This design comes from an exercise in tuning for small area and few clock cycles on the open sky130 flow, not from production work. The RTL was checked by simulation tests, not by an equivalence proof against the original design. Not every run is shown, and edits may drop behaviour that the tests do not exercise. In run 15 the design's own scripts or RTL, not TritonCTS, make the clock network. No driver is modelled on the clock port, so clock power and skew are understated where the tree is cut down; a real chip needs a root buffer or a tree.

==> flow/design.v <==
`timescale 1ns / 1ps
module fifo
   #(
      parameter DATA_WIDTH = 8,
      parameter LOG2_DEPTH = 3 
   )   
   (
      input clk,
      input rst_n,
      input [DATA_WIDTH-1:0]  din,
      input wr_en,
      input rd_en,
      output reg [DATA_WIDTH-1:0] dout,
      output full,
      output empty,
      output reg valid
   );
    parameter MAX_COUNT = 2**LOG2_DEPTH;
    reg   [LOG2_DEPTH-1 : 0]   rd_ptr;
    reg   [LOG2_DEPTH-1 : 0]   wr_ptr;
    reg   [DATA_WIDTH-1 : 0]   mem[MAX_COUNT-1 : 0];    
    reg   [LOG2_DEPTH : 0]     depth_cnt;
    always @(posedge clk) begin
        if(~rst_n) begin
            wr_ptr <= 'h0;
            rd_ptr <= 'h0;
        end  
        else begin
            if(wr_en)
                wr_ptr <= wr_ptr+1;            
            if(rd_en)
                rd_ptr <= rd_ptr+1;
        end  
    end 
    assign empty= (depth_cnt=='h0);
    assign full = (depth_cnt==MAX_COUNT);
    always @(posedge clk) begin
        if (wr_en)
            mem[wr_ptr] <= din;
    end  
    always @(posedge clk) begin
        if (~rst_n) begin
            dout <= 'h0;
            valid <= 1'b0;
        end else begin
            if (rd_en)
                valid <= 1'b1;
            else
                valid <= 1'b0;
            dout <= mem[rd_ptr];            
        end
    end
    always @(posedge clk) begin
        if (~rst_n)
            depth_cnt <= 'h0;
        else begin
            case({rd_en,wr_en})
                2'b10    :  depth_cnt <= depth_cnt-1;
                2'b01    :  depth_cnt <= depth_cnt+1;
            endcase
        end  
    end  
endmodule
`timescale 1ns / 1ps
module bus_bridge
    #(
         parameter DATA_WIDTH = 32,
         parameter ADDR_WIDTH = 32
    )
    (
        input clk,
        input rst_n,
        output rsp_empty_n,    
        output rsp_full_n,
        input req_write,
        input req_din,
        input rsp_read,
        input [ADDR_WIDTH-1:0] address,
        input [31:0] size,
        input [DATA_WIDTH-1:0] dataout,
        output reg [DATA_WIDTH-1:0] datain,
        output writeReq,
        output [DATA_WIDTH-1:0] writeReq_data,
        output [ADDR_WIDTH-1:0] writeReq_addr,
        input writeAck,
        output readReq,
        output [ADDR_WIDTH-1:0] readReq_addr,
        input readAck,
        input [DATA_WIDTH-1:0] readReq_data
    );
    reg [1:0] state;
    parameter free=0, mem_request=1, bus_write=2, bus_read=3;    
    parameter FIFO_WIDTH = DATA_WIDTH + ADDR_WIDTH + 1;
    wire [FIFO_WIDTH-1:0] request_fifo_din;
    wire [FIFO_WIDTH-1:0] request_fifo_dout;
    wire request_fifo_rd_en;
    wire request_fifo_full;
    wire request_fifo_emp;    
    wire request_fifo_valid;
    wire write_request;
    wire read_request;
    wire [ADDR_WIDTH-1:0] req_address;
    wire [DATA_WIDTH-1:0] req_data; 
    wire bus_write_done;
    wire bus_read_done;       
    always @(posedge clk) begin
         if ( ~rst_n ) begin
             state <= free;
         end else begin
             case (state)
                 free: 
                     if ( req_write )                    
                         state <= mem_request;
                 mem_request: 
                     if ( write_request )
                         state <= bus_write;
                     else if ( read_request )
                         state <= bus_read;
                 bus_write: 
                     if ( bus_write_done ) begin
                         if ( ~request_fifo_emp )
                             state <= mem_request;
                         else
                             state <= free;
                     end
                 bus_read: 
                     if ( bus_read_done ) begin
                         if ( ~request_fifo_emp )
                             state <= mem_request;
                         else
                             state <= free;
                     end                
                 default : state <= free;  
             endcase        
         end
     end  
    assign request_fifo_rd_en = ( state == mem_request && request_fifo_valid == 1'b0 ) ? 1'b1 : 1'b0;
    assign request_fifo_din = {req_din, dataout, address};    
    fifo #(
        .DATA_WIDTH( FIFO_WIDTH ),
        .LOG2_DEPTH( 3 )
    )
    fifo_U(
        .clk( clk ),
        .rst_n( rst_n ),        
        .din ( request_fifo_din ),
        .wr_en ( req_write ),
        .rd_en ( request_fifo_rd_en ),
        .dout ( request_fifo_dout ),
        .full ( request_fifo_full ),
        .empty ( request_fifo_emp ),
        .valid ( request_fifo_valid )               
    );    
    assign write_request = request_fifo_dout[DATA_WIDTH+ADDR_WIDTH] & request_fifo_valid;
    assign read_request = ~request_fifo_dout[DATA_WIDTH+ADDR_WIDTH] & request_fifo_valid;    
    assign req_address = request_fifo_dout[ADDR_WIDTH-1:0];
    assign req_data = request_fifo_dout[DATA_WIDTH+ADDR_WIDTH-1:ADDR_WIDTH];
    assign bus_write_done = ( state == bus_write && writeAck == 1'b1 ) ? 1'b1 : 1'b0;
    assign bus_read_done = ( state == bus_read && readAck == 1'b1 ) ? 1'b1 : 1'b0;
    always @(posedge clk) begin
        if ( bus_read_done )
            datain <= readReq_data;
    end  
    assign rsp_empty_n = (state == free ) ? 1'b1 : 1'b0;
    assign rsp_full_n = (state == free) ? 1'b1 : 1'b0;
    assign writeReq =  write_request;
    assign writeReq_addr = req_address;
    assign writeReq_data = req_data;
    assign readReq = read_request;
    assign readReq_addr = req_address;
endmodule
`timescale 1ns / 1ps
module bus_bridge_512 (
    input clk,
    input rst_n,
    output rsp_empty_n,
    output rsp_full_n,
    input req_write,
    input req_din,
    input rsp_read,
    input [31:0] address,
    input [31:0] size,
    input [511:0] dataout,
    output [511:0] datain,
    output writeReq,
    output [511:0] writeReq_data,
    output [31:0] writeReq_addr,
    input writeAck,
    output readReq,
    output [31:0] readReq_addr,
    input readAck,
    input [511:0] readReq_data
);
    bus_bridge #(
         .DATA_WIDTH ( 512 ),
         .ADDR_WIDTH ( 32 )
    )
    bus_bridge_U (
        .clk (clk),
        .rst_n (rst_n),
        .rsp_empty_n (rsp_empty_n),
        .rsp_full_n (rsp_full_n),
        .req_write (req_write),
        .req_din (req_din),
        .rsp_read (rsp_read),
        .address (address),
        .size (size),
        .dataout (dataout),
        .datain (datain),
        .writeReq (writeReq),
        .writeReq_data (writeReq_data),
        .writeReq_addr (writeReq_addr),
        .writeAck (writeAck),
        .readReq (readReq),
        .readReq_addr (readReq_addr),
        .readAck (readAck),
        .readReq_data (readReq_data)
    );
endmodule
==> flow/run.sh <==
#!/bin/bash
# synth_recipe.tcl (not shown) runs the flow's synth.tcl, then flattens the netlist and writes it again
# the make line also repeats each setting of config.mk as NAME=value (left out here)
make -C /OpenROAD-flow-scripts/flow DESIGN_CONFIG=/design/flow/config.mk WORK_HOME=/design/flow/orfs CLKGATE_MAP_FILE= SYNTH_SCRIPT=/design/flow/synth_recipe.tcl finish
==> flow/config.mk <==
export PLATFORM = sky130hd
export DESIGN_NAME = bus_bridge_512
export DESIGN_NICKNAME = bus_bridge_512
export VERILOG_FILES = /design/flow/design.v
export SDC_FILE = /design/flow/constraint.sdc
export NUM_CORES = 4
export LEC_CHECK = 0
export CAP_MARGIN = 20
export CORE_AREA = 10 10 790 790
export DIE_AREA = 0 0 800 800
export SLEW_MARGIN = 20
export SYNTH_MEMORY_MAX_BITS = 8192
==> flow/constraint.sdc <==
create_clock -name core_clock -period 5.0 [get_ports {clk}]
set_input_delay 1.0000 -clock core_clock [delete_from_list [all_inputs] [get_ports {clk}]]
set_output_delay 1.0000 -clock core_clock [all_outputs]
set_load 0.01 [all_outputs]
Fig. 1: run 1, wires at chosen ports, followed through buffers
(1 px per um)
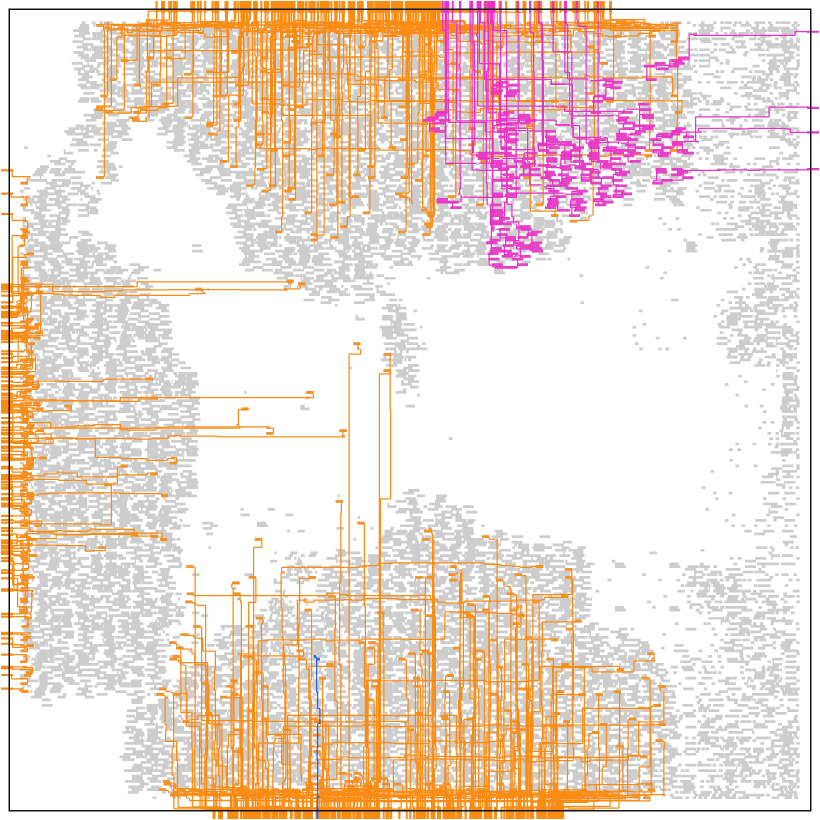
`readAck` -> blue  # bits 1, direction input, edge bottom, end cells 2, wire 166 um
`address` -> magenta  # bits 32, direction input, edge 28 top, 4 right, end cells 256, wire 8010 um
`writeReq_data` -> orange  # bits 512, direction output, edge 210 bottom, 182 top, 120 left, end cells 512, wire 69.6 mm
IO buf count: 2153
IO Count: 2187

Fig. 2: run 1, placement view
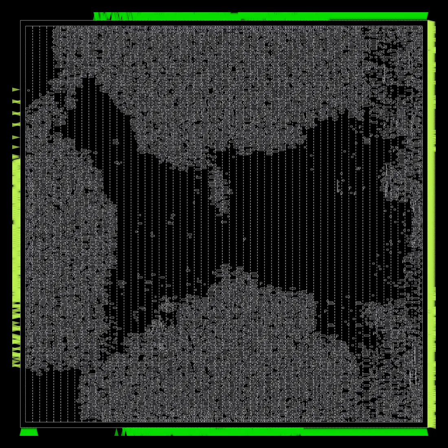
Non-Filler Instances: 19.5k
tap cells: 8064
Fill cells: 53.2k

==> impl_metrics.json, run 1 <==
{
  "row_count": 286,
  "multi_input_area_share": 0.138,
  "place_hpwl_mm": 488,
  "layout.clock.cell_area_share": 0.0778,
  "yosys-top-cells-area": "edfxtp_1 74%, mux4_2 12%, dfxtp_1 5.7%, mux2i_1 2.8%, buf_4 2.6%",
  "yosys-top-cells-count": "4872 x edfxtp_1, 1090 x mux4_2, 677 x buf_4, 558 x dfxtp_1, 554 x nor2b_1",
  "cp_max_fo": 1,
  "hp-class": "in -> reg",
  "async_reset_ff_frac": 0,
  "synth_warnings": 2,
  "synth_nets": 9734,
  "outcome": "complete, no violations",
  "synth.mux.area_fraction": 0.152,
  "fin_crit_sh": 0.732,
  "largest_class": "flip-flops and latches",
  "r2r_start": "bus_bridge_U.fifo_U.rd_ptr[0]",
  "insertion_delay_ns": 1.10,
  "setup_tns_ns": 0,
  "regToRegEndpoint": "bus_bridge_U.fifo_U.dout[130]",
  "cts_tree": "built",
  "largest_reg_flops": 4360,
  "drcViolationCount": 0,
  "clk_pin_slew_ns": 0.06,
  "regArea_um2": 157000,
  "synth-compound-area-share": 0.000196,
  "synth-main-ff-cell": "edfxtp_1",
  "start_util": 0.326,
  "setup.worst_path.start": "bus_bridge_U.fifo_U.dout[117]",
  "synth_adder_area_share": 0.000671,
  "drive_gt1_frac": 0.195,
  "synth_top_cell_area_share": 0.740,
  "critPathKind": "reg -> out",
  "crit_chain": "clkdlybuf4s50_1",
  "multi_input_cells": 2250,
  "synth_xor_area_frac": 0.000266,
  "vias": 95000,
  "grt_pass1_wl_mm": 887,
  "seq_cell_count": 5430,
  "n_all_inverters": 5,
  "cts_resized": 0,
  "finalMaxSlewViolations": 0,
  "busiest_layer": "met2",
  "cts_hold_buf": 0,
  "synth_top_family_by_area": "multiplexers",
  "synthCells": 8629,
  "die_width_um": 800,
  "cp_top_family": "flip-flops",
  "ant_nets": 0,
  "cts_num_sinks": 5430,
  "wl_met3_mm": 46.0,
  "dr.first_iter.drc_count": 9774,
  "buf_share": 0.101,
  "synth_edf_count": 4872,
  "final_cell_area_um2": 246000,
  "hold_viol": 0,
  "hp-start": "readReq_data[3]",
  "fmax_mhz": 273,
  "seq_share": 0.639,
  "die_h_um": 800,
  "utilization": 0.406,
  "ys_ff_latch": 5430,
  "grt_pass1_vias": 94700,
  "max-slew-margin-rel": 0.119,
  "holdPathEnd": "bus_bridge_U.datain[3]",
  "critPathRequiredTime_ns": 4.00,
  "setup_slack_ns": 1.34,
  "worst_pin_slew_ns": 1.32,
  "top_register": "bus_bridge_U.fifo_U.mem",
  "hold_ws_ns": 0.433,
  "synth.most_common_cell": "edfxtp_1",
  "dp_slack_ns": 0.930,
  "rr_worst_depth": 4,
  "wl_met1_mm": 238,
  "die_area_um2": 640000
}
Testbench counts for the RTL of run 1, summed over its fixed seeds: cycles 24,469.
Fig. 3: run 1, zoomed window
Region (390, 550) to (410, 570) um. Cells in grey, sequential cells in the stronger grey; small squares are vias.
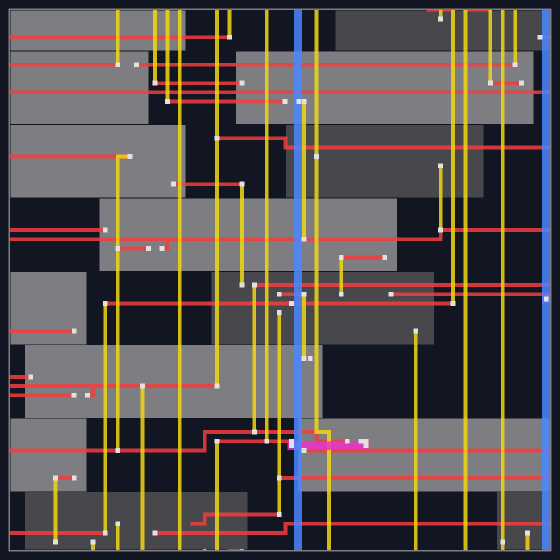
met4 -> blue
met1 -> red
met2 -> yellow
met3 -> magenta
most frequent = edfxtp_1 (6), mux4_2 (3)
netlist names of flops here include = `bus_bridge_U.fifo_U.mem` (6)
cells with their middle in the window = 11
sequential cells in the window = 6

==> run 1 -> run 2 <==
==> flow/design.v (replaced) <==
`timescale 1ns / 1ps
`timescale 1ns / 1ps
module bus_bridge
    #(
         parameter DATA_WIDTH = 32,
         parameter ADDR_WIDTH = 32
    )
    (
        input clk,
        input rst_n,
        output rsp_empty_n,
        output rsp_full_n,
        input req_write,
        input req_din,
        input rsp_read,
        input [ADDR_WIDTH-1:0] address,
        input [31:0] size,
        input [DATA_WIDTH-1:0] dataout,
        output reg [DATA_WIDTH-1:0] datain,
        output writeReq,
        output [DATA_WIDTH-1:0] writeReq_data,
        output [ADDR_WIDTH-1:0] writeReq_addr,
        input writeAck,
        output readReq,
        output [ADDR_WIDTH-1:0] readReq_addr,
        input readAck,
        input [DATA_WIDTH-1:0] readReq_data
    );
    reg busy;
    always @(posedge clk) begin
        if ( ~rst_n )
            busy <= 1'b0;
        else if ( req_write )
            busy <= 1'b1;
        else if ( writeAck | readAck )
            busy <= 1'b0;
    end
    always @(posedge clk) begin
        if ( readAck )
            datain <= readReq_data;
    end
    assign rsp_full_n  = ~busy;
    assign rsp_empty_n = ~busy;
    assign writeReq      = req_write & req_din;
    assign readReq       = req_write & ~req_din;
    assign writeReq_addr = address;
    assign readReq_addr  = address;
    assign writeReq_data = dataout;
endmodule
`timescale 1ns / 1ps
module bus_bridge_512 (
    input clk,
    input rst_n,
    output rsp_empty_n,
    output rsp_full_n,
    input req_write,
    input req_din,
    input rsp_read,
    input [31:0] address,
    input [31:0] size,
    input [511:0] dataout,
    output [511:0] datain,
    output writeReq,
    output [511:0] writeReq_data,
    output [31:0] writeReq_addr,
    input writeAck,
    output readReq,
    output [31:0] readReq_addr,
    input readAck,
    input [511:0] readReq_data
);
    bus_bridge #(
         .DATA_WIDTH ( 512 ),
         .ADDR_WIDTH ( 32 )
    )
    bus_bridge_U (
        .clk (clk),
        .rst_n (rst_n),
        .rsp_empty_n (rsp_empty_n),
        .rsp_full_n (rsp_full_n),
        .req_write (req_write),
        .req_din (req_din),
        .rsp_read (rsp_read),
        .address (address),
        .size (size),
        .dataout (dataout),
        .datain (datain),
        .writeReq (writeReq),
        .writeReq_data (writeReq_data),
        .writeReq_addr (writeReq_addr),
        .writeAck (writeAck),
        .readReq (readReq),
        .readReq_addr (readReq_addr),
        .readAck (readAck),
        .readReq_data (readReq_data)
    );
endmodule
==> flow/flow/run.sh (new file) <==
#!/bin/bash
# Standard layout, unchanged (baseline for a custom flow).
bash standard.sh > standard.log 2>&1
==> flow/standard.sh (new file) <==
#!/bin/bash
# synth_recipe.tcl (not shown) runs the flow's synth.tcl, then flattens the netlist and writes it again
# the make line also repeats each setting of config.mk as NAME=value (left out here)
make -C /OpenROAD-flow-scripts/flow DESIGN_CONFIG=/design/flow/config.mk WORK_HOME=/design/flow/orfs CLKGATE_MAP_FILE= SYNTH_SCRIPT=/design/flow/synth_recipe.tcl "${@:-finish}"
--- a/flow/config.mk
+++ b/flow/config.mk
@@ -6,7 +6,7 @@
 export NUM_CORES = 4
 export LEC_CHECK = 0
 export CAP_MARGIN = 20
-export CORE_AREA = 10 10 790 790
-export DIE_AREA = 0 0 800 800
+export CORE_AREA = 5 5 395 395
+export DIE_AREA = 0 0 400 400
 export SLEW_MARGIN = 20
 export SYNTH_MEMORY_MAX_BITS = 8192
removed: flow/run.sh
==> run 2 against run 1 <==
  * The run now fails in I/O pin placement
  * Synthesized area shrank 90%
  * Synthesized cell count decreased by 87%
==> impl_metrics.json, run 2 <==
{
  "synth_cell_type_count": 8,
  "outcome": "did not finish",
  "synth-main-ff-cell": "edfxtp_1",
  "yosys.area.top_type": "edfxtp_1",
  "syn_area_um2": 19800,
  "synth_adder_area_share": 0,
  "seq_area_frac_synth": 0.779,
  "avgSynthCellArea_um2": 18.0,
  "stop_error": "[ERROR PPL-0024] Number of IO pins (2187) exceeds maximum number of available positions (1446). Increase the die perimeter from 1600.00um to 2974.32um.",
  "synth-compound-area-share": 0.000633,
  "die_width_um": 400,
  "stop_stage": "I/O pin placement",
  "yosys-top-cells-count": "577 x buf_4, 512 x edfxtp_1, 2 x nand2_1",
  "synth-simple-area-share": 0.00101,
  "synth_top_family_by_area": "buffers and inverters",
  "synth_warnings": 1,
  "synth_nets": 2191,
  "ys_ff_latch": 513,
  "synthCells": 1096,
  "async_reset_ff_frac": 0,
  "yosys-top-cells-area": "edfxtp_1 78%, buf_4 22%, dfxtp_1 0.10%, o31ai_2 0.063%, nand2_1 0.038%",
  "row_count": 143,
  "synth.mux.area_fraction": 0,
  "synth_edf_count": 512,
  "synth_xor_area_frac": 0,
  "synth_top_cell_area_share": 0.778,
  "die_h_um": 400,
  "start_util": 0.130,
  "synth.most_common_cell": "buf_4"
}
Testbench counts for the RTL of run 2, summed over its fixed seeds: cycles 17,662.
==> run 2 -> run 3 <==
==> flow/run.sh (new file) <==
#!/bin/bash
# synth_recipe.tcl (not shown) runs the flow's synth.tcl, then flattens the netlist and writes it again
# the make line also repeats each setting of config.mk as NAME=value (left out here)
make -C /OpenROAD-flow-scripts/flow DESIGN_CONFIG=/design/flow/config.mk WORK_HOME=/design/flow/orfs CLKGATE_MAP_FILE= SYNTH_SCRIPT=/design/flow/synth_recipe.tcl finish
removed: flow/flow/run.sh
removed: flow/standard.sh
==> run 3 against run 2 <==
  * The flow again stops in I/O pin placement
  * Synthesized cell count stayed put
  * Synthesized area stayed put
==> impl_metrics.json, run 3 <==
{
  "outcome": "did not finish",
  "stop_stage": "I/O pin placement",
  "stop_error": "[ERROR PPL-0024] Number of IO pins (2187) exceeds maximum number of available positions (1446). Increase the die perimeter from 1600.00um to 2974.32um.",
  "synthCells": 1096,
  "async_reset_ff_frac": 0,
  "synth_top_family_by_area": "buffers and inverters",
  "synth-compound-area-share": 0.000633,
  "synth_top_cell_area_share": 0.778,
  "synth_cell_type_count": 8,
  "synth-main-ff-cell": "edfxtp_1",
  "avgSynthCellArea_um2": 18.0,
  "yosys.area.top_type": "edfxtp_1",
  "synth_adder_area_share": 0,
  "ys_ff_latch": 513,
  "yosys-top-cells-area": "edfxtp_1 78%, buf_4 22%, dfxtp_1 0.10%, o31ai_2 0.063%, nand2_1 0.038%",
  "seq_area_frac_synth": 0.779,
  "start_util": 0.130,
  "die_width_um": 400,
  "die_h_um": 400,
  "synth_nets": 2191,
  "yosys-top-cells-count": "577 x buf_4, 512 x edfxtp_1, 2 x nand2_1",
  "synth.mux.area_fraction": 0,
  "synth-simple-area-share": 0.00101,
  "row_count": 143,
  "synth_warnings": 1,
  "synth_edf_count": 512,
  "syn_area_um2": 19800,
  "synth.most_common_cell": "buf_4",
  "synth_xor_area_frac": 0
}
==> run 3 -> run 4 <==
--- a/flow/config.mk
+++ b/flow/config.mk
@@ -6,7 +6,7 @@
 export NUM_CORES = 4
 export LEC_CHECK = 0
 export CAP_MARGIN = 20
-export CORE_AREA = 5 5 395 395
-export DIE_AREA = 0 0 400 400
+export CORE_AREA = 10 10 790 790
+export DIE_AREA = 0 0 800 800
 export SLEW_MARGIN = 20
 export SYNTH_MEMORY_MAX_BITS = 8192
Fig. 4: run 4, M4 wires
(1 px per um)
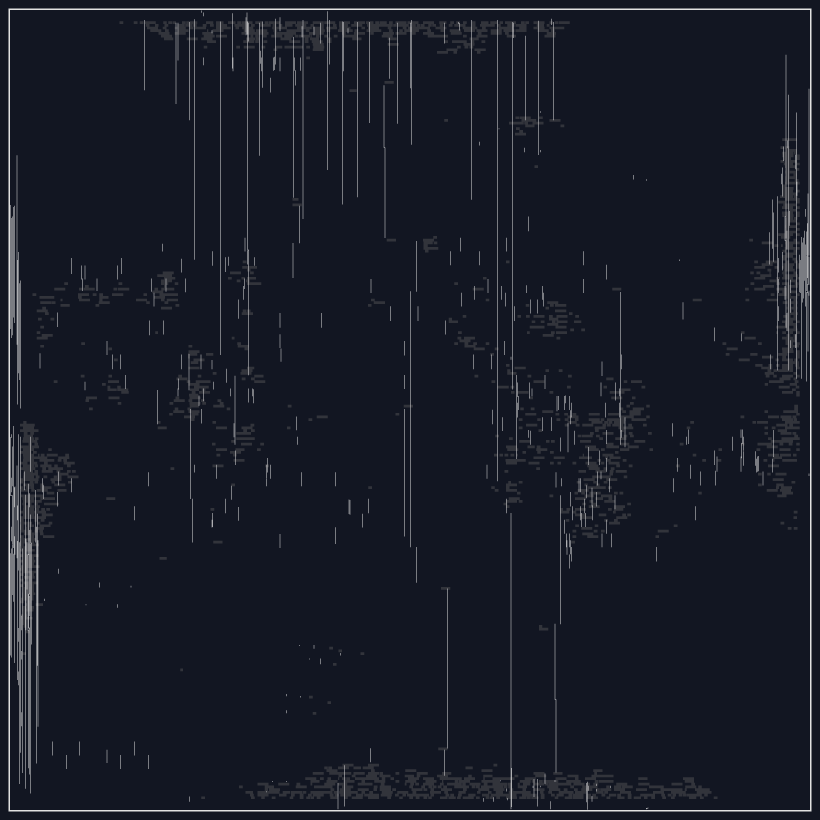
longest straight run = 461 um
nets with wire on the layer = 377
share of all routed wire = 3.8%
Detailed Route WL: 460 mm
via count: 14.8k

Fig. 5: run 4, placement view
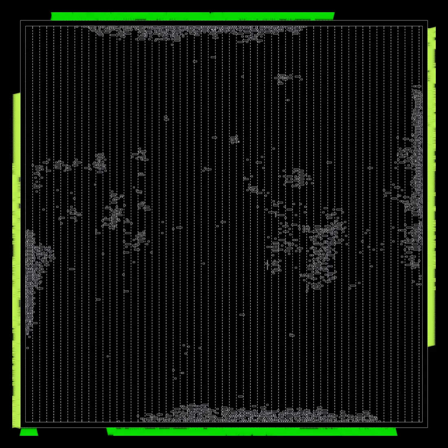
Core ar.: 607000 um2
row count: 286
Fill cells: 70.5k
Non-Filler Instances: 9836

==> run 4 against run 3 <==
  * The run now finishes clean
  * Synthesized cell count is the same
  * Synthesized area is the same
==> impl_metrics.json, run 4 <==
{
  "drv_cap": 0,
  "syn_area_um2": 19800,
  "avgSynthCellArea_um2": 18.0,
  "n_all_inverters": 1,
  "skew_ns": 0,
  "avgViaCountPerCell": 1.51,
  "final_common_cell": "clkdlybuf4s50_1",
  "utilization": 0.0639,
  "synth_warnings": 1,
  "synth_cell_type_count": 8,
  "die_area_um2": 640000,
  "grt-ovfl-total": 0,
  "grt_use_met3": 0.216,
  "ys_ff_latch": 513,
  "outcome": "complete, no violations",
  "yosys-top-cells-area": "edfxtp_1 78%, buf_4 22%, dfxtp_1 0.10%, o31ai_2 0.063%, nand2_1 0.038%",
  "regToRegEndpoint": "bus_bridge_U.busy",
  "antenna_cells": 76,
  "synth.mux.area_fraction": 0,
  "multi_input_area_share": 0.000839,
  "cts_num_sinks": 513,
  "busiest_layer": "met3",
  "yosys-top-cells-count": "577 x buf_4, 512 x edfxtp_1, 2 x nand2_1",
  "synth_top_family_by_area": "buffers and inverters",
  "synth_edf_count": 512,
  "r2r_start": "bus_bridge_U.busy",
  "setup_viol": 0,
  "synth_xor_area_frac": 0,
  "synth-compound-area-share": 0.000633,
  "synth_adder_area_share": 0,
  "cts_resized": 0,
  "regArea_um2": 15400,
  "seq_area_frac_synth": 0.779,
  "async_reset_ff_frac": 0,
  "gp_congestion": 0.936,
  "yosys.area.top_type": "edfxtp_1",
  "wl_met1_mm": 85.0,
  "clk_pin_slew_ns": 0.06,
  "holdPathStages": 2,
  "layout.clock.cell_area_share": 0.0668,
  "place_hpwl_mm": 437,
  "signal_buffers": 1045,
  "first_pass_iters": 5,
  "rsz0062_at_grt": "false",
  "dp_slack_ns": 0.972,
  "seq_cell_count": 513,
  "critPathKind": "in -> out",
  "synth_top_cell_area_share": 0.778,
  "nClkBuffers": 87,
  "critPathArrivalTime_ns": 2.91,
  "setup_tns_ns": 0,
  "fin_nets": 2739,
  "use_met1": 0.0733,
  "synth_nets": 2191,
  "cp_max_fo": 3,
  "synth-simple-area-share": 0.00101,
  "htree_levels": 3,
  "largestRegisters": "bus_bridge_U.datain: 512 flops, bus_bridge_U.busy: 1 flops",
  "dp.cells": 9628,
  "antenna_found_initial": 352,
  "crit_chain": "clkdlybuf4s50_1 > nor2b_1 > buf_4 > clkdlybuf4s50_1",
  "dr.first_iter.drc_count": 1545,
  "synth-main-ff-cell": "edfxtp_1",
  "finalMaxSlewViolations": 0,
  "die_width_um": 800,
  "ant_nets": 0,
  "cpPeakStageDelay_ns": 0.59,
  "largest_reg_flops": 512,
  "io_pins": 2187,
  "grt_max_degree": 98,
  "worstSetupEndpoint": "readReq",
  "io_buffers": 1033,
  "die_h_um": 800,
  "hold_viol": 0,
  "crit_path_top_delay_cell": "clkdlybuf4s50_1",
  "rrSetupSlack_ns": 4.35,
  "start_util": 0.0326,
  "cts_buffer_depth": 4,
  "synthCells": 1096,
  "synth.most_common_cell": "buf_4",
  "worst_pin_slew_ns": 0.982,
  "cts_tree": "built"
}
Fig. 6: run 4, wiring by layer
(1 px per um) Two of the layers only.
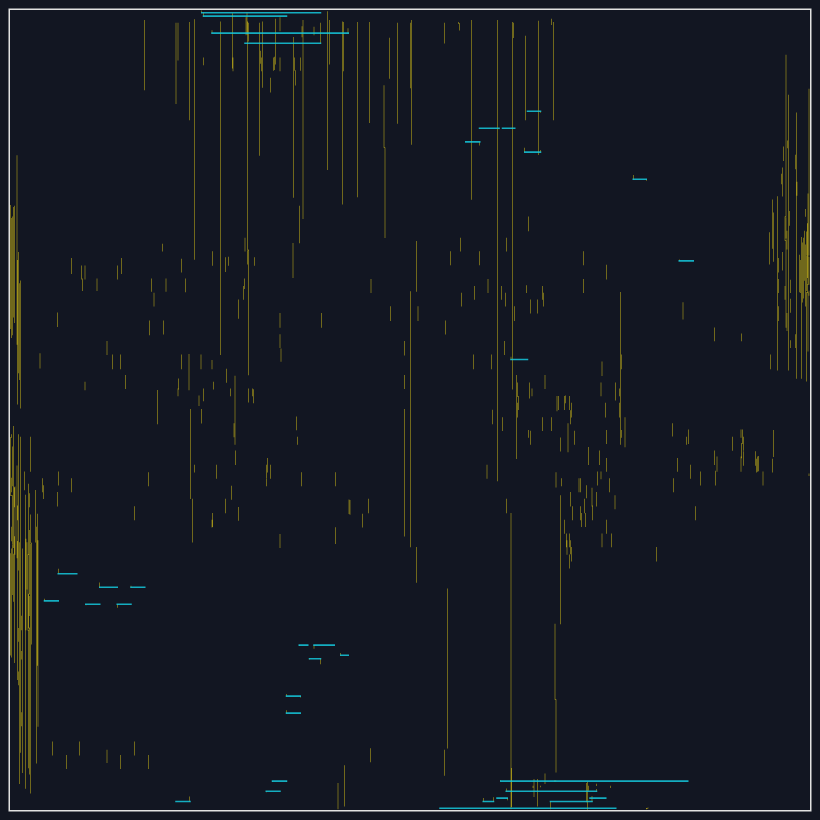
met5 -> cyan  # wire length 1270 um
met4 -> yellow  # wire length 17400 um
GRT Overall Usage: 0.137
drt wl/cell: 46.8 um

==> run 4 -> run 5 <==
--- a/flow/config.mk
+++ b/flow/config.mk
@@ -6,7 +6,8 @@
 export NUM_CORES = 4
 export LEC_CHECK = 0
 export CAP_MARGIN = 20
-export CORE_AREA = 10 10 790 790
-export DIE_AREA = 0 0 800 800
+export CORE_AREA = 2 2 1498 60
+export CTS_BUF_LIST = sky130_fd_sc_hd__clkbuf_2 sky130_fd_sc_hd__clkbuf_4 sky130_fd_sc_hd__clkbuf_8
+export DIE_AREA = 0 0 1500 62
 export SLEW_MARGIN = 20
 export SYNTH_MEMORY_MAX_BITS = 8192
==> run 5 against run 4 <==
  * The run now fails in global routing
  * Synthesized area unchanged
  * Synthesized cell count did not move
==> impl_metrics.json, run 5 <==
{
  "outcome": "did not finish",
  "stop_stage": "global routing",
  "stop_error": "[ERROR GRT-0116] Global routing finished with congestion. Check the congestion regions in the DRC Viewer.",
  "yosys-top-cells-count": "577 x buf_4, 512 x edfxtp_1, 2 x nand2_1",
  "synth_edf_count": 512,
  "grt-ovfl-total": 2004,
  "seq_area_frac_synth": 0.779,
  "synthCells": 1096,
  "root_buffer": "clkbuf_8",
  "io_pins": 2187,
  "avgSynthCellArea_um2": 18.0,
  "grt_pass1_vias": 13900,
  "synth.most_common_cell": "buf_4",
  "synth_nets": 2191,
  "async_reset_ff_frac": 0,
  "yosys.area.top_type": "edfxtp_1",
  "cts_hold_buf": 0,
  "synth_adder_area_share": 0,
  "place_area_um2": 27500,
  "gp_congestion": 1.71,
  "yosys-top-cells-area": "edfxtp_1 78%, buf_4 22%, dfxtp_1 0.10%, o31ai_2 0.063%, nand2_1 0.038%",
  "grt_pass1_wl_mm": 196,
  "start_util": 0.231,
  "synth-compound-area-share": 0.000633,
  "die_h_um": 62,
  "synth-simple-area-share": 0.00101,
  "busiest_layer": "met3",
  "grt_max_degree": 118,
  "grt_use_met3": 0.578,
  "dp.cells": 2806,
  "use_met1": 0.292,
  "cts_num_sinks": 513,
  "synth_xor_area_frac": 0,
  "grtUsageMet2": 0.332,
  "die_width_mm": 1.50,
  "synth_top_cell_area_share": 0.778,
  "synth.mux.area_fraction": 0,
  "synth_top_family_by_area": "buffers and inverters",
  "synth_warnings": 1,
  "row_count": 21,
  "syn_area_um2": 19800,
  "grt.total_usage": 0.347,
  "htree_levels": 2,
  "cts_resized": 0,
  "synth_cell_type_count": 8,
  "post-cts-setup-buffers": 0,
  "ys_ff_latch": 513,
  "place_hpwl_mm": 134,
  "cts_buffers": 48,
  "io_buffers": 1033,
  "cts_buffer_depth": 3,
  "dp_slack_ns": 1.74,
  "synth-main-ff-cell": "edfxtp_1"
}
==> run 5 -> run 6 <==
==> flow/flow/run.sh (new file) <==
#!/bin/bash
# Standard ORFS layout with two changes after the (unchanged) standard
# synthesis: ports are buffered with the smallest buffer, and CTS inserts no
# dummy loads and uses small clock buffers.
set -uo pipefail
bash standard.sh synth > synth.log 2>&1 || exit 1
export BUFFER_PORTS_ARGS="-buffer_cell sky130_fd_sc_hd__buf_1"
export CTS_ARGS="-sink_clustering_enable -repair_clock_nets -dont_use_dummy_load -buf_list {sky130_fd_sc_hd__clkbuf_2 sky130_fd_sc_hd__clkbuf_4 sky130_fd_sc_hd__clkbuf_8}"
bash standard.sh finish > layout.log 2>&1 || exit 1
==> flow/standard.sh (new file) <==
#!/bin/bash
# synth_recipe.tcl (not shown) runs the flow's synth.tcl, then flattens the netlist and writes it again
# the make line also repeats each setting of config.mk as NAME=value (left out here)
make -C /OpenROAD-flow-scripts/flow DESIGN_CONFIG=/design/flow/config.mk WORK_HOME=/design/flow/orfs CLKGATE_MAP_FILE= SYNTH_SCRIPT=/design/flow/synth_recipe.tcl "${@:-finish}"
--- a/flow/config.mk
+++ b/flow/config.mk
@@ -6,8 +6,8 @@
 export NUM_CORES = 4
 export LEC_CHECK = 0
 export CAP_MARGIN = 20
-export CORE_AREA = 2 2 1498 60
+export CORE_AREA = 10 10 790 790
 export CTS_BUF_LIST = sky130_fd_sc_hd__clkbuf_2 sky130_fd_sc_hd__clkbuf_4 sky130_fd_sc_hd__clkbuf_8
-export DIE_AREA = 0 0 1500 62
+export DIE_AREA = 0 0 800 800
 export SLEW_MARGIN = 20
 export SYNTH_MEMORY_MAX_BITS = 8192
removed: flow/run.sh
Fig. 7: run 6, M4 wires
(1 px per um)
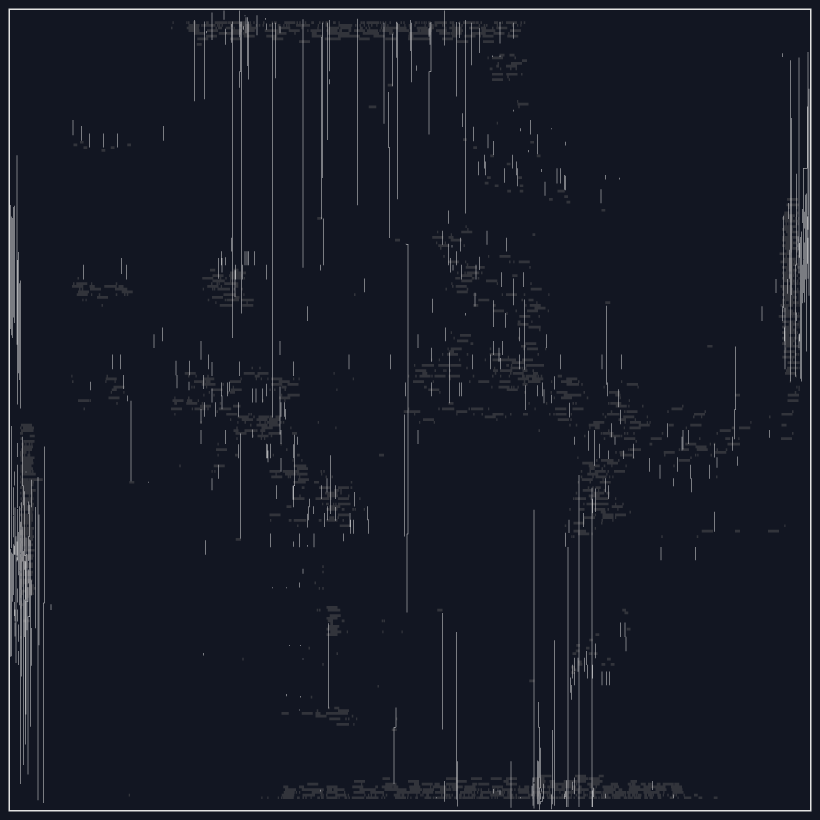
via count: 15.4k
Detailed Route WL: 461 mm

Fig. 8: run 6, placement view
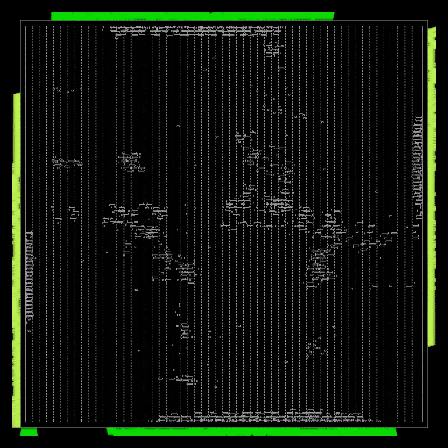
Fill cells: 71.4k
Seq cells: 513

==> run 6 against run 5 <==
  * Now clean on timing, DRC and antenna
  * Synthesized area unchanged
  * Synthesized cell count stayed put
==> impl_metrics.json, run 6 <==
{
  "synth.mux.area_fraction": 0,
  "fin_crit_sh": 0.641,
  "post-cts-setup-buffers": 0,
  "grt_pass1_wl_mm": 490,
  "syn_area_um2": 19800,
  "n_all_inverters": 1,
  "grt.total_usage": 0.137,
  "cp-start-kind": "primary input",
  "synth_top_family_by_area": "buffers and inverters",
  "ys_ff_latch": 513,
  "multi_input_cells": 5,
  "largestRegisters": "bus_bridge_U.datain: 512 flops, bus_bridge_U.busy: 1 flops",
  "io_pins": 2187,
  "hp-start": "readReq_data[362]",
  "htree_levels": 3,
  "grt-ovfl-total": 0,
  "cts_hold_buf": 82,
  "synth-main-ff-cell": "edfxtp_1",
  "synth.most_common_cell": "buf_4",
  "drv_cap": 0,
  "outcome": "complete, no violations",
  "synth_xor_area_frac": 0,
  "grtUsageMet2": 0.214,
  "synthCells": 1096,
  "synth_adder_area_share": 0,
  "async_reset_ff_frac": 0,
  "cts_buffer_depth": 4,
  "synth_edf_count": 512,
  "synth_top_cell_area_share": 0.778,
  "grt_max_degree": 120,
  "critPathKind": "in -> out",
  "cts_buffers": 111,
  "use_met1": 0.0678,
  "critPathArrivalTime_ns": 2.20,
  "hp-class": "in -> reg",
  "seq_area_frac_synth": 0.779,
  "cts_num_sinks": 513,
  "cp_max_fo": 3,
  "place_hpwl_mm": 438,
  "max-slew-margin-rel": 0.248,
  "antenna_found_initial": 371,
  "synth_warnings": 1,
  "io_buffers": 1033,
  "gp_congestion": 0.983,
  "synth-compound-area-share": 0.000633,
  "row_count": 286,
  "avgSynthCellArea_um2": 18.0,
  "wl_met1_mm": 78.1,
  "met2_wirelength_mm": 203,
  "cts_resized": 0,
  "grt_pass1_vias": 14000,
  "synth-simple-area-share": 0.00101,
  "root_buffer": "clkbuf_8",
  "holdPathStages": 1,
  "final_common_cell": "buf_1",
  "dp.cells": 9633,
  "synth_cell_type_count": 8,
  "dp_slack_ns": 1.59,
  "crit_buf_inv": 2,
  "place_area_um2": 29600,
  "busiest_layer": "met3",
  "yosys-top-cells-area": "edfxtp_1 78%, buf_4 22%, dfxtp_1 0.10%, o31ai_2 0.063%, nand2_1 0.038%",
  "buf_share": 0.152,
  "final_cell_area_um2": 32100,
  "first_pass_iters": 6,
  "path_depth": 3,
  "yosys-top-cells-count": "577 x buf_4, 512 x edfxtp_1, 2 x nand2_1",
  "die_h_um": 800,
  "ant_nets": 0,
  "die_width_um": 800,
  "start_util": 0.0326,
  "synth_nets": 2191,
  "yosys.area.top_type": "edfxtp_1",
  "dr.first_iter.drc_count": 1535,
  "final_cell_mix": "1030 x buf_1, 512 x edfxtp_1, 111 x clkbuf_8",
  "insertion_delay_ns": 0.90,
  "signal_buffers": 1132
}
Fig. 9: run 6, metal 3
(1 px per um)
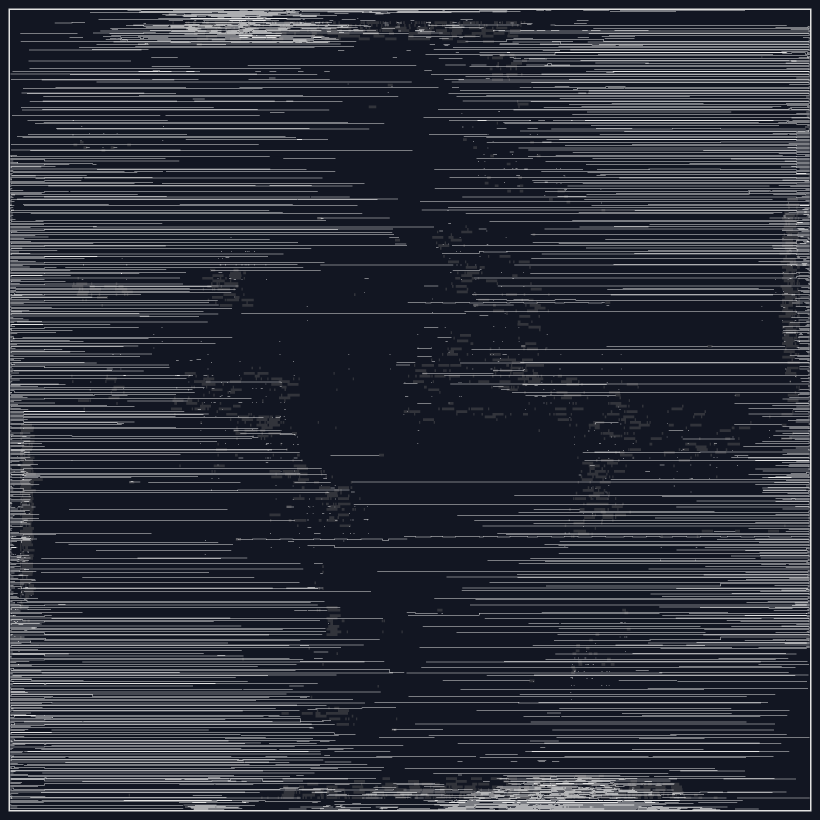
wire length on this layer = 161 mm
main direction = horizontal
share of all routed wire = 35%
nets with wire on the layer = 1378
met3 GRT Util: 0.226

==> run 6 -> run 7 <==
--- a/flow/config.mk
+++ b/flow/config.mk
@@ -6,8 +6,8 @@
 export NUM_CORES = 4
 export LEC_CHECK = 0
 export CAP_MARGIN = 20
-export CORE_AREA = 10 10 790 790
+export CORE_AREA = 2 2 1148 398
 export CTS_BUF_LIST = sky130_fd_sc_hd__clkbuf_2 sky130_fd_sc_hd__clkbuf_4 sky130_fd_sc_hd__clkbuf_8
-export DIE_AREA = 0 0 800 800
+export DIE_AREA = 0 0 1150 400
 export SLEW_MARGIN = 20
 export SYNTH_MEMORY_MAX_BITS = 8192
Fig. 10: run 7, wires at chosen ports, followed through buffers
(0.5 px per um)
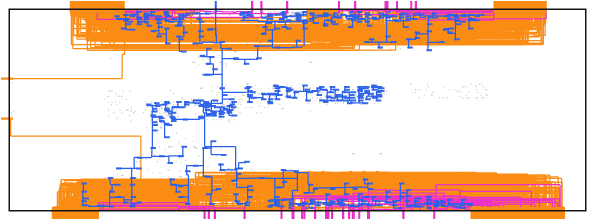
IO buf count: 1033

Fig. 11: run 7, M4 wires
(0.5 px per um)
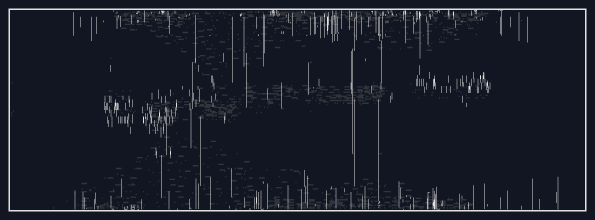
main direction = vertical
share of all routed wire = 2.1%
nets with wire on the layer = 334
Detailed Route WL: 426 mm
via count: 18.8k

==> run 7 against run 6 <==
  * Design area down 11%
  * Critical endpoint is now datain[158]
  * Flip-flop and latch count unchanged
  * Synthesized area unchanged
  * Global-route usage up 3.8 points
  * Critical path depth down 2
  * Register-to-register slack about the same
  * Worst setup slack better by 0.22 ns
  * Still clean on timing, DRC and antenna
  * Non-clock buffer count down 84
==> impl_metrics.json, run 7 <==
{
  "cpPeakStageDelay_ns": 0.91,
  "synth_edf_count": 512,
  "drv_cap": 0,
  "dr.first_iter.drc_count": 4335,
  "synth.mux.area_fraction": 0,
  "setup_slack_ns": 2.02,
  "holdPathEnd": "bus_bridge_U.datain[173]",
  "layout.clock.cell_area_share": 0.0464,
  "min_period_ns": 2.98,
  "cts_buffers": 96,
  "hp-start": "readReq_data[173]",
  "synth_cell_type_count": 8,
  "grt_pass1_vias": 13000,
  "wl_met3_mm": 109,
  "grt_pass1_wl_mm": 449,
  "worst_pin_slew_ns": 1.20,
  "seq_share": 0.541,
  "grtUsageMet2": 0.173,
  "critPathRequiredTime_ns": 4.00,
  "htree_levels": 3,
  "signal_buffers": 1048,
  "fin_cells": 7732,
  "multi_input_area_share": 0.00114,
  "largest_reg_flops": 512,
  "fmax_mhz": 336,
  "hold_ws_ns": 0.265,
  "synth-compound-area-share": 0.000633,
  "insertion_delay_ns": 0.86,
  "final_common_cell": "buf_1",
  "largest_class": "flip-flops and latches",
  "cp_top_family": "flip-flops",
  "seq_area_frac_synth": 0.779,
  "syn_to_final_growth_pct": 44.0,
  "ant_nets": 0,
  "fillerInstances": 52900,
  "clk_pin_slew_ns": 0.07,
  "regToRegEndpoint": "bus_bridge_U.busy",
  "core-area_um2": 452000,
  "die_area_um2": 460000,
  "syn_area_um2": 19800,
  "setup.worst_path.start": "bus_bridge_U.datain[158]",
  "synth.most_common_cell": "buf_4",
  "yosys-top-cells-count": "577 x buf_4, 512 x edfxtp_1, 2 x nand2_1",
  "dp.cells": 7594,
  "cts_resized": 0,
  "worstSetupEndpoint": "datain[158]",
  "rrSetupSlack_ns": 4.37,
  "nWellTaps": 6027,
  "synth-main-ff-cell": "edfxtp_1",
  "crit_path_top_delay_cell": "edfxtp_1",
  "yosys.area.top_type": "edfxtp_1",
  "regArea_um2": 15400,
  "drive_gt1_frac": 0.0686,
  "cp_max_fo": 1,
  "synth_adder_area_share": 0,
  "place_area_um2": 27000,
  "crit_chain": "buf_1",
  "antenna_found_initial": 263,
  "synth_top_cell_area_share": 0.778,
  "met2_wirelength_mm": 128,
  "max-slew-margin-rel": 0.198,
  "r2r_start": "bus_bridge_U.busy",
  "grt_use_met3": 0.217,
  "multi_input_cells": 5,
  "buf_share": 0.143,
  "crit_buf_inv": 1,
  "die_width_mm": 1.15,
  "synth_nets": 2191,
  "path_depth": 1,
  "grt_max_degree": 92,
  "finalMaxSlewViolations": 0,
  "hold_viol": 0,
  "first_pass_iters": 7,
  "synth_warnings": 1,
  "fin_crit_sh": 0.596,
  "cts_hold_buf": 0,
  "gp_congestion": 1.08,
  "utilization": 0.0630,
  "row_count": 145,
  "cts_buffer_depth": 3,
  "place_hpwl_mm": 362,
  "seq_cell_count": 513,
  "routed.top_layer": "met5",
  "top_register": "bus_bridge_U.datain",
  "avgViaCountPerCell": 2.43,
  "n_all_inverters": 1,
  "busiest_layer": "met3",
  "critPathKind": "reg -> out",
  "async_reset_ff_frac": 0,
  "critPathArrivalTime_ns": 1.98,
  "avgSynthCellArea_um2": 18.0,
  "setup_tns_ns": 0,
  "grt-ovfl-total": 0,
  "outcome": "complete, no violations",
  "end_kind": "output pin",
  "drcViolationCount": 0,
  "ys_ff_latch": 513,
  "synth_xor_area_frac": 0,
  "final_cell_area_um2": 28500,
  "fin_nets": 2760,
  "cts_num_sinks": 513,
  "antenna_cells": 42,
  "root_buffer": "clkbuf_8",
  "yosys-top-cells-area": "edfxtp_1 78%, buf_4 22%, dfxtp_1 0.10%, o31ai_2 0.063%, nand2_1 0.038%",
  "skew_ns": 0,
  "start_util": 0.0437,
  "rsz0062_at_grt": "false",
  "synth-simple-area-share": 0.00101,
  "cts_tree": "built",
  "rr_worst_depth": 2,
  "wl_met1_mm": 168,
  "die_h_um": 400,
  "setup_viol": 0,
  "synth_top_family_by_area": "buffers and inverters",
  "synthCells": 1096,
  "holdPathStages": 1,
  "cp-start-kind": "flip-flop",
  "io_pins": 2187,
  "final_cell_mix": "1031 x buf_1, 512 x edfxtp_1, 96 x clkbuf_8",
  "multi_input_area_um2": 32.5,
  "post-cts-setup-buffers": 0,
  "nClkBuffers": 96,
  "dp_slack_ns": 2.15,
  "hp-class": "in -> reg",
  "use_met1": 0.203,
  "largestRegisters": "bus_bridge_U.datain: 512 flops, bus_bridge_U.busy: 1 flops"
}
Fig. 12: run 7, wiring by layer
(0.5 px per um) Two of the layers only.
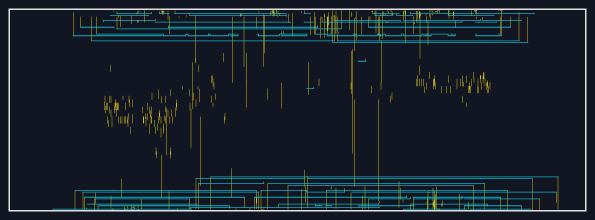
drt wl/cell: 55.1 um
GRT Overall Usage: 0.175

==> run 7 -> run 8 <==
==> flow/flow/run.sh (replaced) <==
#!/bin/bash
# Standard ORFS layout with these changes after the (unchanged) standard
# synthesis: read-data pins go on the left edge and write-data pins on the
# right edge of a tall, narrow die; ports are buffered with the smallest
# buffer; CTS inserts no dummy loads and uses small clock buffers.
set -uo pipefail
bash standard.sh synth > synth.log 2>&1 || exit 1
export PRE_IO_PLACEMENT_TCL="$PWD/flow/pins.tcl"
export BUFFER_PORTS_ARGS="-buffer_cell sky130_fd_sc_hd__buf_1"
export CTS_ARGS="-sink_clustering_enable -repair_clock_nets -dont_use_dummy_load -buf_list {sky130_fd_sc_hd__clkbuf_2 sky130_fd_sc_hd__clkbuf_4 sky130_fd_sc_hd__clkbuf_8}"
bash standard.sh finish > layout.log 2>&1 || exit 1
==> flow/flow/pins.tcl (new file) <==
# Read-data pins (in and out) on the left edge, write-data pass-through pins
# on the right edge; place_pins orders them within each edge.
set left_pins {}
set right_pins {}
for {set i 0} {$i < 512} {incr i} {
  lappend left_pins "readReq_data\[$i\]" "datain\[$i\]"
  lappend right_pins "dataout\[$i\]" "writeReq_data\[$i\]"
}
set_io_pin_constraint -pin_names $left_pins -region left:*
set_io_pin_constraint -pin_names $right_pins -region right:*
--- a/flow/config.mk
+++ b/flow/config.mk
@@ -6,8 +6,8 @@
 export NUM_CORES = 4
 export LEC_CHECK = 0
 export CAP_MARGIN = 20
-export CORE_AREA = 2 2 1148 398
+export CORE_AREA = 2 2 78 1458
 export CTS_BUF_LIST = sky130_fd_sc_hd__clkbuf_2 sky130_fd_sc_hd__clkbuf_4 sky130_fd_sc_hd__clkbuf_8
-export DIE_AREA = 0 0 1150 400
+export DIE_AREA = 0 0 80 1460
 export SLEW_MARGIN = 20
 export SYNTH_MEMORY_MAX_BITS = 8192
==> run 8 against run 7 <==
  * The flow now stops in global routing
  * Synthesized area unchanged
  * Synthesized cell count unchanged
==> impl_metrics.json, run 8 <==
{
  "synth_adder_area_share": 0,
  "synth_top_cell_area_share": 0.778,
  "grt_pass1_vias": 42400,
  "ys_ff_latch": 513,
  "die_h_mm": 1.46,
  "io_pins": 2187,
  "cts_hold_buf": 0,
  "synth_top_family_by_area": "buffers and inverters",
  "synth_nets": 2191,
  "place_hpwl_mm": 540,
  "grtUsageMet2": 0.977,
  "post-cts-setup-buffers": 0,
  "grt_max_degree": 100,
  "synth_cell_type_count": 8,
  "root_buffer": "clkbuf_8",
  "seq_area_frac_synth": 0.779,
  "synth_edf_count": 512,
  "cts_buffers": 50,
  "die_width_um": 80,
  "use_met1": 0.432,
  "synth-main-ff-cell": "edfxtp_1",
  "htree_levels": 2,
  "outcome": "did not finish",
  "cts_num_sinks": 513,
  "gp_congestion": 1.70,
  "stop_error": "[ERROR GRT-0116] Global routing finished with congestion. Check the congestion regions in the DRC Viewer.",
  "yosys-top-cells-count": "577 x buf_4, 512 x edfxtp_1, 2 x nand2_1",
  "yosys-top-cells-area": "edfxtp_1 78%, buf_4 22%, dfxtp_1 0.10%, o31ai_2 0.063%, nand2_1 0.038%",
  "row_count": 535,
  "place_area_um2": 21200,
  "synth_xor_area_frac": 0,
  "cts_buffer_depth": 4,
  "synth.most_common_cell": "buf_4",
  "synthCells": 1096,
  "cts_resized": 0,
  "syn_area_um2": 19800,
  "synth-simple-area-share": 0.00101,
  "grt.total_usage": 1.24,
  "yosys.area.top_type": "edfxtp_1",
  "synth-compound-area-share": 0.000633,
  "grt_pass1_wl_mm": 922,
  "async_reset_ff_frac": 0,
  "synth_warnings": 1,
  "dp.cells": 2915,
  "grt_use_met3": 0.859,
  "busiest_layer": "met4",
  "stop_stage": "global routing",
  "grt-ovfl-total": 53700,
  "dp_slack_ns": 2.25,
  "avgSynthCellArea_um2": 18.0,
  "synth.mux.area_fraction": 0,
  "start_util": 0.180,
  "io_buffers": 1033
}
==> run 8 -> run 9 <==
--- a/flow/flow/pins.tcl
+++ b/flow/flow/pins.tcl
@@ -8,3 +8,11 @@
 }
 set_io_pin_constraint -pin_names $left_pins -region left:*
 set_io_pin_constraint -pin_names $right_pins -region right:*
+# Pins joined only by a pass-through wire have no cell to pull them together,
+# so keep each such set next to each other.
+for {set i 0} {$i < 512} {incr i} {
+  set_io_pin_constraint -group -order -pin_names [list "dataout\[$i\]" "writeReq_data\[$i\]"]
+}
+for {set i 0} {$i < 32} {incr i} {
+  set_io_pin_constraint -group -order -pin_names [list "writeReq_addr\[$i\]" "address\[$i\]" "readReq_addr\[$i\]"]
+}
==> run 9 against run 8 <==
  * The flow again stops in global routing
  * Synthesized area is the same
  * Synthesized cell count is the same
==> impl_metrics.json, run 9 <==
{
  "outcome": "did not finish",
  "stop_stage": "global routing",
  "stop_error": "[ERROR GRT-0116] Global routing finished with congestion. Check the congestion regions in the DRC Viewer.",
  "synth-main-ff-cell": "edfxtp_1",
  "busiest_layer": "met2",
  "synth_top_cell_area_share": 0.778,
  "post-cts-setup-buffers": 0,
  "grt_pass1_wl_mm": 462,
  "yosys-top-cells-area": "edfxtp_1 78%, buf_4 22%, dfxtp_1 0.10%, o31ai_2 0.063%, nand2_1 0.038%",
  "syn_area_um2": 19800,
  "avgSynthCellArea_um2": 18.0,
  "synth.mux.area_fraction": 0,
  "die_width_um": 80,
  "io_buffers": 1033,
  "grt.total_usage": 0.597,
  "synth.most_common_cell": "buf_4",
  "root_buffer": "clkbuf_8",
  "synth_nets": 2191,
  "synth_cell_type_count": 8,
  "cts_hold_buf": 0,
  "synth_adder_area_share": 0,
  "synthCells": 1096,
  "cts_resized": 0,
  "synth_warnings": 1,
  "row_count": 535,
  "grt_use_met3": 0.429,
  "ys_ff_latch": 513,
  "io_pins": 2187,
  "dp_slack_ns": 2.13,
  "yosys-top-cells-count": "577 x buf_4, 512 x edfxtp_1, 2 x nand2_1",
  "cts_buffer_depth": 3,
  "async_reset_ff_frac": 0,
  "yosys.area.top_type": "edfxtp_1",
  "use_met1": 0.408,
  "cts_buffers": 50,
  "synth_edf_count": 512,
  "grt-ovfl-total": 2018,
  "gp_congestion": 1.61,
  "synth-compound-area-share": 0.000633,
  "htree_levels": 2,
  "synth-simple-area-share": 0.00101,
  "place_area_um2": 21200,
  "grt_pass1_vias": 27900,
  "synth_top_family_by_area": "buffers and inverters",
  "cts_num_sinks": 513,
  "seq_area_frac_synth": 0.779,
  "place_hpwl_mm": 234,
  "die_h_mm": 1.46,
  "start_util": 0.180,
  "synth_xor_area_frac": 0,
  "dp.cells": 2916,
  "grt_max_degree": 106,
  "grtUsageMet2": 0.876
}
==> run 9 -> run 10 <==
--- a/flow/flow/pins.tcl
+++ b/flow/flow/pins.tcl
@@ -1,5 +1,5 @@
-# Read-data pins (in and out) on the left edge, write-data pass-through pins
-# on the right edge; place_pins orders them within each edge.
+# Read-data pins (in and out) on the left edge of a tall, narrow die; the
+# write-data pass-through pins go wherever place_pins puts them.
 set left_pins {}
 set right_pins {}
 for {set i 0} {$i < 512} {incr i} {
@@ -7,7 +7,7 @@
   lappend right_pins "dataout\[$i\]" "writeReq_data\[$i\]"
 }
 set_io_pin_constraint -pin_names $left_pins -region left:*
-set_io_pin_constraint -pin_names $right_pins -region right:*
+
 # Pins joined only by a pass-through wire have no cell to pull them together,
 # so keep each such set next to each other.
 for {set i 0} {$i < 512} {incr i} {
--- a/flow/config.mk
+++ b/flow/config.mk
@@ -6,8 +6,8 @@
 export NUM_CORES = 4
 export LEC_CHECK = 0
 export CAP_MARGIN = 20
-export CORE_AREA = 2 2 78 1458
+export CORE_AREA = 2 2 78 1698
 export CTS_BUF_LIST = sky130_fd_sc_hd__clkbuf_2 sky130_fd_sc_hd__clkbuf_4 sky130_fd_sc_hd__clkbuf_8
-export DIE_AREA = 0 0 80 1460
+export DIE_AREA = 0 0 80 1700
 export SLEW_MARGIN = 20
 export SYNTH_MEMORY_MAX_BITS = 8192
==> run 10 against run 9 <==
  * The flow stops in I/O pin placement
  * Synthesized area did not move
  * Synthesized cell count unchanged
==> impl_metrics.json, run 10 <==
{
  "synth_warnings": 1,
  "synth_top_cell_area_share": 0.778,
  "synthCells": 1096,
  "die_width_um": 80,
  "synth_cell_type_count": 8,
  "avgSynthCellArea_um2": 18.0,
  "synth.most_common_cell": "buf_4",
  "outcome": "did not finish",
  "ys_ff_latch": 513,
  "yosys-top-cells-area": "edfxtp_1 78%, buf_4 22%, dfxtp_1 0.10%, o31ai_2 0.063%, nand2_1 0.038%",
  "stop_error": "[ERROR PPL-0086] Pin group of size 2 was not assigned.",
  "synth_adder_area_share": 0,
  "syn_area_um2": 19800,
  "synth-compound-area-share": 0.000633,
  "synth-main-ff-cell": "edfxtp_1",
  "yosys.area.top_type": "edfxtp_1",
  "row_count": 623,
  "synth_xor_area_frac": 0,
  "synth_nets": 2191,
  "synth_edf_count": 512,
  "async_reset_ff_frac": 0,
  "stop_stage": "I/O pin placement",
  "yosys-top-cells-count": "577 x buf_4, 512 x edfxtp_1, 2 x nand2_1",
  "synth.mux.area_fraction": 0,
  "synth-simple-area-share": 0.00101,
  "synth_top_family_by_area": "buffers and inverters",
  "die_h_mm": 1.70,
  "seq_area_frac_synth": 0.779,
  "start_util": 0.155
}
==> run 10 -> run 11 <==
==> flow/flow/run.sh (replaced) <==
#!/bin/bash
# Standard ORFS layout with these changes after the (unchanged) standard
# synthesis: pins placed by flow/pins.tcl on a tall, narrow die; ports are
# buffered with the smallest buffer; CTS inserts no dummy loads and uses
# small clock buffers.
set -uo pipefail
bash standard.sh synth > synth.log 2>&1 || exit 1
export PRE_IO_PLACEMENT_TCL="$PWD/flow/pins.tcl"
export BUFFER_PORTS_ARGS="-buffer_cell sky130_fd_sc_hd__buf_1"
export CTS_ARGS="-sink_clustering_enable -repair_clock_nets -dont_use_dummy_load -root_buf sky130_fd_sc_hd__clkbuf_16 -buf_list {sky130_fd_sc_hd__clkbuf_8}"
bash standard.sh finish > layout.log 2>&1 || exit 1
==> flow/flow/pins.tcl (replaced) <==
# Pin placement for a tall, narrow die (sourced just before place_pins).
# Left edge: readReq_data[i] and datain[i] next to each other, so each
# datain register sits between its two pins. Right edge: the pass-through
# pins dataout[i]/writeReq_data[i] and address[i]/writeReq_addr[i]/
# readReq_addr[i] next to each other (place_pins has no cell to pull such
# pins together), with clk and readAck in the middle of the right edge so
# the clock tree and the readAck fan-out start at the centre of the
# registers. Pins are 0.8 x 0.3 um met3 shapes on every second met3 track,
# as place_pins makes them; place_pins places the remaining pins.
set block [ord::get_db_block]
set die [$block getDieArea]
set dbu [$block getDefUnits]
set W [expr {double([$die xMax]) / $dbu}]
set pitch 0.68
set off 0.34
set first 4
proc put_pin {name x y} {
  place_pin -pin_name $name -layer met3 -location [list $x $y] -pin_size {0.8 0.3}
}
set k $first
for {set i 0} {$i < 512} {incr i} {
  put_pin "readReq_data\[$i\]" 0.4 [expr {$off + $pitch * $k}]
  incr k 2
  put_pin "datain\[$i\]" 0.4 [expr {$off + $pitch * $k}]
  incr k 2
}
set right {}
for {set i 0} {$i < 512} {incr i} {
  lappend right "dataout\[$i\]" "writeReq_data\[$i\]"
}
for {set i 0} {$i < 32} {incr i} {
  lappend right "writeReq_addr\[$i\]" "address\[$i\]" "readReq_addr\[$i\]"
}
# the middle of the left-edge data pins
set mid [expr {$first + 1024}]
set k $first
set n 0
foreach p $right {
  if {$n == 512} {
    # skip the middle slots, leaving room for clk and readAck
    put_pin clk [expr {$W - 0.4}] [expr {$off + $pitch * ($mid - 4)}]
    put_pin readAck [expr {$W - 0.4}] [expr {$off + $pitch * ($mid + 4)}]
    set k [expr {$mid + 8}]
  }
  put_pin $p [expr {$W - 0.4}] [expr {$off + $pitch * $k}]
  incr k 2
  incr n
}
--- a/flow/config.mk
+++ b/flow/config.mk
@@ -6,8 +6,8 @@
 export NUM_CORES = 4
 export LEC_CHECK = 0
 export CAP_MARGIN = 20
-export CORE_AREA = 2 2 78 1698
+export CORE_AREA = 2 2 78 1538
 export CTS_BUF_LIST = sky130_fd_sc_hd__clkbuf_2 sky130_fd_sc_hd__clkbuf_4 sky130_fd_sc_hd__clkbuf_8
-export DIE_AREA = 0 0 80 1700
+export DIE_AREA = 0 0 80 1540
 export SLEW_MARGIN = 20
 export SYNTH_MEMORY_MAX_BITS = 8192
==> run 11 against run 10 <==
  * The run fails in global routing
  * Synthesized cell count unchanged
  * Synthesized area unchanged
==> impl_metrics.json, run 11 <==
{
  "synth-compound-area-share": 0.000633,
  "seq_area_frac_synth": 0.779,
  "dp_slack_ns": 2.24,
  "cts_buffer_depth": 4,
  "htree_levels": 2,
  "io_pins": 41,
  "gp_congestion": 0.592,
  "avgSynthCellArea_um2": 18.0,
  "synth_nets": 2191,
  "synth_edf_count": 512,
  "synth_xor_area_frac": 0,
  "die_width_um": 80,
  "yosys-top-cells-count": "577 x buf_4, 512 x edfxtp_1, 2 x nand2_1",
  "dp.cells": 3002,
  "root_buffer": "clkbuf_16",
  "synth_top_family_by_area": "buffers and inverters",
  "post-cts-setup-buffers": 0,
  "synth_cell_type_count": 8,
  "synth.mux.area_fraction": 0,
  "synth_adder_area_share": 0,
  "row_count": 564,
  "syn_area_um2": 19800,
  "place_hpwl_mm": 23.4,
  "io_buffers": 1033,
  "die_h_mm": 1.54,
  "outcome": "did not finish",
  "place_area_um2": 21400,
  "async_reset_ff_frac": 0,
  "synthCells": 1096,
  "cts_resized": 0,
  "cts_buffers": 40,
  "yosys-top-cells-area": "edfxtp_1 78%, buf_4 22%, dfxtp_1 0.10%, o31ai_2 0.063%, nand2_1 0.038%",
  "yosys.area.top_type": "edfxtp_1",
  "stop_error": "[ERROR GRT-0080] Invalid pin placement.",
  "synth_warnings": 1,
  "synth_top_cell_area_share": 0.778,
  "synth-simple-area-share": 0.00101,
  "cts_num_sinks": 513,
  "synth.most_common_cell": "buf_4",
  "stop_stage": "global routing",
  "synth-main-ff-cell": "edfxtp_1",
  "start_util": 0.171,
  "cts_hold_buf": 0,
  "ys_ff_latch": 513
}
==> run 11 -> run 12 <==
--- a/flow/flow/run.sh
+++ b/flow/flow/run.sh
@@ -7,5 +7,5 @@
 bash standard.sh synth > synth.log 2>&1 || exit 1
 export PRE_IO_PLACEMENT_TCL="$PWD/flow/pins.tcl"
 export BUFFER_PORTS_ARGS="-buffer_cell sky130_fd_sc_hd__buf_1"
-export CTS_ARGS="-sink_clustering_enable -repair_clock_nets -dont_use_dummy_load -root_buf sky130_fd_sc_hd__clkbuf_16 -buf_list {sky130_fd_sc_hd__clkbuf_8}"
+export CTS_ARGS="-sink_clustering_enable -repair_clock_nets -dont_use_dummy_load -buf_list {sky130_fd_sc_hd__clkbuf_4 sky130_fd_sc_hd__clkbuf_8 sky130_fd_sc_hd__clkbuf_16}"
 bash standard.sh finish > layout.log 2>&1 || exit 1
==> run 12 against run 11 <==
  * The run again fails in global routing
  * Synthesized cell count is the same
  * Synthesized area is the same
==> impl_metrics.json, run 12 <==
{
  "outcome": "did not finish",
  "stop_error": "[ERROR GRT-0080] Invalid pin placement.",
  "root_buffer": "clkbuf_16",
  "row_count": 564,
  "synth_cell_type_count": 8,
  "dp_slack_ns": 2.24,
  "dp.cells": 3002,
  "async_reset_ff_frac": 0,
  "cts_num_sinks": 513,
  "gp_congestion": 0.592,
  "synth_edf_count": 512,
  "cts_buffer_depth": 3,
  "avgSynthCellArea_um2": 18.0,
  "start_util": 0.171,
  "synth_xor_area_frac": 0,
  "synth_adder_area_share": 0,
  "synth.mux.area_fraction": 0,
  "synth-simple-area-share": 0.00101,
  "seq_area_frac_synth": 0.779,
  "synth_top_family_by_area": "buffers and inverters",
  "cts_hold_buf": 0,
  "syn_area_um2": 19800,
  "die_h_mm": 1.54,
  "place_hpwl_mm": 23.4,
  "synthCells": 1096,
  "ys_ff_latch": 513,
  "htree_levels": 1,
  "io_buffers": 1033,
  "synth-main-ff-cell": "edfxtp_1",
  "io_pins": 41,
  "post-cts-setup-buffers": 0,
  "cts_resized": 0,
  "yosys-top-cells-area": "edfxtp_1 78%, buf_4 22%, dfxtp_1 0.10%, o31ai_2 0.063%, nand2_1 0.038%",
  "synth-compound-area-share": 0.000633,
  "place_area_um2": 21400,
  "cts_buffers": 22,
  "die_width_um": 80,
  "yosys.area.top_type": "edfxtp_1",
  "stop_stage": "global routing",
  "yosys-top-cells-count": "577 x buf_4, 512 x edfxtp_1, 2 x nand2_1",
  "synth_warnings": 1,
  "synth.most_common_cell": "buf_4",
  "synth_nets": 2191,
  "synth_top_cell_area_share": 0.778
}
==> run 12 -> run 13 <==
--- a/flow/flow/run.sh
+++ b/flow/flow/run.sh
@@ -6,6 +6,7 @@
 set -uo pipefail
 bash standard.sh synth > synth.log 2>&1 || exit 1
 export PRE_IO_PLACEMENT_TCL="$PWD/flow/pins.tcl"
+export PRE_CTS_TCL="$PWD/flow/cts_pre.tcl"
 export BUFFER_PORTS_ARGS="-buffer_cell sky130_fd_sc_hd__buf_1"
-export CTS_ARGS="-sink_clustering_enable -repair_clock_nets -dont_use_dummy_load -buf_list {sky130_fd_sc_hd__clkbuf_4 sky130_fd_sc_hd__clkbuf_8 sky130_fd_sc_hd__clkbuf_16}"
+export CTS_ARGS="-sink_clustering_enable -repair_clock_nets -dont_use_dummy_load -sink_clustering_size 12 -sink_clustering_max_diameter 40 -buf_list {sky130_fd_sc_hd__clkbuf_4 sky130_fd_sc_hd__clkbuf_8 sky130_fd_sc_hd__clkbuf_16}"
 bash standard.sh finish > layout.log 2>&1 || exit 1
==> flow/flow/cts_pre.tcl (new file) <==
set_max_transition 0.100 -clock_path [all_clocks]
--- a/flow/flow/pins.tcl
+++ b/flow/flow/pins.tcl
@@ -31,16 +31,14 @@
 for {set i 0} {$i < 32} {incr i} {
   lappend right "writeReq_addr\[$i\]" "address\[$i\]" "readReq_addr\[$i\]"
 }
-# the middle of the left-edge data pins
-set mid [expr {$first + 1024}]
 set k $first
 set n 0
 foreach p $right {
   if {$n == 512} {
     # skip the middle slots, leaving room for clk and readAck
-    put_pin clk [expr {$W - 0.4}] [expr {$off + $pitch * ($mid - 4)}]
-    put_pin readAck [expr {$W - 0.4}] [expr {$off + $pitch * ($mid + 4)}]
-    set k [expr {$mid + 8}]
+    put_pin clk [expr {$W - 0.4}] [expr {$off + $pitch * ($k + 2)}]
+    put_pin readAck [expr {$W - 0.4}] [expr {$off + $pitch * ($k + 6)}]
+    incr k 10
   }
   put_pin $p [expr {$W - 0.4}] [expr {$off + $pitch * $k}]
   incr k 2
Fig. 13: run 13, wiring by layer
(0.5 px per um) Two of the layers only.
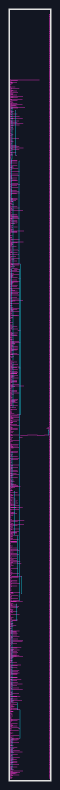
Detailed Route WL: 37.7 mm
via count: 9201
GRT Overall Usage: 0.0594

Fig. 14: run 13, metal 3
(0.5 px per um)
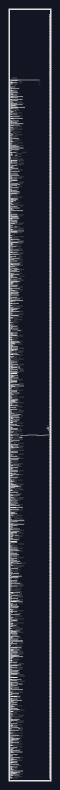
met3 GRT Util: 0.0404

==> run 13 against run 12 <==
  * The run now finishes clean
  * Synthesized area is the same
  * Synthesized cell count is the same
==> impl_metrics.json, run 13 <==
{
  "synth_adder_area_share": 0,
  "nWellTaps": 1415,
  "wire_per_inst_um": 12.4,
  "largest_reg_flops": 512,
  "regToRegEndpoint": "bus_bridge_U.busy",
  "cts_num_sinks": 513,
  "yosys.area.top_type": "edfxtp_1",
  "hp-start": "readReq_data[278]",
  "synth_top_cell_area_share": 0.778,
  "place_area_um2": 21400,
  "multi_input_area_um2": 32.5,
  "skew_ns": 0,
  "avgViaCountPerCell": 3.02,
  "cts_resized": 0,
  "cp-start-kind": "primary input",
  "io_buffers": 1033,
  "die_width_um": 80,
  "grt_pass1_wl_mm": 54.3,
  "largestRegisters": "bus_bridge_U.datain: 512 flops, bus_bridge_U.busy: 1 flops",
  "top_register": "bus_bridge_U.datain",
  "synth_cell_type_count": 8,
  "path_depth": 4,
  "cts_hold_buf": 0,
  "avgSynthCellArea_um2": 18.0,
  "yosys-top-cells-area": "edfxtp_1 78%, buf_4 22%, dfxtp_1 0.10%, o31ai_2 0.063%, nand2_1 0.038%",
  "synth-simple-area-share": 0.00101,
  "synth_warnings": 1,
  "ys_ff_latch": 513,
  "yosys-top-cells-count": "577 x buf_4, 512 x edfxtp_1, 2 x nand2_1",
  "seq_area_frac_synth": 0.779,
  "setup_tns_ns": 0,
  "cts_buffers": 48,
  "synth_xor_area_frac": 0,
  "synth-main-ff-cell": "edfxtp_1",
  "cp_top_family": "buffers and inverters",
  "grtUsageMet2": 0.0882,
  "end_kind": "output pin",
  "post-cts-setup-buffers": 0,
  "grt-ovfl-total": 0,
  "antenna_found_initial": 0,
  "async_reset_ff_frac": 0,
  "synth.most_common_cell": "buf_4",
  "dp.cells": 3001,
  "syn_area_um2": 19800,
  "dp_slack_ns": 2.23,
  "synth_top_family_by_area": "buffers and inverters",
  "critPathKind": "in -> out",
  "synth_edf_count": 512,
  "setup_slack_ns": 2.35,
  "io_pins": 41,
  "use_met1": 0.0514,
  "die_h_mm": 1.54,
  "outcome": "complete, no violations",
  "setup.worst_path.start": "req_write",
  "row_count": 564,
  "routed.top_layer": "met4",
  "synth.mux.area_fraction": 0,
  "finalMaxSlewViolations": 0,
  "crit_buf_inv": 3,
  "fmax_mhz": 377,
  "gp_congestion": 0.596,
  "buf_share": 0.185,
  "drv_cap": 0,
  "die_area_um2": 123000,
  "place_hpwl_mm": 23.7,
  "synthCells": 1096,
  "syn_to_final_growth_pct": 14.3,
  "start_util": 0.171,
  "synth-compound-area-share": 0.000633,
  "synth_nets": 2191
}
Fig. 15: run 13, M4 wires
(0.5 px per um)
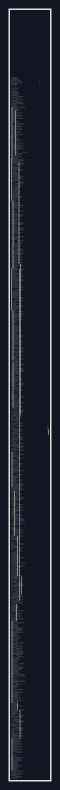
share of all routed wire = 6.6%
longest straight run = 663 um
main direction = vertical
wire length on this layer = 2470 um
nets with wire on the layer = 6

==> run 13 -> run 14 <==
==> flow/flow/run.sh (replaced) <==
#!/bin/bash
# Standard ORFS layout with these changes after the (unchanged) standard
# synthesis: pins placed by flow/pins.tcl on a tall, narrow die; ports are
# buffered with the smallest buffer; the clock tree is built by
# flow/my_cts.tcl (a balanced three-level buffer tree) instead of TritonCTS.
set -uo pipefail
bash standard.sh synth > synth.log 2>&1 || exit 1
export PRE_IO_PLACEMENT_TCL="$PWD/flow/pins.tcl"
export PRE_CTS_TCL="$PWD/flow/my_cts.tcl"
export BUFFER_PORTS_ARGS="-buffer_cell sky130_fd_sc_hd__buf_1"
bash standard.sh finish > layout.log 2>&1 || exit 1
==> flow/flow/my_cts.tcl (new file) <==
# A simple clock tree: split the clock sinks in two along the longer side of
# their bounding box, recursively, down to groups of at most LEAF_SIZE sinks;
# each group gets a buffer at the centre of what it drives, so the tree is a
# balanced binary tree with every sink at the same depth.
proc mycts_centroid {pts} {
  set sx 0; set sy 0
  foreach p $pts { set sx [expr {$sx + [lindex $p 0]}]; set sy [expr {$sy + [lindex $p 1]}] }
  set n [llength $pts]
  return [list [expr {$sx / $n}] [expr {$sy / $n}]]
}
# sinks: list of {x y iterm}; fanouts: how many parts each level splits into,
# from the top; masters: the buffer cell of each level, from the top, one
# more than fanouts (the last is the leaf buffer). Returns {x y input-iterm}
# of the subtree's buffer.
proc mycts_build {sinks fanouts masters level} {
  global mycts
  set block [ord::get_db_block]
  set master [lindex $masters 0]
  if {[llength $fanouts] == 0} {
    set children $sinks
  } else {
    set k [lindex $fanouts 0]
    set xs [lmap s $sinks {lindex $s 0}]
    set ys [lmap s $sinks {lindex $s 1}]
    set dx [expr {[tcl::mathfunc::max {*}$xs] - [tcl::mathfunc::min {*}$xs]}]
    set dy [expr {[tcl::mathfunc::max {*}$ys] - [tcl::mathfunc::min {*}$ys]}]
    set idx [expr {$dx > $dy ? 0 : 1}]
    set sorted [lsort -real -index $idx $sinks]
    set n [llength $sorted]
    set children {}
    for {set j 0} {$j < $k} {incr j} {
      set lo [expr {($n * $j) / $k}]
      set hi [expr {($n * ($j + 1)) / $k - 1}]
      if {$hi < $lo} { continue }
      lappend children [mycts_build [lrange $sorted $lo $hi] [lrange $fanouts 1 end] [lrange $masters 1 end] [expr {$level + 1}]]
    }
  }
  set c [mycts_centroid $children]
  set i [incr mycts(count)]
  set inst [odb::dbInst_create $block [$mycts(db) findMaster $master] "clkbuf_my_${level}_$i"]
  set net [odb::dbNet_create $block "clknet_my_${level}_$i"]
  $net setSigType CLOCK
  foreach ch $children { [lindex $ch 2] connect $net }
  set dbu [$block getDefUnits]
  $inst setLocation [expr {int([lindex $c 0] * $dbu)}] [expr {int([lindex $c 1] * $dbu)}]
  $inst setPlacementStatus PLACED
  [$inst findITerm X] connect $net
  return [list [lindex $c 0] [lindex $c 1] [$inst findITerm A]]
}
proc my_clock_tree {args} {
  global mycts
  set mycts(db) [ord::get_db]
  set block [ord::get_db_block]
  set dbu [$block getDefUnits]
  set clk_net [$block findNet $mycts(clk_net)]
  set sinks {}
  foreach it [$clk_net getITerms] {
    if {[$it isInputSignal] || [[$it getMTerm] getSigType] eq "CLOCK" || [$it isClocked]} {
      set xy [$it getAvgXY]
      if {[lindex $xy 0] == 0} { set loc [[$it getInst] getLocation]; set xy [list 1 [lindex $loc 0] [lindex $loc 1]] }
      lappend sinks [list [expr {double([lindex $xy 1]) / $dbu}] [expr {double([lindex $xy 2]) / $dbu}] $it]
    }
  }
  puts "my_clock_tree: [llength $sinks] sinks on $mycts(clk_net)"
  foreach s $sinks { [lindex $s 2] disconnect }
  set mycts(count) 0
  set root [mycts_build $sinks $mycts(fanouts) $mycts(masters) 0]
  [lindex $root 2] connect $clk_net
  puts "my_clock_tree: $mycts(count) buffers"
  set_propagated_clock [all_clocks]
}

# Used in place of TritonCTS: flow/run.sh sources this file before CTS, and
# the CTS step's call to clock_tree_synthesis then builds this tree instead.
# Four branches from the root, each splitting into eight leaf buffers of 16
# registers each: every register sits three buffers below the clock port.
set mycts(clk_net) clk
set mycts(fanouts) {4 8}
set mycts(masters) {sky130_fd_sc_hd__clkbuf_16 sky130_fd_sc_hd__clkbuf_16 sky130_fd_sc_hd__clkbuf_8}
rename clock_tree_synthesis orfs_clock_tree_synthesis
proc clock_tree_synthesis {args} { my_clock_tree }
removed: flow/flow/cts_pre.tcl
==> run 14 against run 13 <==
  * The flow now stops in clock tree synthesis
  * Synthesized cell count unchanged
  * Synthesized area unchanged
==> impl_metrics.json, run 14 <==
{
  "yosys.area.top_type": "edfxtp_1",
  "outcome": "did not finish",
  "synth_xor_area_frac": 0,
  "synth_nets": 2191,
  "async_reset_ff_frac": 0,
  "synth-compound-area-share": 0.000633,
  "place_area_um2": 21400,
  "place_hpwl_mm": 23.7,
  "dp_slack_ns": 2.23,
  "yosys-top-cells-count": "577 x buf_4, 512 x edfxtp_1, 2 x nand2_1",
  "synth_adder_area_share": 0,
  "synth_edf_count": 512,
  "syn_area_um2": 19800,
  "stop_error": "Error: cts.tcl, 36 can't read \"mycts(clk_net)\": no such element in array",
  "io_buffers": 1033,
  "stop_stage": "clock tree synthesis",
  "dp.cells": 3001,
  "yosys-top-cells-area": "edfxtp_1 78%, buf_4 22%, dfxtp_1 0.10%, o31ai_2 0.063%, nand2_1 0.038%",
  "gp_congestion": 0.596,
  "synth-simple-area-share": 0.00101,
  "row_count": 564,
  "synth.mux.area_fraction": 0,
  "synth_warnings": 1,
  "start_util": 0.171,
  "synth_top_cell_area_share": 0.778,
  "synth_top_family_by_area": "buffers and inverters",
  "ys_ff_latch": 513,
  "die_width_um": 80,
  "synthCells": 1096,
  "avgSynthCellArea_um2": 18.0,
  "seq_area_frac_synth": 0.779,
  "io_pins": 41,
  "synth_cell_type_count": 8,
  "synth-main-ff-cell": "edfxtp_1",
  "die_h_mm": 1.54,
  "synth.most_common_cell": "buf_4"
}
==> run 14 -> run 15 <==
--- a/flow/flow/my_cts.tcl
+++ b/flow/flow/my_cts.tcl
@@ -74,8 +74,8 @@
 # the CTS step's call to clock_tree_synthesis then builds this tree instead.
 # Four branches from the root, each splitting into eight leaf buffers of 16
 # registers each: every register sits three buffers below the clock port.
-set mycts(clk_net) clk
-set mycts(fanouts) {4 8}
-set mycts(masters) {sky130_fd_sc_hd__clkbuf_16 sky130_fd_sc_hd__clkbuf_16 sky130_fd_sc_hd__clkbuf_8}
+set ::mycts(clk_net) clk
+set ::mycts(fanouts) {4 8}
+set ::mycts(masters) {sky130_fd_sc_hd__clkbuf_16 sky130_fd_sc_hd__clkbuf_16 sky130_fd_sc_hd__clkbuf_8}
 rename clock_tree_synthesis orfs_clock_tree_synthesis
 proc clock_tree_synthesis {args} { my_clock_tree }
Fig. 16: run 15, metal 3
(0.5 px per um)
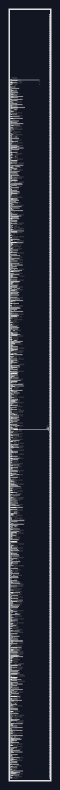
share of all routed wire = 29%
longest straight run = 72.5 um
wire length on this layer = 9330 um
Detailed Route WL: 31.8 mm
met3 GRT Util: 0.0406

Fig. 17: run 15, wiring by layer
(0.5 px per um) Two of the layers only.
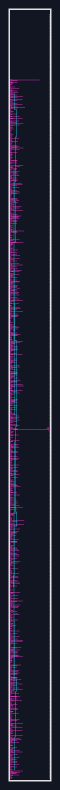
met4 -> cyan  # wire length 2220 um
met3 -> magenta  # wire length 9330 um
drt wl/cell: 10.5 um
GRT Overall Usage: 0.0464

==> run 15 against run 14 <==
  * The run now finishes clean
  * Synthesized cell count unchanged
  * Synthesized area unchanged
==> impl_metrics.json, run 15 <==
{
  "start_util": 0.171,
  "seq_share": 0.702,
  "place_hpwl_mm": 23.7,
  "end_kind": "output pin",
  "min_period_ns": 2.65,
  "grt_pass1_wl_mm": 46.4,
  "hp-start": "bus_bridge_U.busy",
  "fmax_mhz": 377,
  "final_cell_mix": "1031 x buf_1, 512 x edfxtp_1, 32 x clkbuf_8, 32 x buf_4, 5 x clkbuf_16",
  "synth_top_cell_area_share": 0.778,
  "first_pass_iters": 4,
  "synth-simple-area-share": 0.00101,
  "setup_slack_ns": 2.35,
  "synth_adder_area_share": 0,
  "multi_input_area_um2": 32.5,
  "fillerInstances": 12800,
  "holdPathEnd": "bus_bridge_U.busy",
  "max-slew-margin-rel": 0.564,
  "crit_chain": "buf_1 > buf_4 > and2_1 > buf_4",
  "setup_viol": 0,
  "yosys-top-cells-count": "577 x buf_4, 512 x edfxtp_1, 2 x nand2_1",
  "grtUsageMet2": 0.0557,
  "avgSynthCellArea_um2": 18.0,
  "synth_warnings": 1,
  "drive_gt1_frac": 0.0456,
  "finalMaxSlewViolations": 0,
  "crit_buf_inv": 3,
  "utilization": 0.190,
  "rrSetupSlack_ns": 4.36,
  "fin_cells": 3038,
  "synth_top_family_by_area": "buffers and inverters",
  "antenna_cells": 0,
  "drcViolationCount": 0,
  "seq_cell_count": 513,
  "largest_class": "flip-flops and latches",
  "regArea_um2": 15400,
  "synth_edf_count": 512,
  "critPathArrivalTime_ns": 1.65,
  "setup_tns_ns": 0,
  "drv_cap": 0,
  "n_all_inverters": 1,
  "dp.cells": 3001,
  "path_depth": 4,
  "dp_slack_ns": 2.23,
  "dr.first_iter.drc_count": 160,
  "post-cts-setup-buffers": 0,
  "cp-start-kind": "primary input",
  "place_area_um2": 21400,
  "io_buffers": 1033,
  "final_cell_area_um2": 21900,
  "nWellTaps": 1415,
  "rsz0062_at_grt": "false",
  "hold_viol": 0,
  "rr_worst_depth": 2,
  "die_h_mm": 1.54,
  "synth_xor_area_frac": 0,
  "use_met1": 0.0508,
  "cts_resized": 0,
  "seq_area_frac_synth": 0.779,
  "cpPeakStageDelay_ns": 0.23,
  "ys_ff_latch": 513,
  "synth-compound-area-share": 0.000633,
  "wl_met3_mm": 9.33,
  "outcome": "complete, no violations",
  "final_common_cell": "buf_1",
  "synthCells": 1096,
  "busiest_layer": "met2",
  "grt_pass1_vias": 10200,
  "top_register": "bus_bridge_U.datain",
  "syn_to_final_growth_pct": 11.0,
  "synth-main-ff-cell": "edfxtp_1",
  "r2r_start": "bus_bridge_U.busy",
  "grt_max_degree": 119,
  "syn_area_um2": 19800,
  "critPathRequiredTime_ns": 4.00,
  "yosys-top-cells-area": "edfxtp_1 78%, buf_4 22%, dfxtp_1 0.10%, o31ai_2 0.063%, nand2_1 0.038%",
  "insertion_delay_ns": 0.65,
  "synth_cell_type_count": 8,
  "holdPathStages": 2,
  "row_count": 564,
  "yosys.area.top_type": "edfxtp_1",
  "gp_congestion": 0.596,
  "hold_ws_ns": 0.481,
  "multi_input_area_share": 0.00148,
  "largest_reg_flops": 512,
  "die_area_um2": 123000,
  "synth.mux.area_fraction": 0,
  "setup.worst_path.start": "req_write",
  "clk_pin_slew_ns": 0.10,
  "synth_nets": 2191,
  "async_reset_ff_frac": 0,
  "synth.most_common_cell": "buf_4",
  "die_width_um": 80,
  "hp-class": "reg -> reg",
  "cp_max_fo": 3,
  "cts_hold_buf": 0,
  "regToRegEndpoint": "bus_bridge_U.busy"
}
Fig. 18: run 15, wires at chosen ports, followed through buffers
(0.5 px per um)
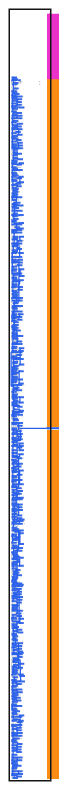
`writeReq_data` -> orange  # bits 512, direction output, edge right, end cells 0, wire 1640 um
`readAck` -> blue  # bits 1, direction input, edge right, end cells 513, wire 4480 um
`address` -> magenta  # bits 32, direction input, edge right, end cells 0, wire 175 um
IO Count: 41

-- afterwards: timing with drivers on the ports --
No port has a modelled driver above. Below, the same layouts with a new extraction and two added sets of constraints. Step 1: set_driving_cell puts a clkbuf_16 on clk and a buf_2 on each other input, an assumption about the parent block. Step 2, shift: input delay + t, output delay - t, t = (earliest + latest rising clock arrival at the registers) / 2. This alone moves slack from input paths to output paths. a / b / c = no drivers / after step 1 / after step 2; a / b = the first two.
run	t, ns	setup WS [ns]	worst slew at a driven data input, ns
run 1	1.204	1.338 / 1.198 / 0.982	0.71
run 4	0.879	1.086 / 1.055 / 1.055	0.87
run 6	1.043	1.797 / 1.764 / 1.764	0.73
run 7	0.913	2.021 / 1.958 / 2.098	0.89
run 13	0.699	2.349 / 2.323 / 2.294	0.11
run 15	0.678	2.349 / 2.323 / 2.323	0.11
After both steps every run listed still meets setup and hold. The setup slack of run 1, which loses most, moves by -0.140 ns with the drivers and by -0.356 ns with both steps.
